From an optimization exercise on the open Yosys and OpenROAD flow, aimed at small area; shortcuts taken in it are not production practice. The RTL was checked by simulation tests, not by an equivalence proof against the original design. Some runs may be left out. An edit can pass the tests and still lose a function that they never use. The clock port is modelled as an ideal driver; clocking choices that lean on that would not hold on a real chip.

==> design/flow/design.v <==
module top(
  input clk,
  input [7:0] sig,
  output signed [7:0] out_1M, out_3M
);
  reg [478:0] x3;   
  reg [545:0] x4;   
  reg [946:0] x5;   
  reg [952:0] x6;   
  reg [958:0] x7;   
  reg [417:0] sl;   
  reg [9:0] cnt;   
  reg [10:0] acc;   
  wire [9:0] wb_i;
  reg [4:0] wb_c;   
  reg [1:0] wb_m3;
  reg [2:0] wb_m4;
  reg [2:0] wb_m5;
  reg [3:0] wb_m6;
  reg [4:0] wb_m7;
  wire [16:0] wb;
  wire [5:0] wl_i;
  reg [3:0] wl_c;   
  reg [1:0] wl_m5;
  reg [2:0] wl_m6;
  reg [3:0] wl_m7;
  wire [8:0] wl;
  reg [10:0] bh;    
  reg [7:0] la, lb, lc;   
  reg [6:0] ws;   
  assign wb_i = cnt < 10'd303 ? cnt : 10'd604 - cnt;
  always @* begin
    case (wb_i)
      0: wb_c = 17;
      1: wb_c = 17;
      2: wb_c = 17;
      3: wb_c = 17;
      4: wb_c = 17;
      16: wb_c = 1;
      17: wb_c = 1;
      18: wb_c = 1;
      19: wb_c = 1;
      20: wb_c = 1;
      21: wb_c = 1;
      22: wb_c = 1;
      32: wb_c = 17;
      33: wb_c = 17;
      34: wb_c = 17;
      35: wb_c = 17;
      36: wb_c = 17;
      37: wb_c = 17;
      38: wb_c = 17;
      39: wb_c = 17;
      48: wb_c = 1;
      49: wb_c = 1;
      50: wb_c = 1;
      51: wb_c = 1;
      52: wb_c = 1;
      53: wb_c = 1;
      54: wb_c = 1;
      55: wb_c = 1;
      56: wb_c = 1;
      65: wb_c = 17;
      66: wb_c = 17;
      67: wb_c = 17;
      68: wb_c = 17;
      69: wb_c = 17;
      70: wb_c = 17;
      71: wb_c = 17;
      72: wb_c = 17;
      73: wb_c = 17;
      82: wb_c = 1;
      83: wb_c = 1;
      84: wb_c = 1;
      85: wb_c = 1;
      86: wb_c = 1;
      87: wb_c = 1;
      88: wb_c = 1;
      148: wb_c = 17;
      149: wb_c = 17;
      150: wb_c = 17;
      151: wb_c = 17;
      152: wb_c = 17;
      153: wb_c = 17;
      154: wb_c = 17;
      155: wb_c = 17;
      156: wb_c = 17;
      157: wb_c = 17;
      163: wb_c = 1;
      164: wb_c = 1;
      165: wb_c = 2;
      166: wb_c = 2;
      167: wb_c = 2;
      168: wb_c = 3;
      169: wb_c = 3;
      170: wb_c = 3;
      171: wb_c = 3;
      172: wb_c = 2;
      173: wb_c = 2;
      174: wb_c = 1;
      175: wb_c = 1;
      179: wb_c = 17;
      180: wb_c = 18;
      181: wb_c = 18;
      182: wb_c = 19;
      183: wb_c = 19;
      184: wb_c = 20;
      185: wb_c = 20;
      186: wb_c = 20;
      187: wb_c = 20;
      188: wb_c = 20;
      189: wb_c = 19;
      190: wb_c = 19;
      191: wb_c = 18;
      192: wb_c = 17;
      195: wb_c = 1;
      196: wb_c = 2;
      197: wb_c = 3;
      198: wb_c = 4;
      199: wb_c = 4;
      200: wb_c = 5;
      201: wb_c = 5;
      202: wb_c = 6;
      203: wb_c = 6;
      204: wb_c = 5;
      205: wb_c = 5;
      206: wb_c = 4;
      207: wb_c = 3;
      208: wb_c = 2;
      209: wb_c = 1;
      212: wb_c = 18;
      213: wb_c = 19;
      214: wb_c = 20;
      215: wb_c = 21;
      216: wb_c = 22;
      217: wb_c = 23;
      218: wb_c = 23;
      219: wb_c = 23;
      220: wb_c = 23;
      221: wb_c = 23;
      222: wb_c = 22;
      223: wb_c = 21;
      224: wb_c = 20;
      225: wb_c = 18;
      226: wb_c = 17;
      228: wb_c = 1;
      229: wb_c = 3;
      230: wb_c = 4;
      231: wb_c = 5;
      232: wb_c = 7;
      233: wb_c = 7;
      234: wb_c = 8;
      235: wb_c = 8;
      236: wb_c = 8;
      237: wb_c = 8;
      238: wb_c = 8;
      239: wb_c = 7;
      240: wb_c = 5;
      241: wb_c = 4;
      242: wb_c = 2;
      243: wb_c = 1;
      245: wb_c = 18;
      246: wb_c = 20;
      247: wb_c = 21;
      248: wb_c = 23;
      249: wb_c = 24;
      250: wb_c = 25;
      251: wb_c = 25;
      252: wb_c = 26;
      253: wb_c = 26;
      254: wb_c = 25;
      255: wb_c = 24;
      256: wb_c = 23;
      257: wb_c = 22;
      258: wb_c = 20;
      259: wb_c = 18;
      261: wb_c = 1;
      262: wb_c = 3;
      263: wb_c = 5;
      264: wb_c = 6;
      265: wb_c = 8;
      266: wb_c = 9;
      267: wb_c = 10;
      268: wb_c = 10;
      269: wb_c = 11;
      270: wb_c = 10;
      271: wb_c = 10;
      272: wb_c = 9;
      273: wb_c = 7;
      274: wb_c = 6;
      275: wb_c = 4;
      276: wb_c = 2;
      278: wb_c = 18;
      279: wb_c = 20;
      280: wb_c = 22;
      281: wb_c = 23;
      282: wb_c = 25;
      283: wb_c = 26;
      284: wb_c = 27;
      285: wb_c = 27;
      286: wb_c = 27;
      287: wb_c = 27;
      288: wb_c = 26;
      289: wb_c = 25;
      290: wb_c = 23;
      291: wb_c = 21;
      292: wb_c = 19;
      293: wb_c = 17;
      295: wb_c = 2;
      296: wb_c = 5;
      297: wb_c = 6;
      298: wb_c = 8;
      299: wb_c = 9;
      300: wb_c = 10;
      301: wb_c = 11;
      302: wb_c = 11;
      default: wb_c = 0;
    endcase
  end
  always @* begin
    case (wb_c[3:0])
      1: begin wb_m3 = 2'd0; wb_m4 = 3'd0; wb_m5 = 3'd0; wb_m6 = 4'd0; wb_m7 = 5'd1; end
      2: begin wb_m3 = 2'd0; wb_m4 = 3'd0; wb_m5 = 3'd0; wb_m6 = 4'd1; wb_m7 = 5'd2; end
      3: begin wb_m3 = 2'd0; wb_m4 = 3'd0; wb_m5 = 3'd1; wb_m6 = 4'd2; wb_m7 = 5'd3; end
      4: begin wb_m3 = 2'd0; wb_m4 = 3'd0; wb_m5 = 3'd1; wb_m6 = 4'd2; wb_m7 = 5'd4; end
      5: begin wb_m3 = 2'd0; wb_m4 = 3'd0; wb_m5 = 3'd1; wb_m6 = 4'd2; wb_m7 = 5'd5; end
      6: begin wb_m3 = 2'd0; wb_m4 = 3'd1; wb_m5 = 3'd2; wb_m6 = 4'd3; wb_m7 = 5'd6; end
      7: begin wb_m3 = 2'd0; wb_m4 = 3'd1; wb_m5 = 3'd2; wb_m6 = 4'd4; wb_m7 = 5'd7; end
      8: begin wb_m3 = 2'd0; wb_m4 = 3'd1; wb_m5 = 3'd2; wb_m6 = 4'd4; wb_m7 = 5'd8; end
      9: begin wb_m3 = 2'd0; wb_m4 = 3'd1; wb_m5 = 3'd2; wb_m6 = 4'd4; wb_m7 = 5'd9; end
      10: begin wb_m3 = 2'd0; wb_m4 = 3'd1; wb_m5 = 3'd2; wb_m6 = 4'd5; wb_m7 = 5'd10; end
      11: begin wb_m3 = 2'd1; wb_m4 = 3'd2; wb_m5 = 3'd3; wb_m6 = 4'd6; wb_m7 = 5'd11; end
      default: begin wb_m3 = 0; wb_m4 = 0; wb_m5 = 0; wb_m6 = 0; wb_m7 = 0; end
    endcase
  end
  assign wb = {wb_c[4] ? -wb_m7 : wb_m7, wb_c[4] ? -wb_m6 : wb_m6, wb_c[4] ? -wb_m5 : wb_m5, wb_c[4] ? -wb_m4 : wb_m4, wb_c[4] ? -wb_m3 : wb_m3};
  wire lpon = cnt >= 10'd640 && cnt < 10'd832;
  assign wl_i = cnt[5:0] < 6'd25 ? cnt[5:0] : 6'd49 - cnt[5:0];
  always @* begin
    case (wl_i)
      0: wl_c = 1;
      1: wl_c = 1;
      2: wl_c = 1;
      3: wl_c = 1;
      4: wl_c = 1;
      5: wl_c = 1;
      6: wl_c = 2;
      7: wl_c = 2;
      8: wl_c = 2;
      9: wl_c = 2;
      10: wl_c = 2;
      11: wl_c = 2;
      12: wl_c = 3;
      13: wl_c = 3;
      14: wl_c = 3;
      15: wl_c = 3;
      16: wl_c = 3;
      17: wl_c = 3;
      18: wl_c = 3;
      19: wl_c = 3;
      20: wl_c = 3;
      21: wl_c = 3;
      22: wl_c = 4;
      23: wl_c = 4;
      24: wl_c = 4;
      default: wl_c = 0;
    endcase
    if (!lpon) wl_c = 0;
  end
  always @* begin
    case (wl_c[2:0])
      1: begin wl_m5 = 2'd0; wl_m6 = 3'd0; wl_m7 = 4'd1; end
      2: begin wl_m5 = 2'd0; wl_m6 = 3'd1; wl_m7 = 4'd2; end
      3: begin wl_m5 = 2'd1; wl_m6 = 3'd2; wl_m7 = 4'd3; end
      4: begin wl_m5 = 2'd1; wl_m6 = 3'd2; wl_m7 = 4'd4; end
      default: begin wl_m5 = 0; wl_m6 = 0; wl_m7 = 0; end
    endcase
  end
  assign wl = {wl_c[3] ? -wl_m7 : wl_m7, wl_c[3] ? -wl_m6 : wl_m6, wl_c[3] ? -wl_m5 : wl_m5};
  wire lx5 = cnt[7:6] == 2'd2 ? x5[490] : cnt[7:6] == 2'd3 ? x5[874] : x5[908];
  wire lx6 = cnt[7:6] == 2'd2 ? x6[490] : cnt[7:6] == 2'd3 ? x6[874] : x6[908];
  wire lx7 = cnt[7:6] == 2'd2 ? x7[490] : cnt[7:6] == 2'd3 ? x7[874] : x7[908];
  wire arst = cnt == 10'd0 || cnt == 10'd640 || cnt == 10'd704 || cnt == 10'd768 || cnt == 10'd832;
  wire wtake = cnt >= 10'd832 && cnt < 10'd900 && cnt != 10'd866;
  wire cal_b = cnt == 10'd605;
  wire cal_la = cnt == 10'd690;
  wire cal_lb = cnt == 10'd754;
  wire cal_lc = cnt == 10'd818;
  wire cal_w = cnt == 10'd0;
  wire n0 = acc[0] & ~arst;
  wire n1 = acc[1] & ~arst;
  wire n2 = acc[2] & ~arst;
  wire n3 = acc[3] & ~arst;
  wire n4 = acc[4] & ~arst;
  wire n5 = acc[5] & ~arst;
  wire n6 = acc[6] & ~arst;
  wire n7 = acc[7] & ~arst;
  wire n8 = acc[8] & ~arst;
  wire n9 = acc[9] & ~arst;
  wire n10 = acc[10] & ~arst;
  wire n11 = wb[0] & x3[142];
  wire n12 = wb[1] & x3[142];
  wire n13 = wb[2] & x4[142];
  wire n14 = wb[3] & x4[142];
  wire n15 = wb[4] & x4[142];
  wire n16 = wb[5] & x5[142];
  wire n17 = wb[6] & x5[142];
  wire n18 = wb[7] & x5[142];
  wire n19 = wb[8] & x6[142];
  wire n20 = wb[9] & x6[142];
  wire n21 = wb[10] & x6[142];
  wire n22 = wb[11] & x6[142];
  wire n23 = ~x7[142];
  wire n24 = wb[12] & n23;
  wire n25 = wb[13] & n23;
  wire n26 = wb[14] & n23;
  wire n27 = wb[15] & n23;
  wire n28 = wb[16] & n23;
  wire n29 = wl[0] & lx5;
  wire n30 = wl[1] & lx5;
  wire n31 = wl[2] & lx6;
  wire n32 = wl[3] & lx6;
  wire n33 = wl[4] & lx6;
  wire n34 = ~lx7;
  wire n35 = wl[5] & n34;
  wire n36 = wl[6] & n34;
  wire n37 = wl[7] & n34;
  wire n38 = wl[8] & n34;
  wire n39 = lb[7] & wtake;
  wire n40, n41;
  fa3 un40 (.a(n0), .b(n11), .c(n13), .s(n40), .co(n41));
  wire n42, n43;
  fa3 un42 (.a(n16), .b(n19), .c(n29), .s(n42), .co(n43));
  wire n44 = ~n31;
  wire n45, n46;
  fa3 un45 (.a(n24), .b(n44), .c(n35), .s(n45), .co(n46));
  wire n47, n48;
  fa3 un47 (.a(n39), .b(n40), .c(n42), .s(n47), .co(n48));
  wire n49 = ~n45 & n47;
  wire n50 = ~n45 ^ n47;
  wire n51, n52;
  fa3 un51 (.a(n1), .b(n14), .c(n17), .s(n51), .co(n52));
  wire n53, n54;
  fa3 un53 (.a(n12), .b(n25), .c(n30), .s(n53), .co(n54));
  wire n55 = ~n36;
  wire n56, n57;
  fa3 un56 (.a(n20), .b(n32), .c(n55), .s(n56), .co(n57));
  wire n58, n59;
  fa3 un58 (.a(n41), .b(n43), .c(n51), .s(n58), .co(n59));
  wire n60 = (1'b1 & ~n46) | (1'b1 & ~n53) | (~n46 & ~n53);
  wire n61 = 1'b1 ^ ~n46 ^ ~n53;
  wire n62, n63;
  fa3 un62 (.a(n56), .b(n61), .c(n48), .s(n62), .co(n63));
  wire n64, n65;
  fa3 un64 (.a(n58), .b(n49), .c(n62), .s(n64), .co(n65));
  wire n66, n67;
  fa3 un66 (.a(n15), .b(n18), .c(n26), .s(n66), .co(n67));
  wire n68 = ~n33;
  wire n69, n70;
  fa3 un69 (.a(n2), .b(n21), .c(n68), .s(n69), .co(n70));
  wire n71, n72;
  fa3 un71 (.a(n37), .b(n54), .c(n66), .s(n71), .co(n72));
  wire n73, n74;
  fa3 un73 (.a(n52), .b(n57), .c(n69), .s(n73), .co(n74));
  wire n75, n76;
  fa3 un75 (.a(n60), .b(n59), .c(n73), .s(n75), .co(n76));
  wire n77, n78;
  fa3 un77 (.a(n63), .b(n75), .c(n65), .s(n77), .co(n78));
  wire n79 = ~n71 & n77;
  wire n80 = ~n71 ^ n77;
  wire n81 = ~n3;
  wire n82, n83;
  fa3 un82 (.a(n81), .b(n22), .c(n27), .s(n82), .co(n83));
  wire n84 = ~n67;
  wire n85, n86;
  fa3 un85 (.a(n38), .b(n84), .c(n70), .s(n85), .co(n86));
  wire n87 = ~n74;
  wire n88, n89;
  fa3 un88 (.a(n82), .b(n72), .c(n87), .s(n88), .co(n89));
  wire n90 = ~n88;
  wire n91, n92;
  fa3 un91 (.a(n85), .b(n76), .c(n90), .s(n91), .co(n92));
  wire n93, n94;
  fa3 un93 (.a(n91), .b(n78), .c(n79), .s(n93), .co(n94));
  wire n95 = (n4 & n28) | (n4 & 1'b1) | (n28 & 1'b1);
  wire n96 = n4 ^ n28 ^ 1'b1;
  wire n97 = ~n83;
  wire n98, n99;
  fa3 un98 (.a(n96), .b(n97), .c(n86), .s(n98), .co(n99));
  wire n100 = ~n89;
  wire n101, n102;
  fa3 un101 (.a(n100), .b(n98), .c(n92), .s(n101), .co(n102));
  wire n103 = n101 & n94;
  wire n104 = n101 ^ n94;
  wire n105, n106;
  fa3 un105 (.a(n5), .b(n95), .c(n99), .s(n105), .co(n106));
  wire n107, n108;
  fa3 un107 (.a(n105), .b(n102), .c(n103), .s(n107), .co(n108));
  wire n109 = (n6 & 1'b1) | (n6 & n106) | (1'b1 & n106);
  wire n110 = n6 ^ 1'b1 ^ n106;
  wire n111 = n110 & n108;
  wire n112 = n110 ^ n108;
  wire n113 = (n7 & 1'b1) | (n7 & n109) | (1'b1 & n109);
  wire n114 = n7 ^ 1'b1 ^ n109;
  wire n115 = n114 & n111;
  wire n116 = n114 ^ n111;
  wire n117 = (n8 & 1'b1) | (n8 & n113) | (1'b1 & n113);
  wire n118 = n8 ^ 1'b1 ^ n113;
  wire n119 = n118 & n115;
  wire n120 = n118 ^ n115;
  wire n121 = (n9 & 1'b1) | (n9 & n117) | (1'b1 & n117);
  wire n122 = n9 ^ 1'b1 ^ n117;
  wire n123 = n122 & n119;
  wire n124 = n122 ^ n119;
  wire n125 = n10 ^ n121;
  wire n126 = n125 ^ n123;
  wire n127 = cal_b ? acc[0] : bh[0];
  wire n128 = cal_b ? acc[1] : bh[1];
  wire n129 = cal_b ? acc[2] : bh[2];
  wire n130 = cal_b ? acc[3] : bh[3];
  wire n131 = cal_b ? acc[4] : bh[4];
  wire n132 = cal_b ? acc[5] : bh[5];
  wire n133 = cal_b ? acc[6] : bh[6];
  wire n134 = cal_b ? acc[7] : bh[7];
  wire n135 = cal_b ? acc[8] : bh[8];
  wire n136 = cal_b ? acc[9] : bh[9];
  wire n137 = cal_b ? acc[10] : bh[10];
  wire n138, n139;
  fa3 un138 (.a(n127), .b(x7[147]), .c(x7[158]), .s(n138), .co(n139));
  wire n140, n141;
  fa3 un140 (.a(x7[182]), .b(x7[190]), .c(x7[216]), .s(n140), .co(n141));
  wire n142, n143;
  fa3 un142 (.a(x7[224]), .b(x7[300]), .c(x7[305]), .s(n142), .co(n143));
  wire n144, n145;
  fa3 un144 (.a(x6[307]), .b(x7[307]), .c(x5[310]), .s(n144), .co(n145));
  wire n146, n147;
  fa3 un146 (.a(x6[310]), .b(x7[310]), .c(x7[331]), .s(n146), .co(n147));
  wire n148, n149;
  fa3 un148 (.a(x5[333]), .b(x6[333]), .c(x7[333]), .s(n148), .co(n149));
  wire n150, n151;
  fa3 un150 (.a(x6[334]), .b(x7[334]), .c(x7[335]), .s(n150), .co(n151));
  wire n152, n153;
  fa3 un152 (.a(x7[337]), .b(x6[338]), .c(x7[338]), .s(n152), .co(n153));
  wire n154, n155;
  fa3 un154 (.a(x5[339]), .b(x6[339]), .c(x7[339]), .s(n154), .co(n155));
  wire n156, n157;
  fa3 un156 (.a(x7[340]), .b(x7[342]), .c(x4[344]), .s(n156), .co(n157));
  wire n158, n159;
  fa3 un158 (.a(x5[344]), .b(x6[344]), .c(x7[344]), .s(n158), .co(n159));
  wire n160, n161;
  fa3 un160 (.a(x6[364]), .b(x7[364]), .c(x4[365]), .s(n160), .co(n161));
  wire n162, n163;
  fa3 un162 (.a(x5[365]), .b(x6[365]), .c(x7[365]), .s(n162), .co(n163));
  wire n164, n165;
  fa3 un164 (.a(x7[366]), .b(x5[367]), .c(x6[367]), .s(n164), .co(n165));
  wire n166, n167;
  fa3 un166 (.a(x6[368]), .b(x7[368]), .c(x7[369]), .s(n166), .co(n167));
  wire n168, n169;
  fa3 un168 (.a(x7[370]), .b(x5[371]), .c(x7[372]), .s(n168), .co(n169));
  wire n170, n171;
  fa3 un170 (.a(x7[373]), .b(x4[374]), .c(x5[374]), .s(n170), .co(n171));
  wire n172, n173;
  fa3 un172 (.a(x7[376]), .b(x6[396]), .c(x7[396]), .s(n172), .co(n173));
  wire n174, n175;
  fa3 un174 (.a(x7[397]), .b(x7[398]), .c(x6[399]), .s(n174), .co(n175));
  wire n176, n177;
  fa3 un176 (.a(x7[399]), .b(x4[400]), .c(x5[400]), .s(n176), .co(n177));
  wire n178, n179;
  fa3 un178 (.a(x6[400]), .b(x5[401]), .c(x6[401]), .s(n178), .co(n179));
  wire n180, n181;
  fa3 un180 (.a(x6[402]), .b(x7[403]), .c(x5[404]), .s(n180), .co(n181));
  wire n182, n183;
  fa3 un182 (.a(x4[406]), .b(x5[406]), .c(x6[406]), .s(n182), .co(n183));
  wire n184, n185;
  fa3 un184 (.a(x7[406]), .b(x6[407]), .c(x7[408]), .s(n184), .co(n185));
  wire n186, n187;
  fa3 un186 (.a(x6[409]), .b(x7[409]), .c(x3[411]), .s(n186), .co(n187));
  wire n188, n189;
  fa3 un188 (.a(x4[411]), .b(x5[411]), .c(x6[411]), .s(n188), .co(n189));
  wire n190, n191;
  fa3 un190 (.a(x7[411]), .b(x3[430]), .c(x4[430]), .s(n190), .co(n191));
  wire n192, n193;
  fa3 un192 (.a(x5[430]), .b(x6[430]), .c(x7[430]), .s(n192), .co(n193));
  wire n194, n195;
  fa3 un194 (.a(x6[431]), .b(x7[431]), .c(x4[433]), .s(n194), .co(n195));
  wire n196, n197;
  fa3 un196 (.a(x5[433]), .b(x5[435]), .c(x7[436]), .s(n196), .co(n197));
  wire n198, n199;
  fa3 un198 (.a(x6[437]), .b(x5[438]), .c(x6[438]), .s(n198), .co(n199));
  wire n200, n201;
  fa3 un200 (.a(x4[439]), .b(x5[439]), .c(x6[439]), .s(n200), .co(n201));
  wire n202, n203;
  fa3 un202 (.a(x7[439]), .b(x6[440]), .c(x7[441]), .s(n202), .co(n203));
  wire n204, n205;
  fa3 un204 (.a(x6[442]), .b(x7[442]), .c(x3[443]), .s(n204), .co(n205));
  wire n206, n207;
  fa3 un206 (.a(x4[443]), .b(x5[443]), .c(x6[443]), .s(n206), .co(n207));
  wire n208, n209;
  fa3 un208 (.a(x7[443]), .b(x7[451]), .c(x3[463]), .s(n208), .co(n209));
  wire n210, n211;
  fa3 un210 (.a(x4[463]), .b(x5[463]), .c(x6[463]), .s(n210), .co(n211));
  wire n212, n213;
  fa3 un212 (.a(x7[463]), .b(x6[464]), .c(x7[464]), .s(n212), .co(n213));
  wire n214, n215;
  fa3 un214 (.a(x6[466]), .b(x7[466]), .c(x4[467]), .s(n214), .co(n215));
  wire n216, n217;
  fa3 un216 (.a(x5[467]), .b(x6[467]), .c(x5[468]), .s(n216), .co(n217));
  wire n218, n219;
  fa3 un218 (.a(x6[468]), .b(x6[469]), .c(x6[470]), .s(n218), .co(n219));
  wire n220, n221;
  fa3 un220 (.a(x5[471]), .b(x6[471]), .c(x4[472]), .s(n220), .co(n221));
  wire n222, n223;
  fa3 un222 (.a(x5[472]), .b(x6[472]), .c(x6[473]), .s(n222), .co(n223));
  wire n224, n225;
  fa3 un224 (.a(x7[473]), .b(x6[475]), .c(x7[475]), .s(n224), .co(n225));
  wire n226, n227;
  fa3 un226 (.a(x3[477]), .b(x4[477]), .c(x5[477]), .s(n226), .co(n227));
  wire n228, n229;
  fa3 un228 (.a(x6[477]), .b(x7[477]), .c(x6[495]), .s(n228), .co(n229));
  wire n230, n231;
  fa3 un230 (.a(x7[495]), .b(x7[497]), .c(x7[498]), .s(n230), .co(n231));
  wire n232, n233;
  fa3 un232 (.a(x4[499]), .b(x5[499]), .c(x7[500]), .s(n232), .co(n233));
  wire n234, n235;
  fa3 un234 (.a(x5[501]), .b(x6[501]), .c(x6[502]), .s(n234), .co(n235));
  wire n236, n237;
  fa3 un236 (.a(x7[503]), .b(x6[504]), .c(x7[504]), .s(n236), .co(n237));
  wire n238, n239;
  fa3 un238 (.a(x5[505]), .b(x6[505]), .c(x7[506]), .s(n238), .co(n239));
  wire n240, n241;
  fa3 un240 (.a(x4[507]), .b(x5[507]), .c(x7[508]), .s(n240), .co(n241));
  wire n242, n243;
  fa3 un242 (.a(x6[530]), .b(x7[530]), .c(x4[531]), .s(n242), .co(n243));
  wire n244, n245;
  fa3 un244 (.a(x5[531]), .b(x6[531]), .c(x7[531]), .s(n244), .co(n245));
  wire n246, n247;
  fa3 un246 (.a(x7[532]), .b(x7[533]), .c(x5[534]), .s(n246), .co(n247));
  wire n248, n249;
  fa3 un248 (.a(x6[534]), .b(x7[534]), .c(x6[535]), .s(n248), .co(n249));
  wire n250, n251;
  fa3 un250 (.a(x7[537]), .b(x6[538]), .c(x7[538]), .s(n250), .co(n251));
  wire n252, n253;
  fa3 un252 (.a(x5[539]), .b(x6[539]), .c(x7[539]), .s(n252), .co(n253));
  wire n254, n255;
  fa3 un254 (.a(x7[540]), .b(x7[541]), .c(x4[543]), .s(n254), .co(n255));
  wire n256, n257;
  fa3 un256 (.a(x5[543]), .b(x6[543]), .c(x7[543]), .s(n256), .co(n257));
  wire n258, n259;
  fa3 un258 (.a(x7[563]), .b(x5[565]), .c(x6[565]), .s(n258), .co(n259));
  wire n260, n261;
  fa3 un260 (.a(x7[565]), .b(x6[567]), .c(x7[567]), .s(n260), .co(n261));
  wire n262, n263;
  fa3 un262 (.a(x7[568]), .b(x7[571]), .c(x6[573]), .s(n262), .co(n263));
  wire n264, n265;
  fa3 un264 (.a(x7[573]), .b(x5[575]), .c(x6[575]), .s(n264), .co(n265));
  wire n266, n267;
  fa3 un266 (.a(x7[575]), .b(x7[599]), .c(x7[658]), .s(n266), .co(n267));
  wire n268, n269;
  fa3 un268 (.a(x7[682]), .b(x7[690]), .c(x7[715]), .s(n268), .co(n269));
  wire n270, n271;
  fa3 un270 (.a(x7[142]), .b(x7[165]), .c(x7[174]), .s(n270), .co(n271));
  wire n272, n273;
  fa3 un272 (.a(x7[199]), .b(x7[207]), .c(x7[231]), .s(n272), .co(n273));
  wire n274, n275;
  fa3 un274 (.a(x7[290]), .b(x5[314]), .c(x6[314]), .s(n274), .co(n275));
  wire n276, n277;
  fa3 un276 (.a(x7[314]), .b(x6[316]), .c(x7[316]), .s(n276), .co(n277));
  wire n278, n279;
  fa3 un278 (.a(x7[318]), .b(x7[321]), .c(x6[322]), .s(n278), .co(n279));
  wire n280, n281;
  fa3 un280 (.a(x7[322]), .b(x5[324]), .c(x6[324]), .s(n280), .co(n281));
  wire n282, n283;
  fa3 un282 (.a(x7[324]), .b(x7[326]), .c(x4[346]), .s(n282), .co(n283));
  wire n284, n285;
  fa3 un284 (.a(x5[346]), .b(x6[346]), .c(x7[346]), .s(n284), .co(n285));
  wire n286, n287;
  fa3 un286 (.a(x7[348]), .b(x7[349]), .c(x5[350]), .s(n286), .co(n287));
  wire n288, n289;
  fa3 un288 (.a(x6[350]), .b(x7[350]), .c(x6[351]), .s(n288), .co(n289));
  wire n290, n291;
  fa3 un290 (.a(x7[351]), .b(x7[352]), .c(x6[354]), .s(n290), .co(n291));
  wire n292, n293;
  fa3 un292 (.a(x5[355]), .b(x6[355]), .c(x7[355]), .s(n292), .co(n293));
  wire n294, n295;
  fa3 un294 (.a(x7[356]), .b(x7[357]), .c(x4[358]), .s(n294), .co(n295));
  wire n296, n297;
  fa3 un296 (.a(x5[358]), .b(x6[358]), .c(x7[358]), .s(n296), .co(n297));
  wire n298, n299;
  fa3 un298 (.a(x6[359]), .b(x7[359]), .c(x7[381]), .s(n298), .co(n299));
  wire n300, n301;
  fa3 un300 (.a(x4[382]), .b(x5[382]), .c(x7[383]), .s(n300), .co(n301));
  wire n302, n303;
  fa3 un302 (.a(x5[384]), .b(x6[384]), .c(x6[385]), .s(n302), .co(n303));
  wire n304, n305;
  fa3 un304 (.a(x7[385]), .b(x7[386]), .c(x6[387]), .s(n304), .co(n305));
  wire n306, n307;
  fa3 un306 (.a(x5[388]), .b(x6[388]), .c(x7[389]), .s(n306), .co(n307));
  wire n308, n309;
  fa3 un308 (.a(x4[390]), .b(x5[390]), .c(x7[391]), .s(n308), .co(n309));
  wire n310, n311;
  fa3 un310 (.a(x7[392]), .b(x6[394]), .c(x7[394]), .s(n310), .co(n311));
  wire n312, n313;
  fa3 un312 (.a(x3[412]), .b(x4[412]), .c(x5[412]), .s(n312), .co(n313));
  wire n314, n315;
  fa3 un314 (.a(x6[412]), .b(x7[412]), .c(x6[414]), .s(n314), .co(n315));
  wire n316, n317;
  fa3 un316 (.a(x7[414]), .b(x6[416]), .c(x7[416]), .s(n316), .co(n317));
  wire n318, n319;
  fa3 un318 (.a(x4[417]), .b(x5[417]), .c(x6[417]), .s(n318), .co(n319));
  wire n320, n321;
  fa3 un320 (.a(x5[418]), .b(x6[418]), .c(x6[419]), .s(n320), .co(n321));
  wire n322, n323;
  fa3 un322 (.a(x6[420]), .b(x5[421]), .c(x6[421]), .s(n322), .co(n323));
  wire n324, n325;
  fa3 un324 (.a(x4[422]), .b(x5[422]), .c(x6[422]), .s(n324), .co(n325));
  wire n326, n327;
  fa3 un326 (.a(x6[423]), .b(x7[423]), .c(x6[425]), .s(n326), .co(n327));
  wire n328, n329;
  fa3 un328 (.a(x7[425]), .b(x3[426]), .c(x4[426]), .s(n328), .co(n329));
  wire n330, n331;
  fa3 un330 (.a(x5[426]), .b(x6[426]), .c(x7[426]), .s(n330), .co(n331));
  wire n332, n333;
  fa3 un332 (.a(x7[438]), .b(x3[446]), .c(x4[446]), .s(n332), .co(n333));
  wire n334, n335;
  fa3 un334 (.a(x5[446]), .b(x6[446]), .c(x7[446]), .s(n334), .co(n335));
  wire n336, n337;
  fa3 un336 (.a(x6[447]), .b(x7[447]), .c(x7[448]), .s(n336), .co(n337));
  wire n338, n339;
  fa3 un338 (.a(x6[449]), .b(x4[450]), .c(x5[450]), .s(n338), .co(n339));
  wire n340, n341;
  fa3 un340 (.a(x6[450]), .b(x7[450]), .c(x5[451]), .s(n340), .co(n341));
  wire n342, n343;
  fa3 un342 (.a(x6[451]), .b(x6[452]), .c(x7[453]), .s(n342), .co(n343));
  wire n344, n345;
  fa3 un344 (.a(x5[454]), .b(x4[456]), .c(x5[456]), .s(n344), .co(n345));
  wire n346, n347;
  fa3 un346 (.a(x6[458]), .b(x7[458]), .c(x3[459]), .s(n346), .co(n347));
  wire n348, n349;
  fa3 un348 (.a(x4[459]), .b(x5[459]), .c(x6[459]), .s(n348), .co(n349));
  wire n350, n351;
  fa3 un350 (.a(x7[459]), .b(x3[478]), .c(x4[478]), .s(n350), .co(n351));
  wire n352, n353;
  fa3 un352 (.a(x5[478]), .b(x6[478]), .c(x7[478]), .s(n352), .co(n353));
  wire n354, n355;
  fa3 un354 (.a(x6[480]), .b(x7[480]), .c(x7[481]), .s(n354), .co(n355));
  wire n356, n357;
  fa3 un356 (.a(x6[482]), .b(x4[483]), .c(x5[483]), .s(n356), .co(n357));
  wire n358, n359;
  fa3 un358 (.a(x6[483]), .b(x7[483]), .c(x5[485]), .s(n358), .co(n359));
  wire n360, n361;
  fa3 un360 (.a(x7[486]), .b(x6[487]), .c(x5[488]), .s(n360), .co(n361));
  wire n362, n363;
  fa3 un362 (.a(x6[488]), .b(x4[489]), .c(x5[489]), .s(n362), .co(n363));
  wire n364, n365;
  fa3 un364 (.a(x6[489]), .b(x6[490]), .c(x7[490]), .s(n364), .co(n365));
  wire n366, n367;
  fa3 un366 (.a(x7[491]), .b(x7[492]), .c(x6[493]), .s(n366), .co(n367));
  wire n368, n369;
  fa3 un368 (.a(x7[493]), .b(x7[513]), .c(x4[515]), .s(n368), .co(n369));
  wire n370, n371;
  fa3 un370 (.a(x5[515]), .b(x7[516]), .c(x7[517]), .s(n370), .co(n371));
  wire n372, n373;
  fa3 un372 (.a(x5[518]), .b(x7[519]), .c(x7[520]), .s(n372), .co(n373));
  wire n374, n375;
  fa3 un374 (.a(x6[521]), .b(x7[521]), .c(x5[522]), .s(n374), .co(n375));
  wire n376, n377;
  fa3 un376 (.a(x6[522]), .b(x7[523]), .c(x4[524]), .s(n376), .co(n377));
  wire n378, n379;
  fa3 un378 (.a(x5[524]), .b(x6[524]), .c(x7[524]), .s(n378), .co(n379));
  wire n380, n381;
  fa3 un380 (.a(x6[525]), .b(x7[525]), .c(x4[545]), .s(n380), .co(n381));
  wire n382, n383;
  fa3 un382 (.a(x5[545]), .b(x6[545]), .c(x7[545]), .s(n382), .co(n383));
  wire n384, n385;
  fa3 un384 (.a(x7[547]), .b(x7[549]), .c(x5[550]), .s(n384), .co(n385));
  wire n386, n387;
  fa3 un386 (.a(x6[550]), .b(x7[550]), .c(x6[551]), .s(n386), .co(n387));
  wire n388, n389;
  fa3 un388 (.a(x7[551]), .b(x7[552]), .c(x7[554]), .s(n388), .co(n389));
  wire n390, n391;
  fa3 un390 (.a(x6[555]), .b(x7[555]), .c(x5[556]), .s(n390), .co(n391));
  wire n392, n393;
  fa3 un392 (.a(x6[556]), .b(x7[556]), .c(x7[558]), .s(n392), .co(n393));
  wire n394, n395;
  fa3 un394 (.a(x5[579]), .b(x6[579]), .c(x7[579]), .s(n394), .co(n395));
  wire n396, n397;
  fa3 un396 (.a(x6[582]), .b(x7[582]), .c(x7[584]), .s(n396), .co(n397));
  wire n398, n399;
  fa3 un398 (.a(x7[589]), .b(x7[665]), .c(x7[673]), .s(n398), .co(n399));
  wire n400, n401;
  fa3 un400 (.a(x7[699]), .b(x7[707]), .c(x7[731]), .s(n400), .co(n401));
  wire n402 = ~x7[742];
  wire n403, n404;
  fa3 un403 (.a(x7[724]), .b(n402), .c(x7[747]), .s(n403), .co(n404));
  wire n405, n406;
  fa3 un405 (.a(n138), .b(n140), .c(n142), .s(n405), .co(n406));
  wire n407, n408;
  fa3 un407 (.a(n144), .b(n146), .c(n148), .s(n407), .co(n408));
  wire n409, n410;
  fa3 un409 (.a(n150), .b(n152), .c(n154), .s(n409), .co(n410));
  wire n411, n412;
  fa3 un411 (.a(n156), .b(n158), .c(n160), .s(n411), .co(n412));
  wire n413, n414;
  fa3 un413 (.a(n162), .b(n164), .c(n166), .s(n413), .co(n414));
  wire n415, n416;
  fa3 un415 (.a(n168), .b(n170), .c(n172), .s(n415), .co(n416));
  wire n417, n418;
  fa3 un417 (.a(n174), .b(n176), .c(n178), .s(n417), .co(n418));
  wire n419, n420;
  fa3 un419 (.a(n180), .b(n182), .c(n184), .s(n419), .co(n420));
  wire n421, n422;
  fa3 un421 (.a(n186), .b(n188), .c(n190), .s(n421), .co(n422));
  wire n423, n424;
  fa3 un423 (.a(n192), .b(n194), .c(n196), .s(n423), .co(n424));
  wire n425, n426;
  fa3 un425 (.a(n198), .b(n200), .c(n202), .s(n425), .co(n426));
  wire n427, n428;
  fa3 un427 (.a(n204), .b(n206), .c(n208), .s(n427), .co(n428));
  wire n429, n430;
  fa3 un429 (.a(n210), .b(n212), .c(n214), .s(n429), .co(n430));
  wire n431, n432;
  fa3 un431 (.a(n216), .b(n218), .c(n220), .s(n431), .co(n432));
  wire n433, n434;
  fa3 un433 (.a(n222), .b(n224), .c(n226), .s(n433), .co(n434));
  wire n435, n436;
  fa3 un435 (.a(n228), .b(n230), .c(n232), .s(n435), .co(n436));
  wire n437, n438;
  fa3 un437 (.a(n234), .b(n236), .c(n238), .s(n437), .co(n438));
  wire n439, n440;
  fa3 un439 (.a(n240), .b(n242), .c(n244), .s(n439), .co(n440));
  wire n441, n442;
  fa3 un441 (.a(n246), .b(n248), .c(n250), .s(n441), .co(n442));
  wire n443, n444;
  fa3 un443 (.a(n252), .b(n254), .c(n256), .s(n443), .co(n444));
  wire n445, n446;
  fa3 un445 (.a(n258), .b(n260), .c(n262), .s(n445), .co(n446));
  wire n447, n448;
  fa3 un447 (.a(n264), .b(n266), .c(n268), .s(n447), .co(n448));
  wire n449, n450;
  fa3 un449 (.a(n270), .b(n272), .c(n274), .s(n449), .co(n450));
  wire n451, n452;
  fa3 un451 (.a(n276), .b(n278), .c(n280), .s(n451), .co(n452));
  wire n453, n454;
  fa3 un453 (.a(n282), .b(n284), .c(n286), .s(n453), .co(n454));
  wire n455, n456;
  fa3 un455 (.a(n288), .b(n290), .c(n292), .s(n455), .co(n456));
  wire n457, n458;
  fa3 un457 (.a(n294), .b(n296), .c(n298), .s(n457), .co(n458));
  wire n459, n460;
  fa3 un459 (.a(n300), .b(n302), .c(n304), .s(n459), .co(n460));
  wire n461, n462;
  fa3 un461 (.a(n306), .b(n308), .c(n310), .s(n461), .co(n462));
  wire n463, n464;
  fa3 un463 (.a(n312), .b(n314), .c(n316), .s(n463), .co(n464));
  wire n465, n466;
  fa3 un465 (.a(n318), .b(n320), .c(n322), .s(n465), .co(n466));
  wire n467, n468;
  fa3 un467 (.a(n324), .b(n326), .c(n328), .s(n467), .co(n468));
  wire n469, n470;
  fa3 un469 (.a(n330), .b(n332), .c(n334), .s(n469), .co(n470));
  wire n471, n472;
  fa3 un471 (.a(n336), .b(n338), .c(n340), .s(n471), .co(n472));
  wire n473, n474;
  fa3 un473 (.a(n342), .b(n344), .c(n346), .s(n473), .co(n474));
  wire n475, n476;
  fa3 un475 (.a(n348), .b(n350), .c(n352), .s(n475), .co(n476));
  wire n477, n478;
  fa3 un477 (.a(n354), .b(n356), .c(n358), .s(n477), .co(n478));
  wire n479, n480;
  fa3 un479 (.a(n360), .b(n362), .c(n364), .s(n479), .co(n480));
  wire n481, n482;
  fa3 un481 (.a(n366), .b(n368), .c(n370), .s(n481), .co(n482));
  wire n483, n484;
  fa3 un483 (.a(n372), .b(n374), .c(n376), .s(n483), .co(n484));
  wire n485, n486;
  fa3 un485 (.a(n378), .b(n380), .c(n382), .s(n485), .co(n486));
  wire n487, n488;
  fa3 un487 (.a(n384), .b(n386), .c(n388), .s(n487), .co(n488));
  wire n489, n490;
  fa3 un489 (.a(n390), .b(n392), .c(n394), .s(n489), .co(n490));
  wire n491, n492;
  fa3 un491 (.a(n396), .b(n398), .c(n400), .s(n491), .co(n492));
  wire n493, n494;
  fa3 un493 (.a(n403), .b(n405), .c(n407), .s(n493), .co(n494));
  wire n495, n496;
  fa3 un495 (.a(n409), .b(n411), .c(n413), .s(n495), .co(n496));
  wire n497, n498;
  fa3 un497 (.a(n415), .b(n417), .c(n419), .s(n497), .co(n498));
  wire n499, n500;
  fa3 un499 (.a(n421), .b(n423), .c(n425), .s(n499), .co(n500));
  wire n501, n502;
  fa3 un501 (.a(n427), .b(n429), .c(n431), .s(n501), .co(n502));
  wire n503, n504;
  fa3 un503 (.a(n433), .b(n435), .c(n437), .s(n503), .co(n504));
  wire n505, n506;
  fa3 un505 (.a(n439), .b(n441), .c(n443), .s(n505), .co(n506));
  wire n507, n508;
  fa3 un507 (.a(n449), .b(n451), .c(n453), .s(n507), .co(n508));
  wire n509, n510;
  fa3 un509 (.a(n455), .b(n457), .c(n459), .s(n509), .co(n510));
  wire n511, n512;
  fa3 un511 (.a(n461), .b(n463), .c(n465), .s(n511), .co(n512));
  wire n513, n514;
  fa3 un513 (.a(n467), .b(n469), .c(n471), .s(n513), .co(n514));
  wire n515, n516;
  fa3 un515 (.a(n473), .b(n475), .c(n477), .s(n515), .co(n516));
  wire n517, n518;
  fa3 un517 (.a(n479), .b(n481), .c(n483), .s(n517), .co(n518));
  wire n519, n520;
  fa3 un519 (.a(n485), .b(n487), .c(n489), .s(n519), .co(n520));
  wire n521 = (1'b1 & n445) | (1'b1 & n447) | (n445 & n447);
  wire n522 = 1'b1 ^ n445 ^ n447;
  wire n523, n524;
  fa3 un523 (.a(n522), .b(n493), .c(n495), .s(n523), .co(n524));
  wire n525, n526;
  fa3 un525 (.a(n497), .b(n499), .c(n501), .s(n525), .co(n526));
  wire n527, n528;
  fa3 un527 (.a(n491), .b(n507), .c(n509), .s(n527), .co(n528));
  wire n529, n530;
  fa3 un529 (.a(n511), .b(n513), .c(n515), .s(n529), .co(n530));
  wire n531 = ~n517;
  wire n532, n533;
  fa3 un532 (.a(n503), .b(n505), .c(n531), .s(n532), .co(n533));
  wire n534, n535;
  fa3 un534 (.a(n519), .b(n527), .c(n529), .s(n534), .co(n535));
  wire n536, n537;
  fa3 un536 (.a(n523), .b(n525), .c(n532), .s(n536), .co(n537));
  wire n538 = ~n534 & n536;
  wire n539 = ~n534 ^ n536;
  wire n540, n541;
  fa3 un540 (.a(n128), .b(x7[367]), .c(x6[371]), .s(n540), .co(n541));
  wire n542, n543;
  fa3 un542 (.a(x7[371]), .b(x6[374]), .c(x7[374]), .s(n542), .co(n543));
  wire n544, n545;
  fa3 un544 (.a(x7[400]), .b(x7[401]), .c(x7[402]), .s(n544), .co(n545));
  wire n546, n547;
  fa3 un546 (.a(x6[404]), .b(x7[404]), .c(x7[405]), .s(n546), .co(n547));
  wire n548, n549;
  fa3 un548 (.a(x7[407]), .b(x7[432]), .c(x6[433]), .s(n548), .co(n549));
  wire n550, n551;
  fa3 un550 (.a(x7[433]), .b(x7[434]), .c(x6[435]), .s(n550), .co(n551));
  wire n552, n553;
  fa3 un552 (.a(x7[435]), .b(x7[437]), .c(x7[440]), .s(n552), .co(n553));
  wire n554, n555;
  fa3 un554 (.a(x7[465]), .b(x7[467]), .c(x7[468]), .s(n554), .co(n555));
  wire n556, n557;
  fa3 un556 (.a(x7[469]), .b(x7[470]), .c(x7[471]), .s(n556), .co(n557));
  wire n558, n559;
  fa3 un558 (.a(x7[472]), .b(x7[474]), .c(x6[499]), .s(n558), .co(n559));
  wire n560, n561;
  fa3 un560 (.a(x7[499]), .b(x7[501]), .c(x7[502]), .s(n560), .co(n561));
  wire n562, n563;
  fa3 un562 (.a(x7[505]), .b(x6[507]), .c(x7[507]), .s(n562), .co(n563));
  wire n564, n565;
  fa3 un564 (.a(x7[354]), .b(x6[382]), .c(x7[382]), .s(n564), .co(n565));
  wire n566, n567;
  fa3 un566 (.a(x7[384]), .b(x7[387]), .c(x7[388]), .s(n566), .co(n567));
  wire n568, n569;
  fa3 un568 (.a(x6[390]), .b(x7[390]), .c(x7[415]), .s(n568), .co(n569));
  wire n570, n571;
  fa3 un570 (.a(x7[417]), .b(x7[418]), .c(x7[419]), .s(n570), .co(n571));
  wire n572, n573;
  fa3 un572 (.a(x7[420]), .b(x7[421]), .c(x7[422]), .s(n572), .co(n573));
  wire n574, n575;
  fa3 un574 (.a(x7[424]), .b(x7[449]), .c(x7[452]), .s(n574), .co(n575));
  wire n576, n577;
  fa3 un576 (.a(x6[454]), .b(x7[454]), .c(x7[455]), .s(n576), .co(n577));
  wire n578, n579;
  fa3 un578 (.a(x6[456]), .b(x7[456]), .c(x7[457]), .s(n578), .co(n579));
  wire n580, n581;
  fa3 un580 (.a(x7[482]), .b(x7[484]), .c(x6[485]), .s(n580), .co(n581));
  wire n582, n583;
  fa3 un582 (.a(x7[485]), .b(x7[487]), .c(x7[488]), .s(n582), .co(n583));
  wire n584, n585;
  fa3 un584 (.a(x7[489]), .b(x6[515]), .c(x7[515]), .s(n584), .co(n585));
  wire n586, n587;
  fa3 un586 (.a(x6[518]), .b(x7[518]), .c(x7[522]), .s(n586), .co(n587));
  wire n588, n589;
  fa3 un588 (.a(x7[535]), .b(n139), .c(n141), .s(n588), .co(n589));
  wire n590, n591;
  fa3 un590 (.a(n143), .b(n145), .c(n147), .s(n590), .co(n591));
  wire n592, n593;
  fa3 un592 (.a(n149), .b(n151), .c(n153), .s(n592), .co(n593));
  wire n594, n595;
  fa3 un594 (.a(n155), .b(n157), .c(n159), .s(n594), .co(n595));
  wire n596, n597;
  fa3 un596 (.a(n161), .b(n163), .c(n165), .s(n596), .co(n597));
  wire n598, n599;
  fa3 un598 (.a(n167), .b(n169), .c(n171), .s(n598), .co(n599));
  wire n600, n601;
  fa3 un600 (.a(n173), .b(n175), .c(n177), .s(n600), .co(n601));
  wire n602, n603;
  fa3 un602 (.a(n179), .b(n181), .c(n183), .s(n602), .co(n603));
  wire n604, n605;
  fa3 un604 (.a(n185), .b(n187), .c(n189), .s(n604), .co(n605));
  wire n606, n607;
  fa3 un606 (.a(n191), .b(n193), .c(n195), .s(n606), .co(n607));
  wire n608, n609;
  fa3 un608 (.a(n197), .b(n199), .c(n201), .s(n608), .co(n609));
  wire n610, n611;
  fa3 un610 (.a(n203), .b(n205), .c(n207), .s(n610), .co(n611));
  wire n612, n613;
  fa3 un612 (.a(n209), .b(n211), .c(n213), .s(n612), .co(n613));
  wire n614, n615;
  fa3 un614 (.a(n215), .b(n217), .c(n219), .s(n614), .co(n615));
  wire n616, n617;
  fa3 un616 (.a(n221), .b(n223), .c(n225), .s(n616), .co(n617));
  wire n618, n619;
  fa3 un618 (.a(n227), .b(n229), .c(n231), .s(n618), .co(n619));
  wire n620, n621;
  fa3 un620 (.a(n233), .b(n235), .c(n237), .s(n620), .co(n621));
  wire n622, n623;
  fa3 un622 (.a(n239), .b(n241), .c(n243), .s(n622), .co(n623));
  wire n624, n625;
  fa3 un624 (.a(n245), .b(n247), .c(n249), .s(n624), .co(n625));
  wire n626, n627;
  fa3 un626 (.a(n251), .b(n253), .c(n255), .s(n626), .co(n627));
  wire n628, n629;
  fa3 un628 (.a(n257), .b(n259), .c(n261), .s(n628), .co(n629));
  wire n630, n631;
  fa3 un630 (.a(n263), .b(n265), .c(n267), .s(n630), .co(n631));
  wire n632, n633;
  fa3 un632 (.a(n271), .b(n273), .c(n275), .s(n632), .co(n633));
  wire n634, n635;
  fa3 un634 (.a(n277), .b(n279), .c(n281), .s(n634), .co(n635));
  wire n636, n637;
  fa3 un636 (.a(n283), .b(n285), .c(n287), .s(n636), .co(n637));
  wire n638, n639;
  fa3 un638 (.a(n289), .b(n291), .c(n293), .s(n638), .co(n639));
  wire n640, n641;
  fa3 un640 (.a(n295), .b(n297), .c(n299), .s(n640), .co(n641));
  wire n642, n643;
  fa3 un642 (.a(n301), .b(n303), .c(n305), .s(n642), .co(n643));
  wire n644, n645;
  fa3 un644 (.a(n307), .b(n309), .c(n311), .s(n644), .co(n645));
  wire n646, n647;
  fa3 un646 (.a(n313), .b(n315), .c(n317), .s(n646), .co(n647));
  wire n648, n649;
  fa3 un648 (.a(n319), .b(n321), .c(n323), .s(n648), .co(n649));
  wire n650, n651;
  fa3 un650 (.a(n325), .b(n327), .c(n329), .s(n650), .co(n651));
  wire n652, n653;
  fa3 un652 (.a(n331), .b(n333), .c(n335), .s(n652), .co(n653));
  wire n654, n655;
  fa3 un654 (.a(n337), .b(n339), .c(n341), .s(n654), .co(n655));
  wire n656, n657;
  fa3 un656 (.a(n343), .b(n345), .c(n347), .s(n656), .co(n657));
  wire n658, n659;
  fa3 un658 (.a(n349), .b(n351), .c(n353), .s(n658), .co(n659));
  wire n660, n661;
  fa3 un660 (.a(n355), .b(n357), .c(n359), .s(n660), .co(n661));
  wire n662, n663;
  fa3 un662 (.a(n361), .b(n363), .c(n365), .s(n662), .co(n663));
  wire n664, n665;
  fa3 un664 (.a(n367), .b(n369), .c(n371), .s(n664), .co(n665));
  wire n666, n667;
  fa3 un666 (.a(n373), .b(n375), .c(n377), .s(n666), .co(n667));
  wire n668, n669;
  fa3 un668 (.a(n379), .b(n381), .c(n383), .s(n668), .co(n669));
  wire n670, n671;
  fa3 un670 (.a(n385), .b(n387), .c(n389), .s(n670), .co(n671));
  wire n672, n673;
  fa3 un672 (.a(n391), .b(n393), .c(n395), .s(n672), .co(n673));
  wire n674, n675;
  fa3 un674 (.a(n397), .b(n399), .c(n401), .s(n674), .co(n675));
  wire n676, n677;
  fa3 un676 (.a(n269), .b(n404), .c(n540), .s(n676), .co(n677));
  wire n678, n679;
  fa3 un678 (.a(n542), .b(n544), .c(n546), .s(n678), .co(n679));
  wire n680, n681;
  fa3 un680 (.a(n548), .b(n550), .c(n552), .s(n680), .co(n681));
  wire n682, n683;
  fa3 un682 (.a(n554), .b(n556), .c(n558), .s(n682), .co(n683));
  wire n684, n685;
  fa3 un684 (.a(n564), .b(n566), .c(n568), .s(n684), .co(n685));
  wire n686, n687;
  fa3 un686 (.a(n570), .b(n572), .c(n574), .s(n686), .co(n687));
  wire n688, n689;
  fa3 un688 (.a(n576), .b(n578), .c(n580), .s(n688), .co(n689));
  wire n690, n691;
  fa3 un690 (.a(n582), .b(n584), .c(n586), .s(n690), .co(n691));
  wire n692, n693;
  fa3 un692 (.a(n560), .b(n562), .c(n406), .s(n692), .co(n693));
  wire n694, n695;
  fa3 un694 (.a(n408), .b(n410), .c(n412), .s(n694), .co(n695));
  wire n696, n697;
  fa3 un696 (.a(n414), .b(n416), .c(n418), .s(n696), .co(n697));
  wire n698, n699;
  fa3 un698 (.a(n420), .b(n422), .c(n424), .s(n698), .co(n699));
  wire n700, n701;
  fa3 un700 (.a(n426), .b(n428), .c(n430), .s(n700), .co(n701));
  wire n702, n703;
  fa3 un702 (.a(n432), .b(n434), .c(n436), .s(n702), .co(n703));
  wire n704, n705;
  fa3 un704 (.a(n438), .b(n440), .c(n442), .s(n704), .co(n705));
  wire n706, n707;
  fa3 un706 (.a(n444), .b(n446), .c(n448), .s(n706), .co(n707));
  wire n708, n709;
  fa3 un708 (.a(n588), .b(n590), .c(n592), .s(n708), .co(n709));
  wire n710, n711;
  fa3 un710 (.a(n594), .b(n596), .c(n598), .s(n710), .co(n711));
  wire n712, n713;
  fa3 un712 (.a(n600), .b(n602), .c(n604), .s(n712), .co(n713));
  wire n714, n715;
  fa3 un714 (.a(n606), .b(n608), .c(n610), .s(n714), .co(n715));
  wire n716, n717;
  fa3 un716 (.a(n612), .b(n614), .c(n616), .s(n716), .co(n717));
  wire n718, n719;
  fa3 un718 (.a(n618), .b(n620), .c(n622), .s(n718), .co(n719));
  wire n720, n721;
  fa3 un720 (.a(n624), .b(n626), .c(n628), .s(n720), .co(n721));
  wire n722, n723;
  fa3 un722 (.a(n450), .b(n452), .c(n454), .s(n722), .co(n723));
  wire n724, n725;
  fa3 un724 (.a(n456), .b(n458), .c(n460), .s(n724), .co(n725));
  wire n726, n727;
  fa3 un726 (.a(n462), .b(n464), .c(n466), .s(n726), .co(n727));
  wire n728, n729;
  fa3 un728 (.a(n468), .b(n470), .c(n472), .s(n728), .co(n729));
  wire n730, n731;
  fa3 un730 (.a(n474), .b(n476), .c(n478), .s(n730), .co(n731));
  wire n732, n733;
  fa3 un732 (.a(n480), .b(n482), .c(n484), .s(n732), .co(n733));
  wire n734, n735;
  fa3 un734 (.a(n486), .b(n488), .c(n490), .s(n734), .co(n735));
  wire n736, n737;
  fa3 un736 (.a(n492), .b(n632), .c(n634), .s(n736), .co(n737));
  wire n738, n739;
  fa3 un738 (.a(n636), .b(n638), .c(n640), .s(n738), .co(n739));
  wire n740, n741;
  fa3 un740 (.a(n642), .b(n644), .c(n646), .s(n740), .co(n741));
  wire n742, n743;
  fa3 un742 (.a(n648), .b(n650), .c(n652), .s(n742), .co(n743));
  wire n744, n745;
  fa3 un744 (.a(n654), .b(n656), .c(n658), .s(n744), .co(n745));
  wire n746, n747;
  fa3 un746 (.a(n660), .b(n662), .c(n664), .s(n746), .co(n747));
  wire n748, n749;
  fa3 un748 (.a(n666), .b(n668), .c(n670), .s(n748), .co(n749));
  wire n750, n751;
  fa3 un750 (.a(n630), .b(n676), .c(n678), .s(n750), .co(n751));
  wire n752, n753;
  fa3 un752 (.a(n672), .b(n674), .c(n684), .s(n752), .co(n753));
  wire n754, n755;
  fa3 un754 (.a(n686), .b(n688), .c(n690), .s(n754), .co(n755));
  wire n756, n757;
  fa3 un756 (.a(n680), .b(n682), .c(n521), .s(n756), .co(n757));
  wire n758, n759;
  fa3 un758 (.a(n494), .b(n496), .c(n498), .s(n758), .co(n759));
  wire n760, n761;
  fa3 un760 (.a(n500), .b(n502), .c(n504), .s(n760), .co(n761));
  wire n762, n763;
  fa3 un762 (.a(n506), .b(n692), .c(n694), .s(n762), .co(n763));
  wire n764, n765;
  fa3 un764 (.a(n696), .b(n698), .c(n700), .s(n764), .co(n765));
  wire n766, n767;
  fa3 un766 (.a(n702), .b(n704), .c(n706), .s(n766), .co(n767));
  wire n768, n769;
  fa3 un768 (.a(n708), .b(n710), .c(n712), .s(n768), .co(n769));
  wire n770, n771;
  fa3 un770 (.a(n714), .b(n716), .c(n718), .s(n770), .co(n771));
  wire n772, n773;
  fa3 un772 (.a(n508), .b(n510), .c(n512), .s(n772), .co(n773));
  wire n774, n775;
  fa3 un774 (.a(n514), .b(n516), .c(n518), .s(n774), .co(n775));
  wire n776, n777;
  fa3 un776 (.a(n520), .b(n722), .c(n724), .s(n776), .co(n777));
  wire n778, n779;
  fa3 un778 (.a(n726), .b(n728), .c(n730), .s(n778), .co(n779));
  wire n780, n781;
  fa3 un780 (.a(n732), .b(n734), .c(n736), .s(n780), .co(n781));
  wire n782, n783;
  fa3 un782 (.a(n738), .b(n740), .c(n742), .s(n782), .co(n783));
  wire n784, n785;
  fa3 un784 (.a(n744), .b(n746), .c(n748), .s(n784), .co(n785));
  wire n786, n787;
  fa3 un786 (.a(n720), .b(n750), .c(n756), .s(n786), .co(n787));
  wire n788, n789;
  fa3 un788 (.a(n524), .b(n526), .c(n758), .s(n788), .co(n789));
  wire n790, n791;
  fa3 un790 (.a(n760), .b(n762), .c(n764), .s(n790), .co(n791));
  wire n792, n793;
  fa3 un792 (.a(n766), .b(n768), .c(n770), .s(n792), .co(n793));
  wire n794, n795;
  fa3 un794 (.a(n752), .b(n754), .c(n528), .s(n794), .co(n795));
  wire n796, n797;
  fa3 un796 (.a(n530), .b(n772), .c(n774), .s(n796), .co(n797));
  wire n798, n799;
  fa3 un798 (.a(n776), .b(n778), .c(n780), .s(n798), .co(n799));
  wire n800 = ~n533;
  wire n801, n802;
  fa3 un801 (.a(n782), .b(n784), .c(n800), .s(n801), .co(n802));
  wire n803, n804;
  fa3 un803 (.a(n786), .b(n788), .c(n790), .s(n803), .co(n804));
  wire n805, n806;
  fa3 un805 (.a(n535), .b(n794), .c(n796), .s(n805), .co(n806));
  wire n807 = ~n798;
  wire n808, n809;
  fa3 un808 (.a(n792), .b(n807), .c(n537), .s(n808), .co(n809));
  wire n810, n811;
  fa3 un810 (.a(n538), .b(n803), .c(n808), .s(n810), .co(n811));
  wire n812 = ~n810;
  wire n813, n814;
  fa3 un813 (.a(n801), .b(n805), .c(n812), .s(n813), .co(n814));
  wire n815 = ~x7[451];
  wire n816, n817;
  fa3 un816 (.a(n129), .b(x7[438]), .c(n815), .s(n816), .co(n817));
  wire n818, n819;
  fa3 un818 (.a(n541), .b(n543), .c(n545), .s(n818), .co(n819));
  wire n820, n821;
  fa3 un820 (.a(n547), .b(n549), .c(n551), .s(n820), .co(n821));
  wire n822, n823;
  fa3 un822 (.a(n553), .b(n555), .c(n557), .s(n822), .co(n823));
  wire n824, n825;
  fa3 un824 (.a(n559), .b(n561), .c(n563), .s(n824), .co(n825));
  wire n826, n827;
  fa3 un826 (.a(n565), .b(n567), .c(n569), .s(n826), .co(n827));
  wire n828, n829;
  fa3 un828 (.a(n571), .b(n573), .c(n575), .s(n828), .co(n829));
  wire n830, n831;
  fa3 un830 (.a(n577), .b(n579), .c(n581), .s(n830), .co(n831));
  wire n832, n833;
  fa3 un832 (.a(n583), .b(n585), .c(n587), .s(n832), .co(n833));
  wire n834, n835;
  fa3 un834 (.a(n816), .b(n589), .c(n591), .s(n834), .co(n835));
  wire n836, n837;
  fa3 un836 (.a(n593), .b(n595), .c(n597), .s(n836), .co(n837));
  wire n838, n839;
  fa3 un838 (.a(n599), .b(n601), .c(n603), .s(n838), .co(n839));
  wire n840, n841;
  fa3 un840 (.a(n605), .b(n607), .c(n609), .s(n840), .co(n841));
  wire n842, n843;
  fa3 un842 (.a(n611), .b(n613), .c(n615), .s(n842), .co(n843));
  wire n844, n845;
  fa3 un844 (.a(n617), .b(n619), .c(n621), .s(n844), .co(n845));
  wire n846, n847;
  fa3 un846 (.a(n623), .b(n625), .c(n627), .s(n846), .co(n847));
  wire n848, n849;
  fa3 un848 (.a(n633), .b(n635), .c(n637), .s(n848), .co(n849));
  wire n850, n851;
  fa3 un850 (.a(n639), .b(n641), .c(n643), .s(n850), .co(n851));
  wire n852, n853;
  fa3 un852 (.a(n645), .b(n647), .c(n649), .s(n852), .co(n853));
  wire n854, n855;
  fa3 un854 (.a(n651), .b(n653), .c(n655), .s(n854), .co(n855));
  wire n856, n857;
  fa3 un856 (.a(n657), .b(n659), .c(n661), .s(n856), .co(n857));
  wire n858, n859;
  fa3 un858 (.a(n663), .b(n665), .c(n667), .s(n858), .co(n859));
  wire n860, n861;
  fa3 un860 (.a(n669), .b(n671), .c(n673), .s(n860), .co(n861));
  wire n862, n863;
  fa3 un862 (.a(n629), .b(n631), .c(n677), .s(n862), .co(n863));
  wire n864, n865;
  fa3 un864 (.a(n679), .b(n681), .c(n683), .s(n864), .co(n865));
  wire n866, n867;
  fa3 un866 (.a(n818), .b(n820), .c(n822), .s(n866), .co(n867));
  wire n868, n869;
  fa3 un868 (.a(n675), .b(n685), .c(n687), .s(n868), .co(n869));
  wire n870, n871;
  fa3 un870 (.a(n689), .b(n691), .c(n826), .s(n870), .co(n871));
  wire n872, n873;
  fa3 un872 (.a(n828), .b(n830), .c(n832), .s(n872), .co(n873));
  wire n874, n875;
  fa3 un874 (.a(n824), .b(n693), .c(n695), .s(n874), .co(n875));
  wire n876, n877;
  fa3 un876 (.a(n697), .b(n699), .c(n701), .s(n876), .co(n877));
  wire n878, n879;
  fa3 un878 (.a(n703), .b(n705), .c(n707), .s(n878), .co(n879));
  wire n880, n881;
  fa3 un880 (.a(n709), .b(n711), .c(n713), .s(n880), .co(n881));
  wire n882, n883;
  fa3 un882 (.a(n715), .b(n717), .c(n719), .s(n882), .co(n883));
  wire n884, n885;
  fa3 un884 (.a(n721), .b(n834), .c(n836), .s(n884), .co(n885));
  wire n886, n887;
  fa3 un886 (.a(n838), .b(n840), .c(n842), .s(n886), .co(n887));
  wire n888, n889;
  fa3 un888 (.a(n723), .b(n725), .c(n727), .s(n888), .co(n889));
  wire n890, n891;
  fa3 un890 (.a(n729), .b(n731), .c(n733), .s(n890), .co(n891));
  wire n892, n893;
  fa3 un892 (.a(n735), .b(n737), .c(n739), .s(n892), .co(n893));
  wire n894, n895;
  fa3 un894 (.a(n741), .b(n743), .c(n745), .s(n894), .co(n895));
  wire n896, n897;
  fa3 un896 (.a(n747), .b(n749), .c(n848), .s(n896), .co(n897));
  wire n898, n899;
  fa3 un898 (.a(n850), .b(n852), .c(n854), .s(n898), .co(n899));
  wire n900, n901;
  fa3 un900 (.a(n856), .b(n858), .c(n860), .s(n900), .co(n901));
  wire n902, n903;
  fa3 un902 (.a(n844), .b(n846), .c(n751), .s(n902), .co(n903));
  wire n904, n905;
  fa3 un904 (.a(n862), .b(n864), .c(n866), .s(n904), .co(n905));
  wire n906, n907;
  fa3 un906 (.a(n753), .b(n755), .c(n868), .s(n906), .co(n907));
  wire n908 = (1'b1 & ~n870) | (1'b1 & ~n872) | (~n870 & ~n872);
  wire n909 = 1'b1 ^ ~n870 ^ ~n872;
  wire n910, n911;
  fa3 un910 (.a(n757), .b(n909), .c(n759), .s(n910), .co(n911));
  wire n912, n913;
  fa3 un912 (.a(n761), .b(n763), .c(n765), .s(n912), .co(n913));
  wire n914, n915;
  fa3 un914 (.a(n767), .b(n769), .c(n771), .s(n914), .co(n915));
  wire n916, n917;
  fa3 un916 (.a(n773), .b(n775), .c(n777), .s(n916), .co(n917));
  wire n918, n919;
  fa3 un918 (.a(n779), .b(n781), .c(n783), .s(n918), .co(n919));
  wire n920, n921;
  fa3 un920 (.a(n874), .b(n876), .c(n878), .s(n920), .co(n921));
  wire n922, n923;
  fa3 un922 (.a(n880), .b(n882), .c(n884), .s(n922), .co(n923));
  wire n924, n925;
  fa3 un924 (.a(n785), .b(n888), .c(n890), .s(n924), .co(n925));
  wire n926, n927;
  fa3 un926 (.a(n892), .b(n894), .c(n896), .s(n926), .co(n927));
  wire n928, n929;
  fa3 un928 (.a(n886), .b(n902), .c(n904), .s(n928), .co(n929));
  wire n930, n931;
  fa3 un930 (.a(n898), .b(n900), .c(n906), .s(n930), .co(n931));
  wire n932, n933;
  fa3 un932 (.a(n787), .b(n789), .c(n791), .s(n932), .co(n933));
  wire n934, n935;
  fa3 un934 (.a(n793), .b(n910), .c(n912), .s(n934), .co(n935));
  wire n936, n937;
  fa3 un936 (.a(n914), .b(n920), .c(n922), .s(n936), .co(n937));
  wire n938, n939;
  fa3 un938 (.a(n795), .b(n797), .c(n799), .s(n938), .co(n939));
  wire n940, n941;
  fa3 un940 (.a(n916), .b(n918), .c(n924), .s(n940), .co(n941));
  wire n942, n943;
  fa3 un942 (.a(n926), .b(n802), .c(n930), .s(n942), .co(n943));
  wire n944, n945;
  fa3 un944 (.a(n928), .b(n804), .c(n932), .s(n944), .co(n945));
  wire n946, n947;
  fa3 un946 (.a(n806), .b(n938), .c(n940), .s(n946), .co(n947));
  wire n948, n949;
  fa3 un948 (.a(n934), .b(n936), .c(n809), .s(n948), .co(n949));
  wire n950, n951;
  fa3 un950 (.a(n944), .b(n811), .c(n948), .s(n950), .co(n951));
  wire n952, n953;
  fa3 un952 (.a(n942), .b(n946), .c(n814), .s(n952), .co(n953));
  wire n954 = n950 & ~n952;
  wire n955 = n950 ^ ~n952;
  wire n956 = (n130 & 1'b1) | (n130 & n817) | (1'b1 & n817);
  wire n957 = n130 ^ 1'b1 ^ n817;
  wire n958, n959;
  fa3 un958 (.a(n957), .b(n819), .c(n821), .s(n958), .co(n959));
  wire n960, n961;
  fa3 un960 (.a(n827), .b(n829), .c(n831), .s(n960), .co(n961));
  wire n962 = ~n833;
  wire n963, n964;
  fa3 un963 (.a(n823), .b(n825), .c(n962), .s(n963), .co(n964));
  wire n965, n966;
  fa3 un965 (.a(n835), .b(n837), .c(n839), .s(n965), .co(n966));
  wire n967, n968;
  fa3 un967 (.a(n841), .b(n843), .c(n845), .s(n967), .co(n968));
  wire n969, n970;
  fa3 un969 (.a(n849), .b(n851), .c(n853), .s(n969), .co(n970));
  wire n971, n972;
  fa3 un971 (.a(n855), .b(n857), .c(n859), .s(n971), .co(n972));
  wire n973, n974;
  fa3 un973 (.a(n847), .b(n863), .c(n865), .s(n973), .co(n974));
  wire n975, n976;
  fa3 un975 (.a(n861), .b(n869), .c(n871), .s(n975), .co(n976));
  wire n977, n978;
  fa3 un977 (.a(n867), .b(n958), .c(n963), .s(n977), .co(n978));
  wire n979, n980;
  fa3 un979 (.a(n908), .b(n875), .c(n877), .s(n979), .co(n980));
  wire n981, n982;
  fa3 un981 (.a(n879), .b(n881), .c(n883), .s(n981), .co(n982));
  wire n983, n984;
  fa3 un983 (.a(n885), .b(n887), .c(n965), .s(n983), .co(n984));
  wire n985, n986;
  fa3 un985 (.a(n873), .b(n960), .c(n889), .s(n985), .co(n986));
  wire n987, n988;
  fa3 un987 (.a(n891), .b(n893), .c(n895), .s(n987), .co(n988));
  wire n989, n990;
  fa3 un989 (.a(n897), .b(n899), .c(n901), .s(n989), .co(n990));
  wire n991, n992;
  fa3 un991 (.a(n967), .b(n903), .c(n905), .s(n991), .co(n992));
  wire n993, n994;
  fa3 un993 (.a(n969), .b(n971), .c(n907), .s(n993), .co(n994));
  wire n995 = ~n975;
  wire n996, n997;
  fa3 un996 (.a(n973), .b(n995), .c(n977), .s(n996), .co(n997));
  wire n998, n999;
  fa3 un998 (.a(n911), .b(n913), .c(n915), .s(n998), .co(n999));
  wire n1000, n1001;
  fa3 un1000 (.a(n921), .b(n923), .c(n979), .s(n1000), .co(n1001));
  wire n1002, n1003;
  fa3 un1002 (.a(n917), .b(n919), .c(n925), .s(n1002), .co(n1003));
  wire n1004, n1005;
  fa3 un1004 (.a(n927), .b(n985), .c(n987), .s(n1004), .co(n1005));
  wire n1006, n1007;
  fa3 un1006 (.a(n981), .b(n983), .c(n929), .s(n1006), .co(n1007));
  wire n1008, n1009;
  fa3 un1008 (.a(n989), .b(n931), .c(n993), .s(n1008), .co(n1009));
  wire n1010, n1011;
  fa3 un1010 (.a(n991), .b(n996), .c(n933), .s(n1010), .co(n1011));
  wire n1012, n1013;
  fa3 un1012 (.a(n935), .b(n937), .c(n998), .s(n1012), .co(n1013));
  wire n1014, n1015;
  fa3 un1014 (.a(n939), .b(n941), .c(n1002), .s(n1014), .co(n1015));
  wire n1016, n1017;
  fa3 un1016 (.a(n1004), .b(n943), .c(n1008), .s(n1016), .co(n1017));
  wire n1018, n1019;
  fa3 un1018 (.a(n1000), .b(n1006), .c(n945), .s(n1018), .co(n1019));
  wire n1020, n1021;
  fa3 un1020 (.a(n1010), .b(n1012), .c(n949), .s(n1020), .co(n1021));
  wire n1022, n1023;
  fa3 un1022 (.a(n947), .b(n1014), .c(n1016), .s(n1022), .co(n1023));
  wire n1024, n1025;
  fa3 un1024 (.a(n1018), .b(n951), .c(n1020), .s(n1024), .co(n1025));
  wire n1026 = ~n1024;
  wire n1027, n1028;
  fa3 un1027 (.a(n1022), .b(n1026), .c(n953), .s(n1027), .co(n1028));
  wire n1029 = n954 & ~n1027;
  wire n1030 = n954 ^ ~n1027;
  wire n1031, n1032;
  fa3 un1031 (.a(n131), .b(n956), .c(n959), .s(n1031), .co(n1032));
  wire n1033, n1034;
  fa3 un1033 (.a(n964), .b(n966), .c(n968), .s(n1033), .co(n1034));
  wire n1035, n1036;
  fa3 un1035 (.a(n961), .b(n970), .c(n972), .s(n1035), .co(n1036));
  wire n1037, n1038;
  fa3 un1037 (.a(n974), .b(n1031), .c(n978), .s(n1037), .co(n1038));
  wire n1039, n1040;
  fa3 un1039 (.a(n980), .b(n982), .c(n984), .s(n1039), .co(n1040));
  wire n1041, n1042;
  fa3 un1041 (.a(n976), .b(n986), .c(n988), .s(n1041), .co(n1042));
  wire n1043, n1044;
  fa3 un1043 (.a(n990), .b(n1035), .c(n994), .s(n1043), .co(n1044));
  wire n1045, n1046;
  fa3 un1045 (.a(n1033), .b(n992), .c(n1037), .s(n1045), .co(n1046));
  wire n1047, n1048;
  fa3 un1047 (.a(n997), .b(n999), .c(n1001), .s(n1047), .co(n1048));
  wire n1049, n1050;
  fa3 un1049 (.a(n1003), .b(n1005), .c(n1041), .s(n1049), .co(n1050));
  wire n1051, n1052;
  fa3 un1051 (.a(n1039), .b(n1007), .c(n1045), .s(n1051), .co(n1052));
  wire n1053, n1054;
  fa3 un1053 (.a(n1011), .b(n1013), .c(n1047), .s(n1053), .co(n1054));
  wire n1055, n1056;
  fa3 un1055 (.a(n1009), .b(n1043), .c(n1015), .s(n1055), .co(n1056));
  wire n1057 = ~n1051;
  wire n1058, n1059;
  fa3 un1058 (.a(n1049), .b(n1017), .c(n1057), .s(n1058), .co(n1059));
  wire n1060, n1061;
  fa3 un1060 (.a(n1019), .b(n1053), .c(n1021), .s(n1060), .co(n1061));
  wire n1062, n1063;
  fa3 un1062 (.a(n1055), .b(n1023), .c(n1058), .s(n1062), .co(n1063));
  wire n1064 = ~n1062;
  wire n1065, n1066;
  fa3 un1065 (.a(n1060), .b(n1025), .c(n1064), .s(n1065), .co(n1066));
  wire n1067 = ~n1028;
  wire n1068, n1069;
  fa3 un1068 (.a(n1067), .b(n1065), .c(n1029), .s(n1068), .co(n1069));
  wire n1070 = (n132 & 1'b1) | (n132 & n1032) | (1'b1 & n1032);
  wire n1071 = n132 ^ 1'b1 ^ n1032;
  wire n1072, n1073;
  fa3 un1072 (.a(n1071), .b(n1034), .c(n1038), .s(n1072), .co(n1073));
  wire n1074, n1075;
  fa3 un1074 (.a(n1036), .b(n1042), .c(n1044), .s(n1074), .co(n1075));
  wire n1076, n1077;
  fa3 un1076 (.a(n1040), .b(n1046), .c(n1072), .s(n1076), .co(n1077));
  wire n1078, n1079;
  fa3 un1078 (.a(n1048), .b(n1052), .c(n1076), .s(n1078), .co(n1079));
  wire n1080, n1081;
  fa3 un1080 (.a(n1050), .b(n1074), .c(n1056), .s(n1080), .co(n1081));
  wire n1082 = ~n1059;
  wire n1083, n1084;
  fa3 un1083 (.a(n1054), .b(n1078), .c(n1082), .s(n1083), .co(n1084));
  wire n1085 = ~n1061;
  wire n1086, n1087;
  fa3 un1086 (.a(n1080), .b(n1085), .c(n1063), .s(n1086), .co(n1087));
  wire n1088 = ~n1086;
  wire n1089, n1090;
  fa3 un1089 (.a(n1083), .b(n1066), .c(n1088), .s(n1089), .co(n1090));
  wire n1091 = n1089 & n1069;
  wire n1092 = n1089 ^ n1069;
  wire n1093 = (n133 & 1'b1) | (n133 & n1070) | (1'b1 & n1070);
  wire n1094 = n133 ^ 1'b1 ^ n1070;
  wire n1095, n1096;
  fa3 un1095 (.a(n1094), .b(n1073), .c(n1077), .s(n1095), .co(n1096));
  wire n1097 = ~n1075;
  wire n1098, n1099;
  fa3 un1098 (.a(n1097), .b(n1079), .c(n1095), .s(n1098), .co(n1099));
  wire n1100 = ~n1081;
  wire n1101, n1102;
  fa3 un1101 (.a(n1100), .b(n1098), .c(n1084), .s(n1101), .co(n1102));
  wire n1103 = ~n1087;
  wire n1104, n1105;
  fa3 un1104 (.a(n1103), .b(n1101), .c(n1090), .s(n1104), .co(n1105));
  wire n1106 = n1104 & n1091;
  wire n1107 = n1104 ^ n1091;
  wire n1108 = (n134 & 1'b1) | (n134 & n1093) | (1'b1 & n1093);
  wire n1109 = n134 ^ 1'b1 ^ n1093;
  wire n1110, n1111;
  fa3 un1110 (.a(n1109), .b(n1096), .c(n1099), .s(n1110), .co(n1111));
  wire n1112, n1113;
  fa3 un1112 (.a(n1110), .b(n1102), .c(n1105), .s(n1112), .co(n1113));
  wire n1114 = n1106 & n1112;
  wire n1115 = n1106 ^ n1112;
  wire n1116, n1117;
  fa3 un1116 (.a(n135), .b(n1108), .c(n1111), .s(n1116), .co(n1117));
  wire n1118, n1119;
  fa3 un1118 (.a(n1116), .b(n1113), .c(n1114), .s(n1118), .co(n1119));
  wire n1120 = (n136 & 1'b1) | (n136 & n1117) | (1'b1 & n1117);
  wire n1121 = n136 ^ 1'b1 ^ n1117;
  wire n1122 = n1121 & n1119;
  wire n1123 = n1121 ^ n1119;
  wire n1124 = n137 ^ n1120;
  wire n1125 = n1124 ^ n1122;
  wire n1126 = cal_la ? acc[0] : la[0];
  wire n1127 = cal_la ? acc[1] : la[1];
  wire n1128 = cal_la ? acc[2] : la[2];
  wire n1129 = cal_la ? acc[3] : la[3];
  wire n1130 = cal_la ? acc[4] : la[4];
  wire n1131 = cal_la ? acc[5] : la[5];
  wire n1132 = cal_la ? acc[6] : la[6];
  wire n1133 = cal_la ? acc[7] : la[7];
  wire n1134, n1135;
  fa3 un1134 (.a(n1126), .b(x7[490]), .c(x6[496]), .s(n1134), .co(n1135));
  wire n1136, n1137;
  fa3 un1136 (.a(x7[496]), .b(x5[502]), .c(x6[502]), .s(n1136), .co(n1137));
  wire n1138, n1139;
  fa3 un1138 (.a(x7[518]), .b(x5[528]), .c(x6[528]), .s(n1138), .co(n1139));
  wire n1140, n1141;
  fa3 un1140 (.a(x7[528]), .b(x6[534]), .c(x7[534]), .s(n1140), .co(n1141));
  wire n1142 = ~x7[540];
  wire n1143, n1144;
  fa3 un1143 (.a(x7[502]), .b(x7[512]), .c(n1142), .s(n1143), .co(n1144));
  wire n1145, n1146;
  fa3 un1145 (.a(n1134), .b(n1136), .c(n1143), .s(n1145), .co(n1146));
  wire n1147 = (1'b1 & ~n1138) | (1'b1 & ~n1140) | (~n1138 & ~n1140);
  wire n1148 = 1'b1 ^ ~n1138 ^ ~n1140;
  wire n1149 = n1148 & n1145;
  wire n1150 = n1148 ^ n1145;
  wire n1151, n1152;
  fa3 un1151 (.a(n1127), .b(n1135), .c(n1137), .s(n1151), .co(n1152));
  wire n1153 = ~n1144;
  wire n1154, n1155;
  fa3 un1154 (.a(n1139), .b(n1141), .c(n1153), .s(n1154), .co(n1155));
  wire n1156, n1157;
  fa3 un1156 (.a(n1147), .b(n1151), .c(n1146), .s(n1156), .co(n1157));
  wire n1158 = ~n1154;
  wire n1159, n1160;
  fa3 un1159 (.a(n1158), .b(n1149), .c(n1156), .s(n1159), .co(n1160));
  wire n1161 = ~n1155;
  wire n1162, n1163;
  fa3 un1162 (.a(n1128), .b(n1152), .c(n1161), .s(n1162), .co(n1163));
  wire n1164, n1165;
  fa3 un1164 (.a(n1157), .b(n1162), .c(n1160), .s(n1164), .co(n1165));
  wire n1166 = (n1129 & 1'b1) | (n1129 & n1163) | (1'b1 & n1163);
  wire n1167 = n1129 ^ 1'b1 ^ n1163;
  wire n1168 = n1167 & n1165;
  wire n1169 = n1167 ^ n1165;
  wire n1170 = (n1130 & 1'b1) | (n1130 & n1166) | (1'b1 & n1166);
  wire n1171 = n1130 ^ 1'b1 ^ n1166;
  wire n1172 = n1171 & n1168;
  wire n1173 = n1171 ^ n1168;
  wire n1174 = (n1131 & 1'b1) | (n1131 & n1170) | (1'b1 & n1170);
  wire n1175 = n1131 ^ 1'b1 ^ n1170;
  wire n1176 = n1175 & n1172;
  wire n1177 = n1175 ^ n1172;
  wire n1178 = (n1132 & 1'b1) | (n1132 & n1174) | (1'b1 & n1174);
  wire n1179 = n1132 ^ 1'b1 ^ n1174;
  wire n1180 = n1179 & n1176;
  wire n1181 = n1179 ^ n1176;
  wire n1182 = n1133 ^ n1178;
  wire n1183 = n1182 ^ n1180;
  wire n1184 = cal_lb ? acc[0] : lb[0];
  wire n1185 = cal_lb ? acc[1] : lb[1];
  wire n1186 = cal_lb ? acc[2] : lb[2];
  wire n1187 = cal_lb ? acc[3] : lb[3];
  wire n1188 = cal_lb ? acc[4] : lb[4];
  wire n1189 = cal_lb ? acc[5] : lb[5];
  wire n1190 = cal_lb ? acc[6] : lb[6];
  wire n1191 = cal_lb ? acc[7] : lb[7];
  wire n1192, n1193;
  fa3 un1192 (.a(n1184), .b(x7[874]), .c(x6[880]), .s(n1192), .co(n1193));
  wire n1194, n1195;
  fa3 un1194 (.a(x7[880]), .b(x5[886]), .c(x6[886]), .s(n1194), .co(n1195));
  wire n1196, n1197;
  fa3 un1196 (.a(x7[902]), .b(x5[912]), .c(x6[912]), .s(n1196), .co(n1197));
  wire n1198, n1199;
  fa3 un1198 (.a(x7[912]), .b(x6[918]), .c(x7[918]), .s(n1198), .co(n1199));
  wire n1200 = ~x7[924];
  wire n1201, n1202;
  fa3 un1201 (.a(x7[886]), .b(x7[896]), .c(n1200), .s(n1201), .co(n1202));
  wire n1203, n1204;
  fa3 un1203 (.a(n1192), .b(n1194), .c(n1201), .s(n1203), .co(n1204));
  wire n1205 = (1'b1 & ~n1196) | (1'b1 & ~n1198) | (~n1196 & ~n1198);
  wire n1206 = 1'b1 ^ ~n1196 ^ ~n1198;
  wire n1207 = n1206 & n1203;
  wire n1208 = n1206 ^ n1203;
  wire n1209, n1210;
  fa3 un1209 (.a(n1185), .b(n1193), .c(n1195), .s(n1209), .co(n1210));
  wire n1211 = ~n1202;
  wire n1212, n1213;
  fa3 un1212 (.a(n1197), .b(n1199), .c(n1211), .s(n1212), .co(n1213));
  wire n1214, n1215;
  fa3 un1214 (.a(n1205), .b(n1209), .c(n1204), .s(n1214), .co(n1215));
  wire n1216 = ~n1212;
  wire n1217, n1218;
  fa3 un1217 (.a(n1216), .b(n1207), .c(n1214), .s(n1217), .co(n1218));
  wire n1219 = ~n1213;
  wire n1220, n1221;
  fa3 un1220 (.a(n1186), .b(n1210), .c(n1219), .s(n1220), .co(n1221));
  wire n1222, n1223;
  fa3 un1222 (.a(n1215), .b(n1220), .c(n1218), .s(n1222), .co(n1223));
  wire n1224 = (n1187 & 1'b1) | (n1187 & n1221) | (1'b1 & n1221);
  wire n1225 = n1187 ^ 1'b1 ^ n1221;
  wire n1226 = n1225 & n1223;
  wire n1227 = n1225 ^ n1223;
  wire n1228 = (n1188 & 1'b1) | (n1188 & n1224) | (1'b1 & n1224);
  wire n1229 = n1188 ^ 1'b1 ^ n1224;
  wire n1230 = n1229 & n1226;
  wire n1231 = n1229 ^ n1226;
  wire n1232 = (n1189 & 1'b1) | (n1189 & n1228) | (1'b1 & n1228);
  wire n1233 = n1189 ^ 1'b1 ^ n1228;
  wire n1234 = n1233 & n1230;
  wire n1235 = n1233 ^ n1230;
  wire n1236 = (n1190 & 1'b1) | (n1190 & n1232) | (1'b1 & n1232);
  wire n1237 = n1190 ^ 1'b1 ^ n1232;
  wire n1238 = n1237 & n1234;
  wire n1239 = n1237 ^ n1234;
  wire n1240 = n1191 ^ n1236;
  wire n1241 = n1240 ^ n1238;
  wire n1242 = cal_lc ? acc[0] : lc[0];
  wire n1243 = cal_lc ? acc[1] : lc[1];
  wire n1244 = cal_lc ? acc[2] : lc[2];
  wire n1245 = cal_lc ? acc[3] : lc[3];
  wire n1246 = cal_lc ? acc[4] : lc[4];
  wire n1247 = cal_lc ? acc[5] : lc[5];
  wire n1248 = cal_lc ? acc[6] : lc[6];
  wire n1249 = cal_lc ? acc[7] : lc[7];
  wire n1250, n1251;
  fa3 un1250 (.a(n1242), .b(x7[908]), .c(x6[914]), .s(n1250), .co(n1251));
  wire n1252, n1253;
  fa3 un1252 (.a(x7[914]), .b(x5[920]), .c(x6[920]), .s(n1252), .co(n1253));
  wire n1254, n1255;
  fa3 un1254 (.a(x7[936]), .b(x5[946]), .c(x6[946]), .s(n1254), .co(n1255));
  wire n1256, n1257;
  fa3 un1256 (.a(x7[946]), .b(x6[952]), .c(x7[952]), .s(n1256), .co(n1257));
  wire n1258 = ~x7[958];
  wire n1259, n1260;
  fa3 un1259 (.a(x7[920]), .b(x7[930]), .c(n1258), .s(n1259), .co(n1260));
  wire n1261, n1262;
  fa3 un1261 (.a(n1250), .b(n1252), .c(n1259), .s(n1261), .co(n1262));
  wire n1263 = (1'b1 & ~n1254) | (1'b1 & ~n1256) | (~n1254 & ~n1256);
  wire n1264 = 1'b1 ^ ~n1254 ^ ~n1256;
  wire n1265 = n1264 & n1261;
  wire n1266 = n1264 ^ n1261;
  wire n1267, n1268;
  fa3 un1267 (.a(n1243), .b(n1251), .c(n1253), .s(n1267), .co(n1268));
  wire n1269 = ~n1260;
  wire n1270, n1271;
  fa3 un1270 (.a(n1255), .b(n1257), .c(n1269), .s(n1270), .co(n1271));
  wire n1272, n1273;
  fa3 un1272 (.a(n1263), .b(n1267), .c(n1262), .s(n1272), .co(n1273));
  wire n1274 = ~n1270;
  wire n1275, n1276;
  fa3 un1275 (.a(n1274), .b(n1265), .c(n1272), .s(n1275), .co(n1276));
  wire n1277 = ~n1271;
  wire n1278, n1279;
  fa3 un1278 (.a(n1244), .b(n1268), .c(n1277), .s(n1278), .co(n1279));
  wire n1280, n1281;
  fa3 un1280 (.a(n1273), .b(n1278), .c(n1276), .s(n1280), .co(n1281));
  wire n1282 = (n1245 & 1'b1) | (n1245 & n1279) | (1'b1 & n1279);
  wire n1283 = n1245 ^ 1'b1 ^ n1279;
  wire n1284 = n1283 & n1281;
  wire n1285 = n1283 ^ n1281;
  wire n1286 = (n1246 & 1'b1) | (n1246 & n1282) | (1'b1 & n1282);
  wire n1287 = n1246 ^ 1'b1 ^ n1282;
  wire n1288 = n1287 & n1284;
  wire n1289 = n1287 ^ n1284;
  wire n1290 = (n1247 & 1'b1) | (n1247 & n1286) | (1'b1 & n1286);
  wire n1291 = n1247 ^ 1'b1 ^ n1286;
  wire n1292 = n1291 & n1288;
  wire n1293 = n1291 ^ n1288;
  wire n1294 = (n1248 & 1'b1) | (n1248 & n1290) | (1'b1 & n1290);
  wire n1295 = n1248 ^ 1'b1 ^ n1290;
  wire n1296 = n1295 & n1292;
  wire n1297 = n1295 ^ n1292;
  wire n1298 = n1249 ^ n1294;
  wire n1299 = n1298 ^ n1296;
  wire n1300 = cal_w ? acc[0] : ws[0];
  wire n1301 = cal_w ? acc[1] : ws[1];
  wire n1302 = cal_w ? acc[2] : ws[2];
  wire n1303 = cal_w ? acc[3] : ws[3];
  wire n1304 = cal_w ? acc[4] : ws[4];
  wire n1305 = cal_w ? acc[5] : ws[5];
  wire n1306 = cal_w ? acc[6] : ws[6];
  wire n1307, n1308;
  fa3 un1307 (.a(n1300), .b(lb[7]), .c(lc[7]), .s(n1307), .co(n1308));
  wire n1309 = ~n1307;
  wire n1310, n1311;
  fa3 un1310 (.a(sl[33]), .b(~n1299), .c(n1309), .s(n1310), .co(n1311));
  wire n1312 = (n1301 & 1'b1) | (n1301 & n1308) | (1'b1 & n1308);
  wire n1313 = n1301 ^ 1'b1 ^ n1308;
  wire n1314 = n1313 & ~n1311;
  wire n1315 = n1313 ^ ~n1311;
  wire n1316 = (n1302 & 1'b1) | (n1302 & n1312) | (1'b1 & n1312);
  wire n1317 = n1302 ^ 1'b1 ^ n1312;
  wire n1318 = n1317 & n1314;
  wire n1319 = n1317 ^ n1314;
  wire n1320 = (n1303 & 1'b1) | (n1303 & n1316) | (1'b1 & n1316);
  wire n1321 = n1303 ^ 1'b1 ^ n1316;
  wire n1322 = n1321 & n1318;
  wire n1323 = n1321 ^ n1318;
  wire n1324 = (n1304 & 1'b1) | (n1304 & n1320) | (1'b1 & n1320);
  wire n1325 = n1304 ^ 1'b1 ^ n1320;
  wire n1326 = n1325 & n1322;
  wire n1327 = n1325 ^ n1322;
  wire n1328 = (n1305 & 1'b1) | (n1305 & n1324) | (1'b1 & n1324);
  wire n1329 = n1305 ^ 1'b1 ^ n1324;
  wire n1330 = n1329 & n1326;
  wire n1331 = n1329 ^ n1326;
  wire n1332 = n1306 ^ n1328;
  wire n1333 = n1332 ^ n1330;
  wire n1334, n1335;
  fa3 un1334 (.a(lb[7]), .b(lc[0]), .c(ws[0]), .s(n1334), .co(n1335));
  wire n1336, n1337;
  fa3 un1336 (.a(la[7]), .b(lc[6]), .c(sl[417]), .s(n1336), .co(n1337));
  wire n1338 = (1'b1 & n1334) | (1'b1 & ~n1336) | (n1334 & ~n1336);
  wire n1339 = 1'b1 ^ n1334 ^ ~n1336;
  wire n1340, n1341;
  fa3 un1340 (.a(lc[1]), .b(lc[7]), .c(ws[1]), .s(n1340), .co(n1341));
  wire n1342, n1343;
  fa3 un1342 (.a(n1335), .b(n1340), .c(n1338), .s(n1342), .co(n1343));
  wire n1344 = ~n1337 & n1342;
  wire n1345 = ~n1337 ^ n1342;
  wire n1346 = (lc[2] & ws[2]) | (lc[2] & 1'b1) | (ws[2] & 1'b1);
  wire n1347 = lc[2] ^ ws[2] ^ 1'b1;
  wire n1348, n1349;
  fa3 un1348 (.a(n1347), .b(n1341), .c(n1343), .s(n1348), .co(n1349));
  wire n1350 = n1344 & n1348;
  wire n1351 = n1344 ^ n1348;
  wire n1352, n1353;
  fa3 un1352 (.a(lc[3]), .b(ws[3]), .c(n1346), .s(n1352), .co(n1353));
  wire n1354 = (1'b1 & n1352) | (1'b1 & n1349) | (n1352 & n1349);
  wire n1355 = 1'b1 ^ n1352 ^ n1349;
  wire n1356 = n1355 & n1350;
  wire n1357 = n1355 ^ n1350;
  wire n1358 = (lc[4] & ws[4]) | (lc[4] & 1'b1) | (ws[4] & 1'b1);
  wire n1359 = lc[4] ^ ws[4] ^ 1'b1;
  wire n1360, n1361;
  fa3 un1360 (.a(n1359), .b(n1353), .c(n1354), .s(n1360), .co(n1361));
  wire n1362 = n1356 & n1360;
  wire n1363 = n1356 ^ n1360;
  wire n1364, n1365;
  fa3 un1364 (.a(lc[5]), .b(ws[5]), .c(n1358), .s(n1364), .co(n1365));
  wire n1366 = (1'b1 & n1364) | (1'b1 & n1361) | (n1364 & n1361);
  wire n1367 = 1'b1 ^ n1364 ^ n1361;
  wire n1368 = n1367 & n1362;
  wire n1369 = n1367 ^ n1362;
  wire n1370 = (lc[6] & ws[6]) | (lc[6] & 1'b1) | (ws[6] & 1'b1);
  wire n1371 = lc[6] ^ ws[6] ^ 1'b1;
  wire n1372, n1373;
  fa3 un1372 (.a(n1371), .b(n1365), .c(n1366), .s(n1372), .co(n1373));
  wire n1374 = n1368 & n1372;
  wire n1375 = n1368 ^ n1372;
  wire n1376 = lc[7] ^ n1370;
  wire n1377 = n1376 ^ n1373;
  wire n1378 = n1377 ^ n1374;
  always @(posedge clk) begin
    x3 <= {x3[477:0], sig[3]};
    x4 <= {x4[544:0], sig[4]};
    x5 <= {x5[945:0], sig[5]};
    x6 <= {x6[951:0], sig[6]};
    x7 <= {x7[957:0], sig[7]};
    sl <= {sl[416:0], lc[7]};
    cnt <= cnt == 10'd899 ? 10'd0 : cnt + 10'd1;
    acc <= {~n126, n124, n120, n116, n112, n107, n104, n93, n80, n64, n50};
    bh <= {~n1125, n1123, n1118, n1115, n1107, n1092, n1068, n1030, n955, ~n813, n539};
    la <= {~n1183, n1181, n1177, n1173, n1169, n1164, n1159, n1150};
    lb <= {~n1241, n1239, n1235, n1231, n1227, n1222, n1217, n1208};
    lc <= {~n1299, n1297, n1293, n1289, n1285, n1280, n1275, n1266};
    ws <= {~n1333, n1331, n1327, n1323, n1319, n1315, ~n1310};
  end
  assign out_3M = bh[10:3];
  assign out_1M = {~n1378, n1375, n1369, n1363, n1357, n1351, n1345, n1339};
endmodule
module fa3(input a, input b, input c, output s, output co);
  assign s = a ^ b ^ c;
  assign co = (a & b) | (a & c) | (b & c);
endmodule
==> design/flow/flow/run.sh <==
#!/bin/bash
# The standard flow, with a clock tree built without dummy loads and
# the smallest buffer on each port.
bash standard.sh CTS_ARGS="-sink_clustering_enable -repair_clock_nets -sink_clustering_size 36 -sink_clustering_max_diameter 70 -buf_list sky130_fd_sc_hd__clkbuf_16 -dont_use_dummy_load" BUFFER_PORTS_ARGS="-buffer_cell sky130_fd_sc_hd__buf_1" finish > standard.log 2>&1
==> design/flow/standard.sh <==
#!/bin/bash
# synth_recipe.tcl (not shown) runs the flow's synth.tcl, then flattens the netlist and writes it again
# the make line also repeats each setting of config.mk as NAME=value (left out here)
make -C /OpenROAD-flow-scripts/flow DESIGN_CONFIG=/design/flow/config.mk WORK_HOME=/design/flow/orfs CLKGATE_MAP_FILE= SYNTH_SCRIPT=/design/flow/synth_recipe.tcl "${@:-finish}"
==> design/flow/config.mk <==
export PLATFORM = sky130hd
export DESIGN_NAME = top
export DESIGN_NICKNAME = top
export VERILOG_FILES = /design/flow/design.v
export SDC_FILE = /design/flow/constraint.sdc
export NUM_CORES = 8
export LEC_CHECK = 0
export ABC_AREA = 1
export CAP_MARGIN = 20
export CORE_MARGIN = 2
export CORE_UTILIZATION = 60
export GPL_TIMING_DRIVEN = 0
export PLACE_DENSITY = 0.7
export SLEW_MARGIN = 20
export SYNTH_HIERARCHICAL = 1
export SYNTH_MEMORY_MAX_BITS = 65536
==> design/flow/constraint.sdc <==
create_clock -name core_clock -period 10.0 [get_ports {clk}]
set_input_delay 2.0000 -clock core_clock [delete_from_list [all_inputs] [get_ports {clk}]]
set_output_delay 2.0000 -clock core_clock [all_outputs]
set_load 0.01 [all_outputs]
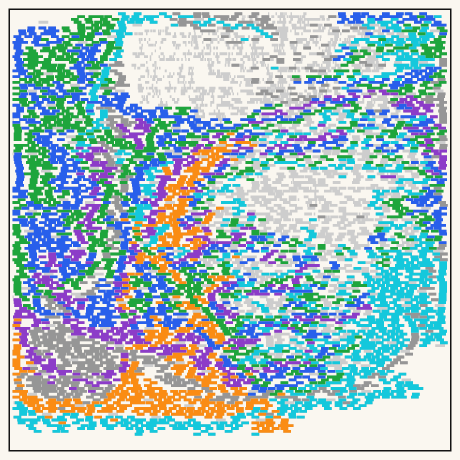
Figure 1: run 1, register map, names as in the netlist.
Other sequential cells in the stronger grey, the rest of the logic in the fainter grey.
[x6] green | flops: 953
[x5] blue | flops: 947
[x4] purple | flops: 546
[x7] cyan | flops: 959 | where: widely spread
[x3] orange | flops: 479
final core occ: 0.641

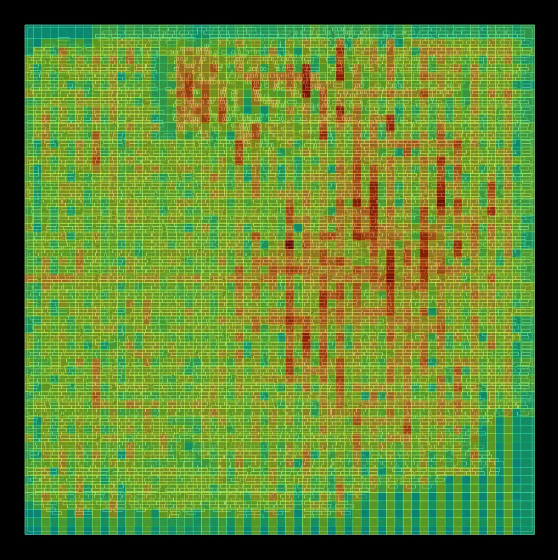
Figure 2: run 1, routing congestion map.
grt peak-use layer: met1
WL/cell: 15.6 um
gr usage total: 0.150
met3 Resource Use GR: 0.0278

==> impl_metrics.yaml, run 1 <==
synth:
  yosysWarnings: 7
  synthDistinctLibCells: 49
  synth_compound_gate_area_share: 0.00521
  ys_top_cells_by_area: "dfxtp_1 85%, fa_1 11%, ha_1 1.2%, nand2_1 0.71%, inv_1 0.64%"
  synthCells: 5739
  yosysMostFrequentCell: "dfxtp_1"
  synth_mux_area_frac: 0.000875
setup_path:
  cp.depth: 28
  r2r_cells: 28
  required_ns: 10.65
  worstPathArrival_ns: 10.13
  crit_path_end: "bh[10]"
  slowest_stage: "fa_1"
  critical_path.startpoint_type: "flip-flop"
  r2r-end: "bh[10]"
  worst-path-max-fanout: 10
  cp-startpoint: "cnt[7]"
layout:
  multi_input_area_um2: 14700
  area_delta_synth_final_pct: 6.53
  largest_class: "registers"
  layout_commonest_cell: "dfxtp_1"
  buffers_excl_clock: 56
  fin_area_um2: 110000
clock_tree:
  clkSlewWorstSetupHoldPaths_ns: 0.11
  hold_buffers: 0
die:
  die_w_um: 418
  start_util: 0.602
run_status:
  status: "finished clean"
detailed_routing:
  route.layer.met1.wl_mm: 66.7
  wl_mm: 127
global_route:
  antenna_found_initial: 2
sta:
  finalHoldViolCount: 0
  drv_slew: 0
  maxSlewHeadroom: 0.359
placed_design:
  port_buffers: 21
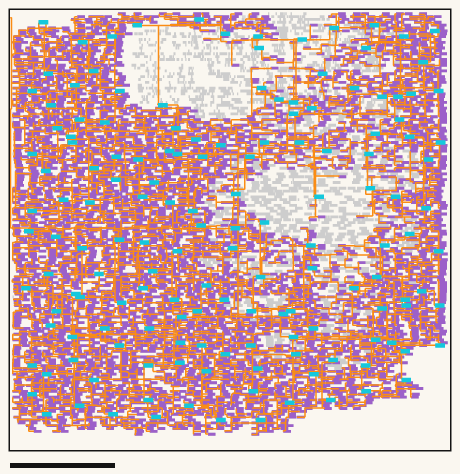
Figure 3: run 1, clock distribution.
Bar = 100 um.
[clock drivers] cyan | count: 153
[clock wires] orange | length: 34.2 mm
[flip-flops] purple | count: 4365
routed clock nets: 154
Clock Skew: 0.0942 ns

==> run 2, diff against run 1 <==
==> design/flow/flow/run.sh (replaced) <==
#!/bin/bash
# The standard flow, with a clock tree built without dummy loads and
# the smallest buffer on each port.
bash standard.sh CTS_ARGS="-sink_clustering_enable -repair_clock_nets -sink_clustering_size 35 -sink_clustering_max_diameter 80 -buf_list sky130_fd_sc_hd__clkbuf_16 -dont_use_dummy_load" BUFFER_PORTS_ARGS="-buffer_cell sky130_fd_sc_hd__buf_1" finish > standard.log 2>&1
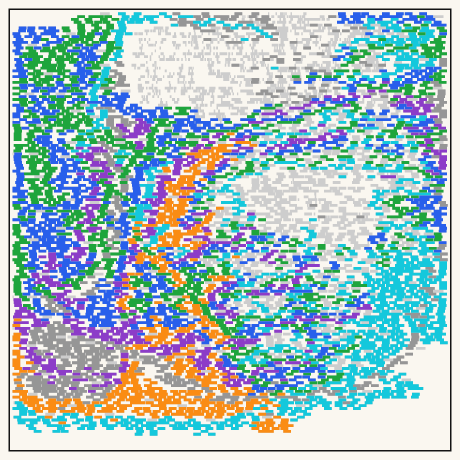
Figure 4: run 2, register map, names as in the netlist.
Other sequential cells in the stronger grey, the rest of the logic in the fainter grey.
[x3] orange | flops: 479
[x4] purple | flops: 546
[x6] green | flops: 953
[x7] cyan | flops: 959 | where: widely spread
[x5] blue | flops: 947
sequential share of cell area: 0.797
final core occ: 0.641
Reg area: 87400 um2

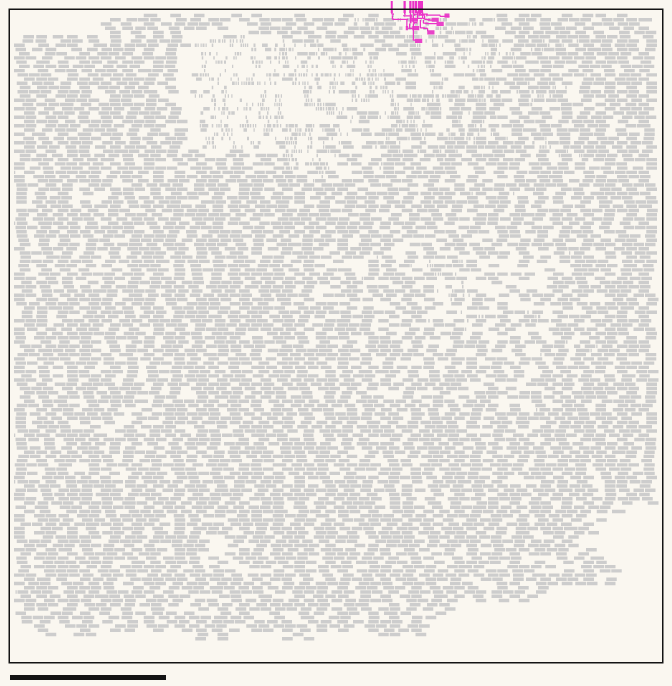
Figure 5: run 2, nets reached from selected ports.
Bar = 100 um.
[out_1M] magenta | bits: 8 | direction: output | end cells: 8 | buffers: 15 | wire: 149 um
IO Port Bufs: 21
I/O pins: 25

==> run 2 against run 1 <==
  * Largest cell class unchanged
  * Core utilization hardly changed
  * Worst hold slack worse by 0.016 ns
  * Critical path depth is 1 lower
  * Wire length is 0.72% higher
  * Worst setup slack better by 0.035 ns
  * Count of clock-buffer cells in the layout is 3 lower
==> impl_metrics.yaml, run 2 <==
run_status:
  status: "finished clean"
synth:
  synth_mux_area_frac: 0.000875
  synth_compound_gate_area_share: 0.00521
  ys_top_cells_by_area: "dfxtp_1 85%, fa_1 11%, ha_1 1.2%, nand2_1 0.71%, inv_1 0.64%"
  yosysWarnings: 7
  yosysMostFrequentCell: "dfxtp_1"
  synthDistinctLibCells: 49
  synthCells: 5739
layout:
  area_delta_synth_final_pct: 6.46
  multi_input_area_um2: 14700
  buffers_excl_clock: 56
  fin_area_um2: 110000
  largest_class: "registers"
  final_nets: 6561
  seq_cells: 4365
  layout_commonest_cell: "dfxtp_1"
  largest_reg_flops: 959
  antenna_cells: 6
clock_tree:
  cts_buffers: 150
  worst_skew_pair.late_latency_ns: 0.84
  clkSlewWorstSetupHoldPaths_ns: 0.11
sta:
  tightest_slew_ns: 0.971
  finalHoldViolCount: 0
  maxSlewHeadroom: 0.347
  fin_worst_skew_ns: 0.146
  drv_slew: 0
setup_path:
  cp.depth: 27
  cp-startpoint: "cnt[7]"
  required_ns: 10.64
  cp_num_buf_inv: 4
  critical_path.startpoint_type: "flip-flop"
  r2r_cells: 27
  worst_path_most_repeated_cell: "fa_1"
  crit_path_end: "bh[10]"
  worst-path-max-fanout: 10
  r2r-end: "bh[10]"
  slowest_stage: "fa_1"
  worstPathArrival_ns: 10.09
detailed_routing:
  drc: 0
  routed_via_density: 4.36
  route.layer.met1.wl_mm: 67.1
  wl_mm: 128
  wl_met2_mm: 53.5
  wire_per_inst_um: 15.7
die:
  start_util: 0.602
  core_um2: 171000
  die_w_um: 418
global_route:
  grt_usage: 0.152
  gr-usage-met3: 0.0281
  busiest_layer: "met1"
  antenna_found_initial: 3
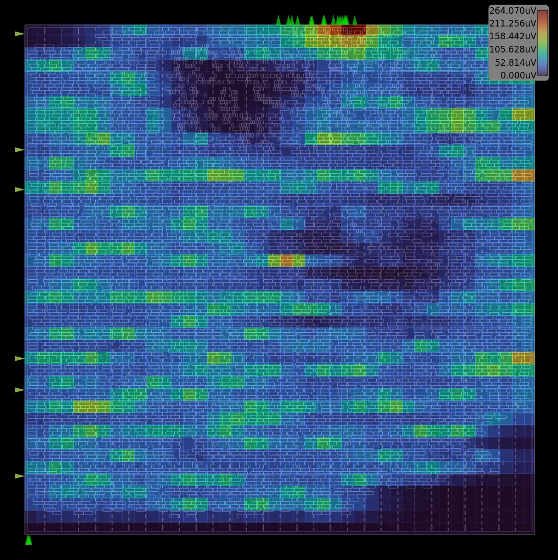
Figure 6: run 2, IR drop over the die.

==> run 3, diff against run 2 <==
==> design/flow/flow/run.sh (replaced) <==
#!/bin/bash
# The standard flow, with a clock tree built without dummy loads and
# the smallest buffer on each port.
bash standard.sh CTS_ARGS="-sink_clustering_enable -repair_clock_nets -sink_clustering_size 36 -sink_clustering_max_diameter 80 -buf_list sky130_fd_sc_hd__clkbuf_16 -dont_use_dummy_load" BUFFER_PORTS_ARGS="-buffer_cell sky130_fd_sc_hd__buf_1" finish > standard.log 2>&1
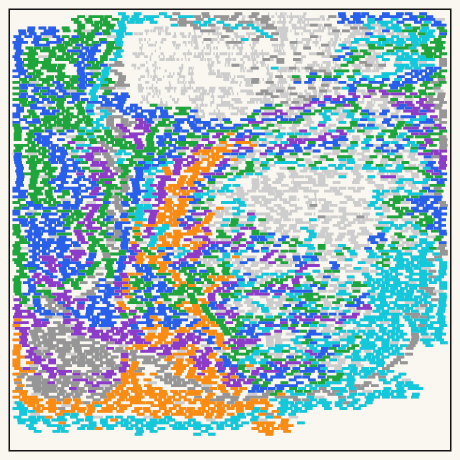
Figure 7: run 3, register map, names as in the netlist.
Other sequential cells in the stronger grey, the rest of the logic in the fainter grey.
[x3] orange | flops: 479
[x6] green | flops: 953
[x7] cyan | flops: 959 | where: widely spread
[x4] purple | flops: 546
[x5] blue | flops: 947
sequential share of cell area: 0.798
final core occ: 0.640

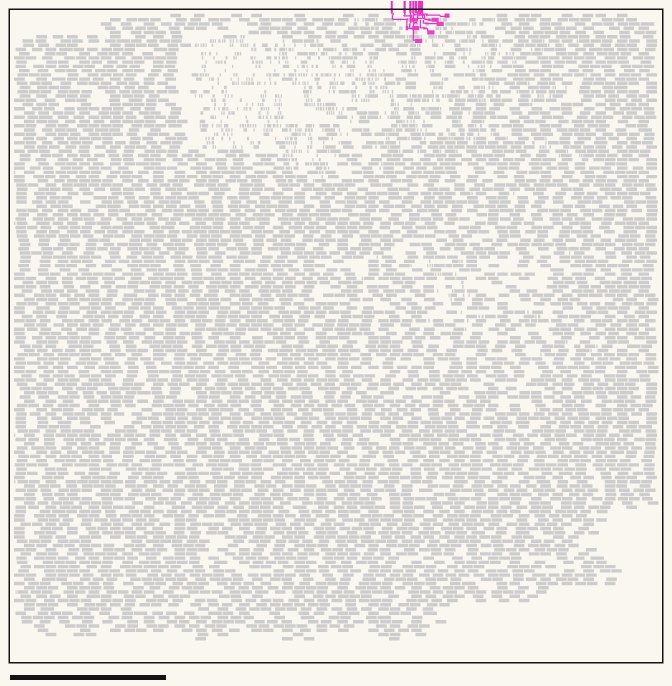
Figure 8: run 3, nets reached from selected ports.
Bar = 100 um.
[out_1M] magenta | bits: 8 | direction: output | end cells: 8 | buffers: 15 | wire: 149 um

==> run 3 against run 2 <==
  * Still clean
  * Non-clock buffer count is the same
  * Core utilization shrank 0.060 points
  * Clock skew shrank 0.041 ns
  * Via count grew 0.12%
  * Sequential share of layout area grew 0.075 points
==> impl_metrics.yaml, run 3 <==
setup_path:
  cp-startpoint: "cnt[7]"
  r2r_cells: 28
  worst-path-max-fanout: 10
  critical_path.startpoint_type: "flip-flop"
  r2r-end: "bh[10]"
  cp.depth: 28
  worstPathArrival_ns: 10.17
global_route:
  grt_usage: 0.151
  antenna_found_initial: 2
placed_design:
  port_buffers: 21
layout:
  layout_commonest_cell: "dfxtp_1"
  final-seq-area_um2: 87400
  area_delta_synth_final_pct: 6.36
  buffers_excl_clock: 56
  final_nets: 6557
sta:
  drv_slew: 0
  maxSlewHeadroom: 0.338
  fin_worst_skew_ns: 0.105
  tightest_slew_ns: 0.985
synth:
  ys_top_cells_by_area: "dfxtp_1 85%, fa_1 11%, ha_1 1.2%, nand2_1 0.71%, inv_1 0.64%"
clock_tree:
  worst_skew_pair.late_latency_ns: 0.81
  cts_buffers: 146
detailed_routing:
  route.layer.met1.wl_mm: 66.4
  wl_mm: 127
die:
  die_w_um: 418
run_status:
  status: "finished clean"
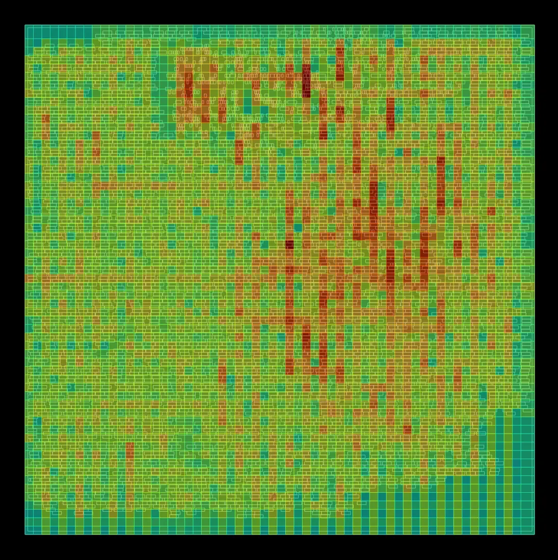
Figure 9: run 3, routing congestion map.
WL/cell: 15.6 um
global routing usage on met2: 0.221
GR Util met1: 0.232
met3 Resource Use GR: 0.0277

==> run 4, diff against run 3 <==
--- a/design/flow/config.mk
+++ b/design/flow/config.mk
@@ -10,5 +10,5 @@
 export CORE_MARGIN = 2
-export CORE_UTILIZATION = 60
+export CORE_UTILIZATION = 50
 export GPL_TIMING_DRIVEN = 0
-export PLACE_DENSITY = 0.7
+export PLACE_DENSITY = 0.6
 export SLEW_MARGIN = 20
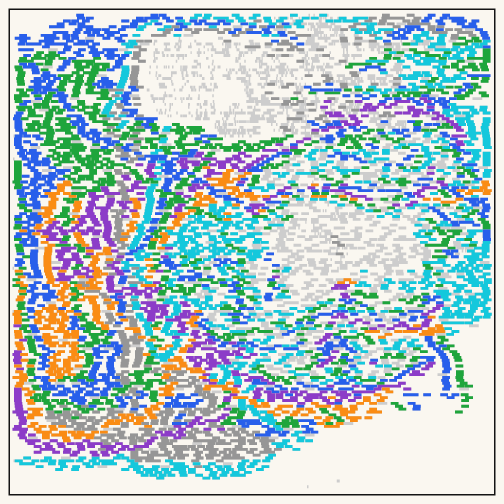
Figure 10: run 4, register map, names as in the netlist.
Other sequential cells in the stronger grey, the rest of the logic in the fainter grey.
[x7] cyan | flops: 959 | where: widely spread
[x3] orange | flops: 479
[x5] blue | flops: 947 | where: widely spread
[x6] green | flops: 953 | where: widely spread
[x4] purple | flops: 546
not coloured: 481
final core occ: 0.538
sequential share of cell area: 0.793

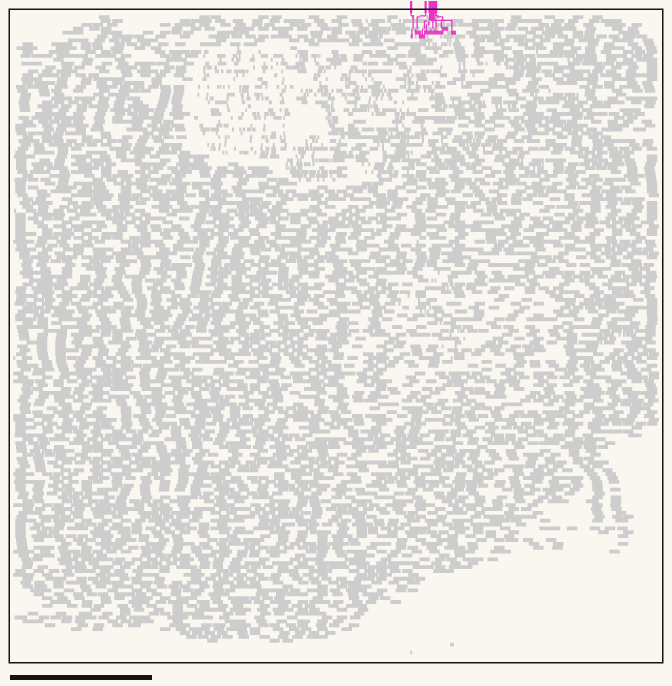
Figure 11: run 4, nets reached from selected ports.
Bar = 100 um.
[out_1M] magenta | bits: 8 | direction: output | end cells: 8 | buffers: 15 | wire: 159 um

==> run 4 against run 3 <==
  * Register-to-register slack gained 0.02 ns
  * Wire length grew 0.77%
  * Flip-flop and latch count is the same
  * Critical path depth shrank 1
  * Die area grew 20%
  * Fmax grew 0.16%
  * Core utilization shrank 10 points
==> impl_metrics.yaml, run 4 <==
run_status:
  status: "finished clean"
sta:
  finalHoldViolCount: 0
  fin_worst_skew_ns: 0.0882
  maxSlewHeadroom: 0.479
  drv_slew: 0
placed_design:
  placed_cells: 8449
  port_buffers: 21
clock_tree:
  worst_skew_pair.late_latency_ns: 0.81
  clkSlewWorstSetupHoldPaths_ns: 0.12
  hold_buffers: 0
detailed_routing:
  drc: 0
  wl_mm: 128
  wl_met2_mm: 53.0
  wire_per_inst_um: 14.9
  route.layer.met1.wl_mm: 67.4
  routed_via_density: 4.14
global_route:
  antenna_found_initial: 7
  busiest_layer: "met1"
  grt_usage: 0.126
setup_path:
  critical_path.startpoint_type: "flip-flop"
  required_ns: 10.68
  worst-path-max-fanout: 10
  cp.depth: 27
  worstPathArrival_ns: 10.18
  cp-startpoint: "cnt[7]"
  worst_path_most_repeated_cell: "fa_1"
  r2r-end: "bh[10]"
  slowest_stage: "fa_1"
layout:
  antenna_cells: 6
  largest_class: "registers"
  drive_gt1_frac: 0.0413
  fin_area_um2: 110000
  final_nets: 6558
  final-seq-area_um2: 87400
  largest_reg_flops: 959
  buffers_excl_clock: 57
  layout_commonest_cell: "dfxtp_1"
  area_delta_synth_final_pct: 6.93
  multi_input_area_um2: 14700
  seq_cells: 4365
synth:
  synthDistinctLibCells: 49
  yosysMostFrequentCell: "dfxtp_1"
  synth_mux_area_frac: 0.000875
  synthCells: 5739
die:
  core_um2: 205000
  ios: 25
  die_w_um: 458
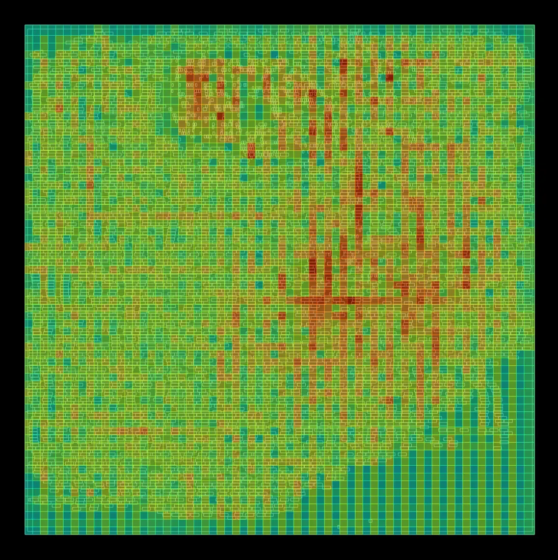
Figure 12: run 4, routing congestion map.
GR Util met1: 0.191
met3 Resource Use GR: 0.0271
global routing usage on met2: 0.183

==> run 5, diff against run 4 <==
==> design/flow/flow/run.sh (replaced) <==
#!/bin/bash
# The standard flow, with a clock tree built without dummy loads and
# the smallest buffer on each port.
bash standard.sh CTS_ARGS="-sink_clustering_enable -repair_clock_nets -sink_clustering_size 34 -sink_clustering_max_diameter 70 -buf_list sky130_fd_sc_hd__clkbuf_16 -dont_use_dummy_load" BUFFER_PORTS_ARGS="-buffer_cell sky130_fd_sc_hd__buf_1" finish > standard.log 2>&1
--- a/design/flow/config.mk
+++ b/design/flow/config.mk
@@ -10,5 +10,5 @@
 export CORE_MARGIN = 2
-export CORE_UTILIZATION = 50
+export CORE_UTILIZATION = 60
 export GPL_TIMING_DRIVEN = 0
-export PLACE_DENSITY = 0.6
+export PLACE_DENSITY = 0.7
 export SLEW_MARGIN = 20
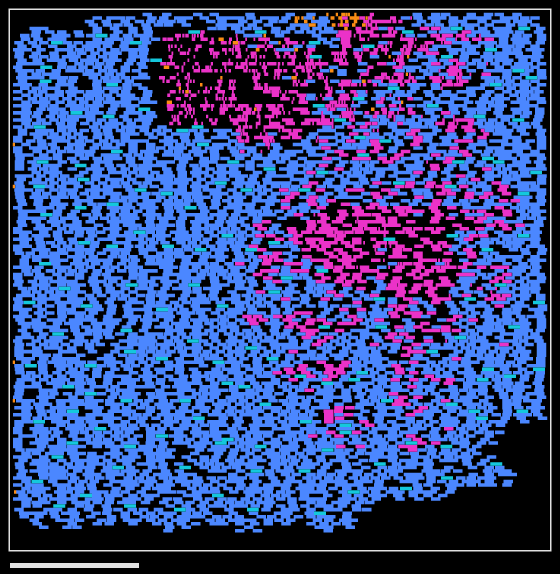
Figure 13: run 5, placed cells, one colour a class.
Bar = 100 um.
[clock drivers] cyan | cells: 157
[other buffers and delay cells] orange | cells: 56
[flops] blue | cells: 4365
[combinational and other logic] magenta | cells: 1339
core area: 171000 um2
sequential share of cell area: 0.796
final core occ: 0.642

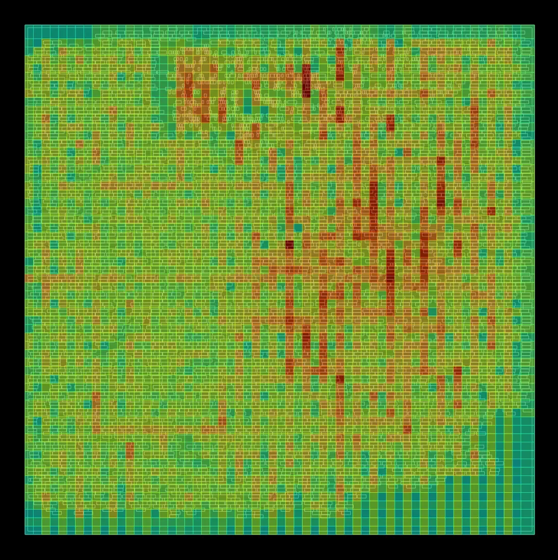
Figure 14: run 5, routing congestion map.
met3 Resource Use GR: 0.0277
GR Util met1: 0.233
gr usage total: 0.151
global routing usage on met2: 0.219
WL/cell: 15.6 um

==> run 5 against run 4 <==
  * Still clean on timing, DRC and antenna
  * Clock skew rose by 0.029 ns
  * Area after synthesis stayed put
  * Highest routed layer is now met4
==> impl_metrics.yaml, run 5 <==
run_status:
  status: "finished clean"
detailed_routing:
  wl_mm: 127
  drtPass1Iterations: 4
  routed_via_density: 4.36
  drc: 0
setup_path:
  critical_path.startpoint_type: "flip-flop"
  worst-path-max-fanout: 10
  cp-startpoint: "cnt[7]"
  r2r-end: "bh[10]"
  crit_path_end: "bh[10]"
  r2r_slack_ns: 0.53
  worstPathArrival_ns: 10.14
  worst_path_most_repeated_cell: "fa_1"
  required_ns: 10.66
  cp_num_buf_inv: 4
  slowest_stage: "fa_1"
  cp.depth: 27
sta:
  finalHoldViolCount: 0
  fin_worst_skew_ns: 0.117
  maxSlewHeadroom: 0.331
layout:
  area_delta_synth_final_pct: 6.63
  final-seq-area_um2: 87400
  largest_class: "registers"
  antenna_cells: 6
  drive_gt1_frac: 0.0426
  multi_input_area_um2: 14700
  seq_cells: 4365
  largest_reg_flops: 959
  final_nets: 6568
synth:
  ys_top_cells_by_area: "dfxtp_1 85%, fa_1 11%, ha_1 1.2%, nand2_1 0.71%, inv_1 0.64%"
  synthDistinctLibCells: 49
  synth_top_family_by_area: "adder cells"
  yosys-top-cells-count: "4365 x dfxtp_1, 542 x fa_1, 195 x nand2_1"
  synth_compound_gate_area_share: 0.00521
  synth_mux_area_frac: 0.000875
  yosysMostFrequentCell: "dfxtp_1"
  yosysWarnings: 7
placed_design:
  placed_cells: 7994
  port_buffers: 21
die:
  ios: 25
  start_util: 0.602
global_route:
  busiest_layer: "met1"
  antenna_found_initial: 2
clock_tree:
  worst_skew_pair.late_latency_ns: 0.83
  cts_buffers: 157
  hold_buffers: 0
  clkSlewWorstSetupHoldPaths_ns: 0.12
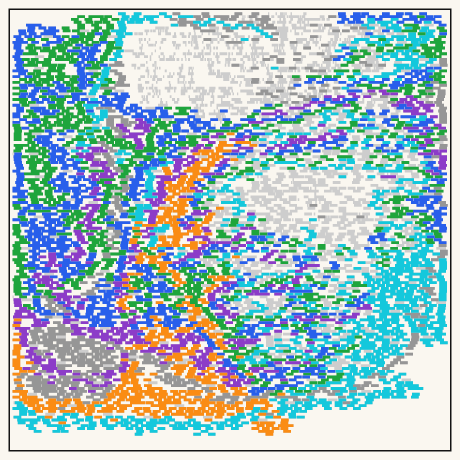
Figure 15: run 5, register map, names as in the netlist.
Other sequential cells in the stronger grey, the rest of the logic in the fainter grey.
[x3] orange | flops: 479
[x4] purple | flops: 546
[x7] cyan | flops: 959 | where: widely spread
[x6] green | flops: 953
[x5] blue | flops: 947


## Gallery

Placed cells, one colour a class.
Bar = 100 um.
Plate I
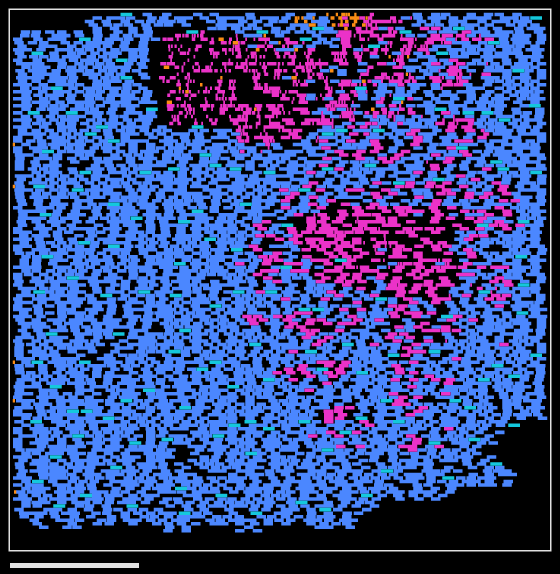
Plate II
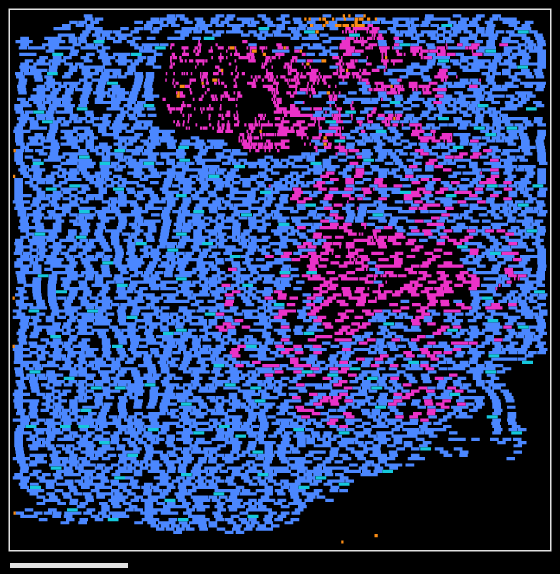
Plate I: run 2
Plate II: run 4
Of these, highest utilization: Plate I
Of these, largest die: Plate II

Key to Plate I:
[other buffers and delay cells] orange | cells: 56
[clock drivers] cyan | cells: 150
[flops] blue | cells: 4365
[combinational and other logic] magenta | cells: 1339

==> separate check: timing with driven ports <==
Ports are ideal in the flow. The routed layouts listed here were re-timed in OpenROAD.
Step 1 (the two cells are an assumption about what drives the block):
set clk [get_ports {clk}]
set_driving_cell -lib_cell sky130_fd_sc_hd__clkbuf_16 $clk
set_driving_cell -lib_cell sky130_fd_sc_hd__buf_2 [delete_from_list [all_inputs] $clk]
Step 2 adds t to the input delays and takes it off the output delays; t is the mean of the earliest and latest rising clock arrival at the registers after step 1. Input paths then give back, and output paths get back, about the clock's delay inside the block.
Three values: ideal ports, drivers, drivers and shift; two values: the first two.
run | shift t [ns] | setup WS [ns] | latest minus earliest clock arrival (ns) | worst slew at a driven data input, ns | pins driven straight from the clock port
run 1 | 0.830 | 0.513 / 0.513 / 0.513 | 0.117 / 0.117 | 0.03 | 1
run 2 | 0.855 | 0.548 / 0.548 / 0.548 | 0.153 / 0.152 | 0.03 | 1
run 3 | 0.840 | 0.478 / 0.478 / 0.478 | 0.106 / 0.106 | 0.03 | 1
run 4 | 0.848 | 0.494 / 0.494 / 0.494 | 0.146 / 0.146 | 0.03 | 1
run 5 | 0.854 | 0.529 / 0.529 / 0.529 | 0.125 / 0.125 | 0.03 | 1
After both steps every run listed still meets setup and hold.
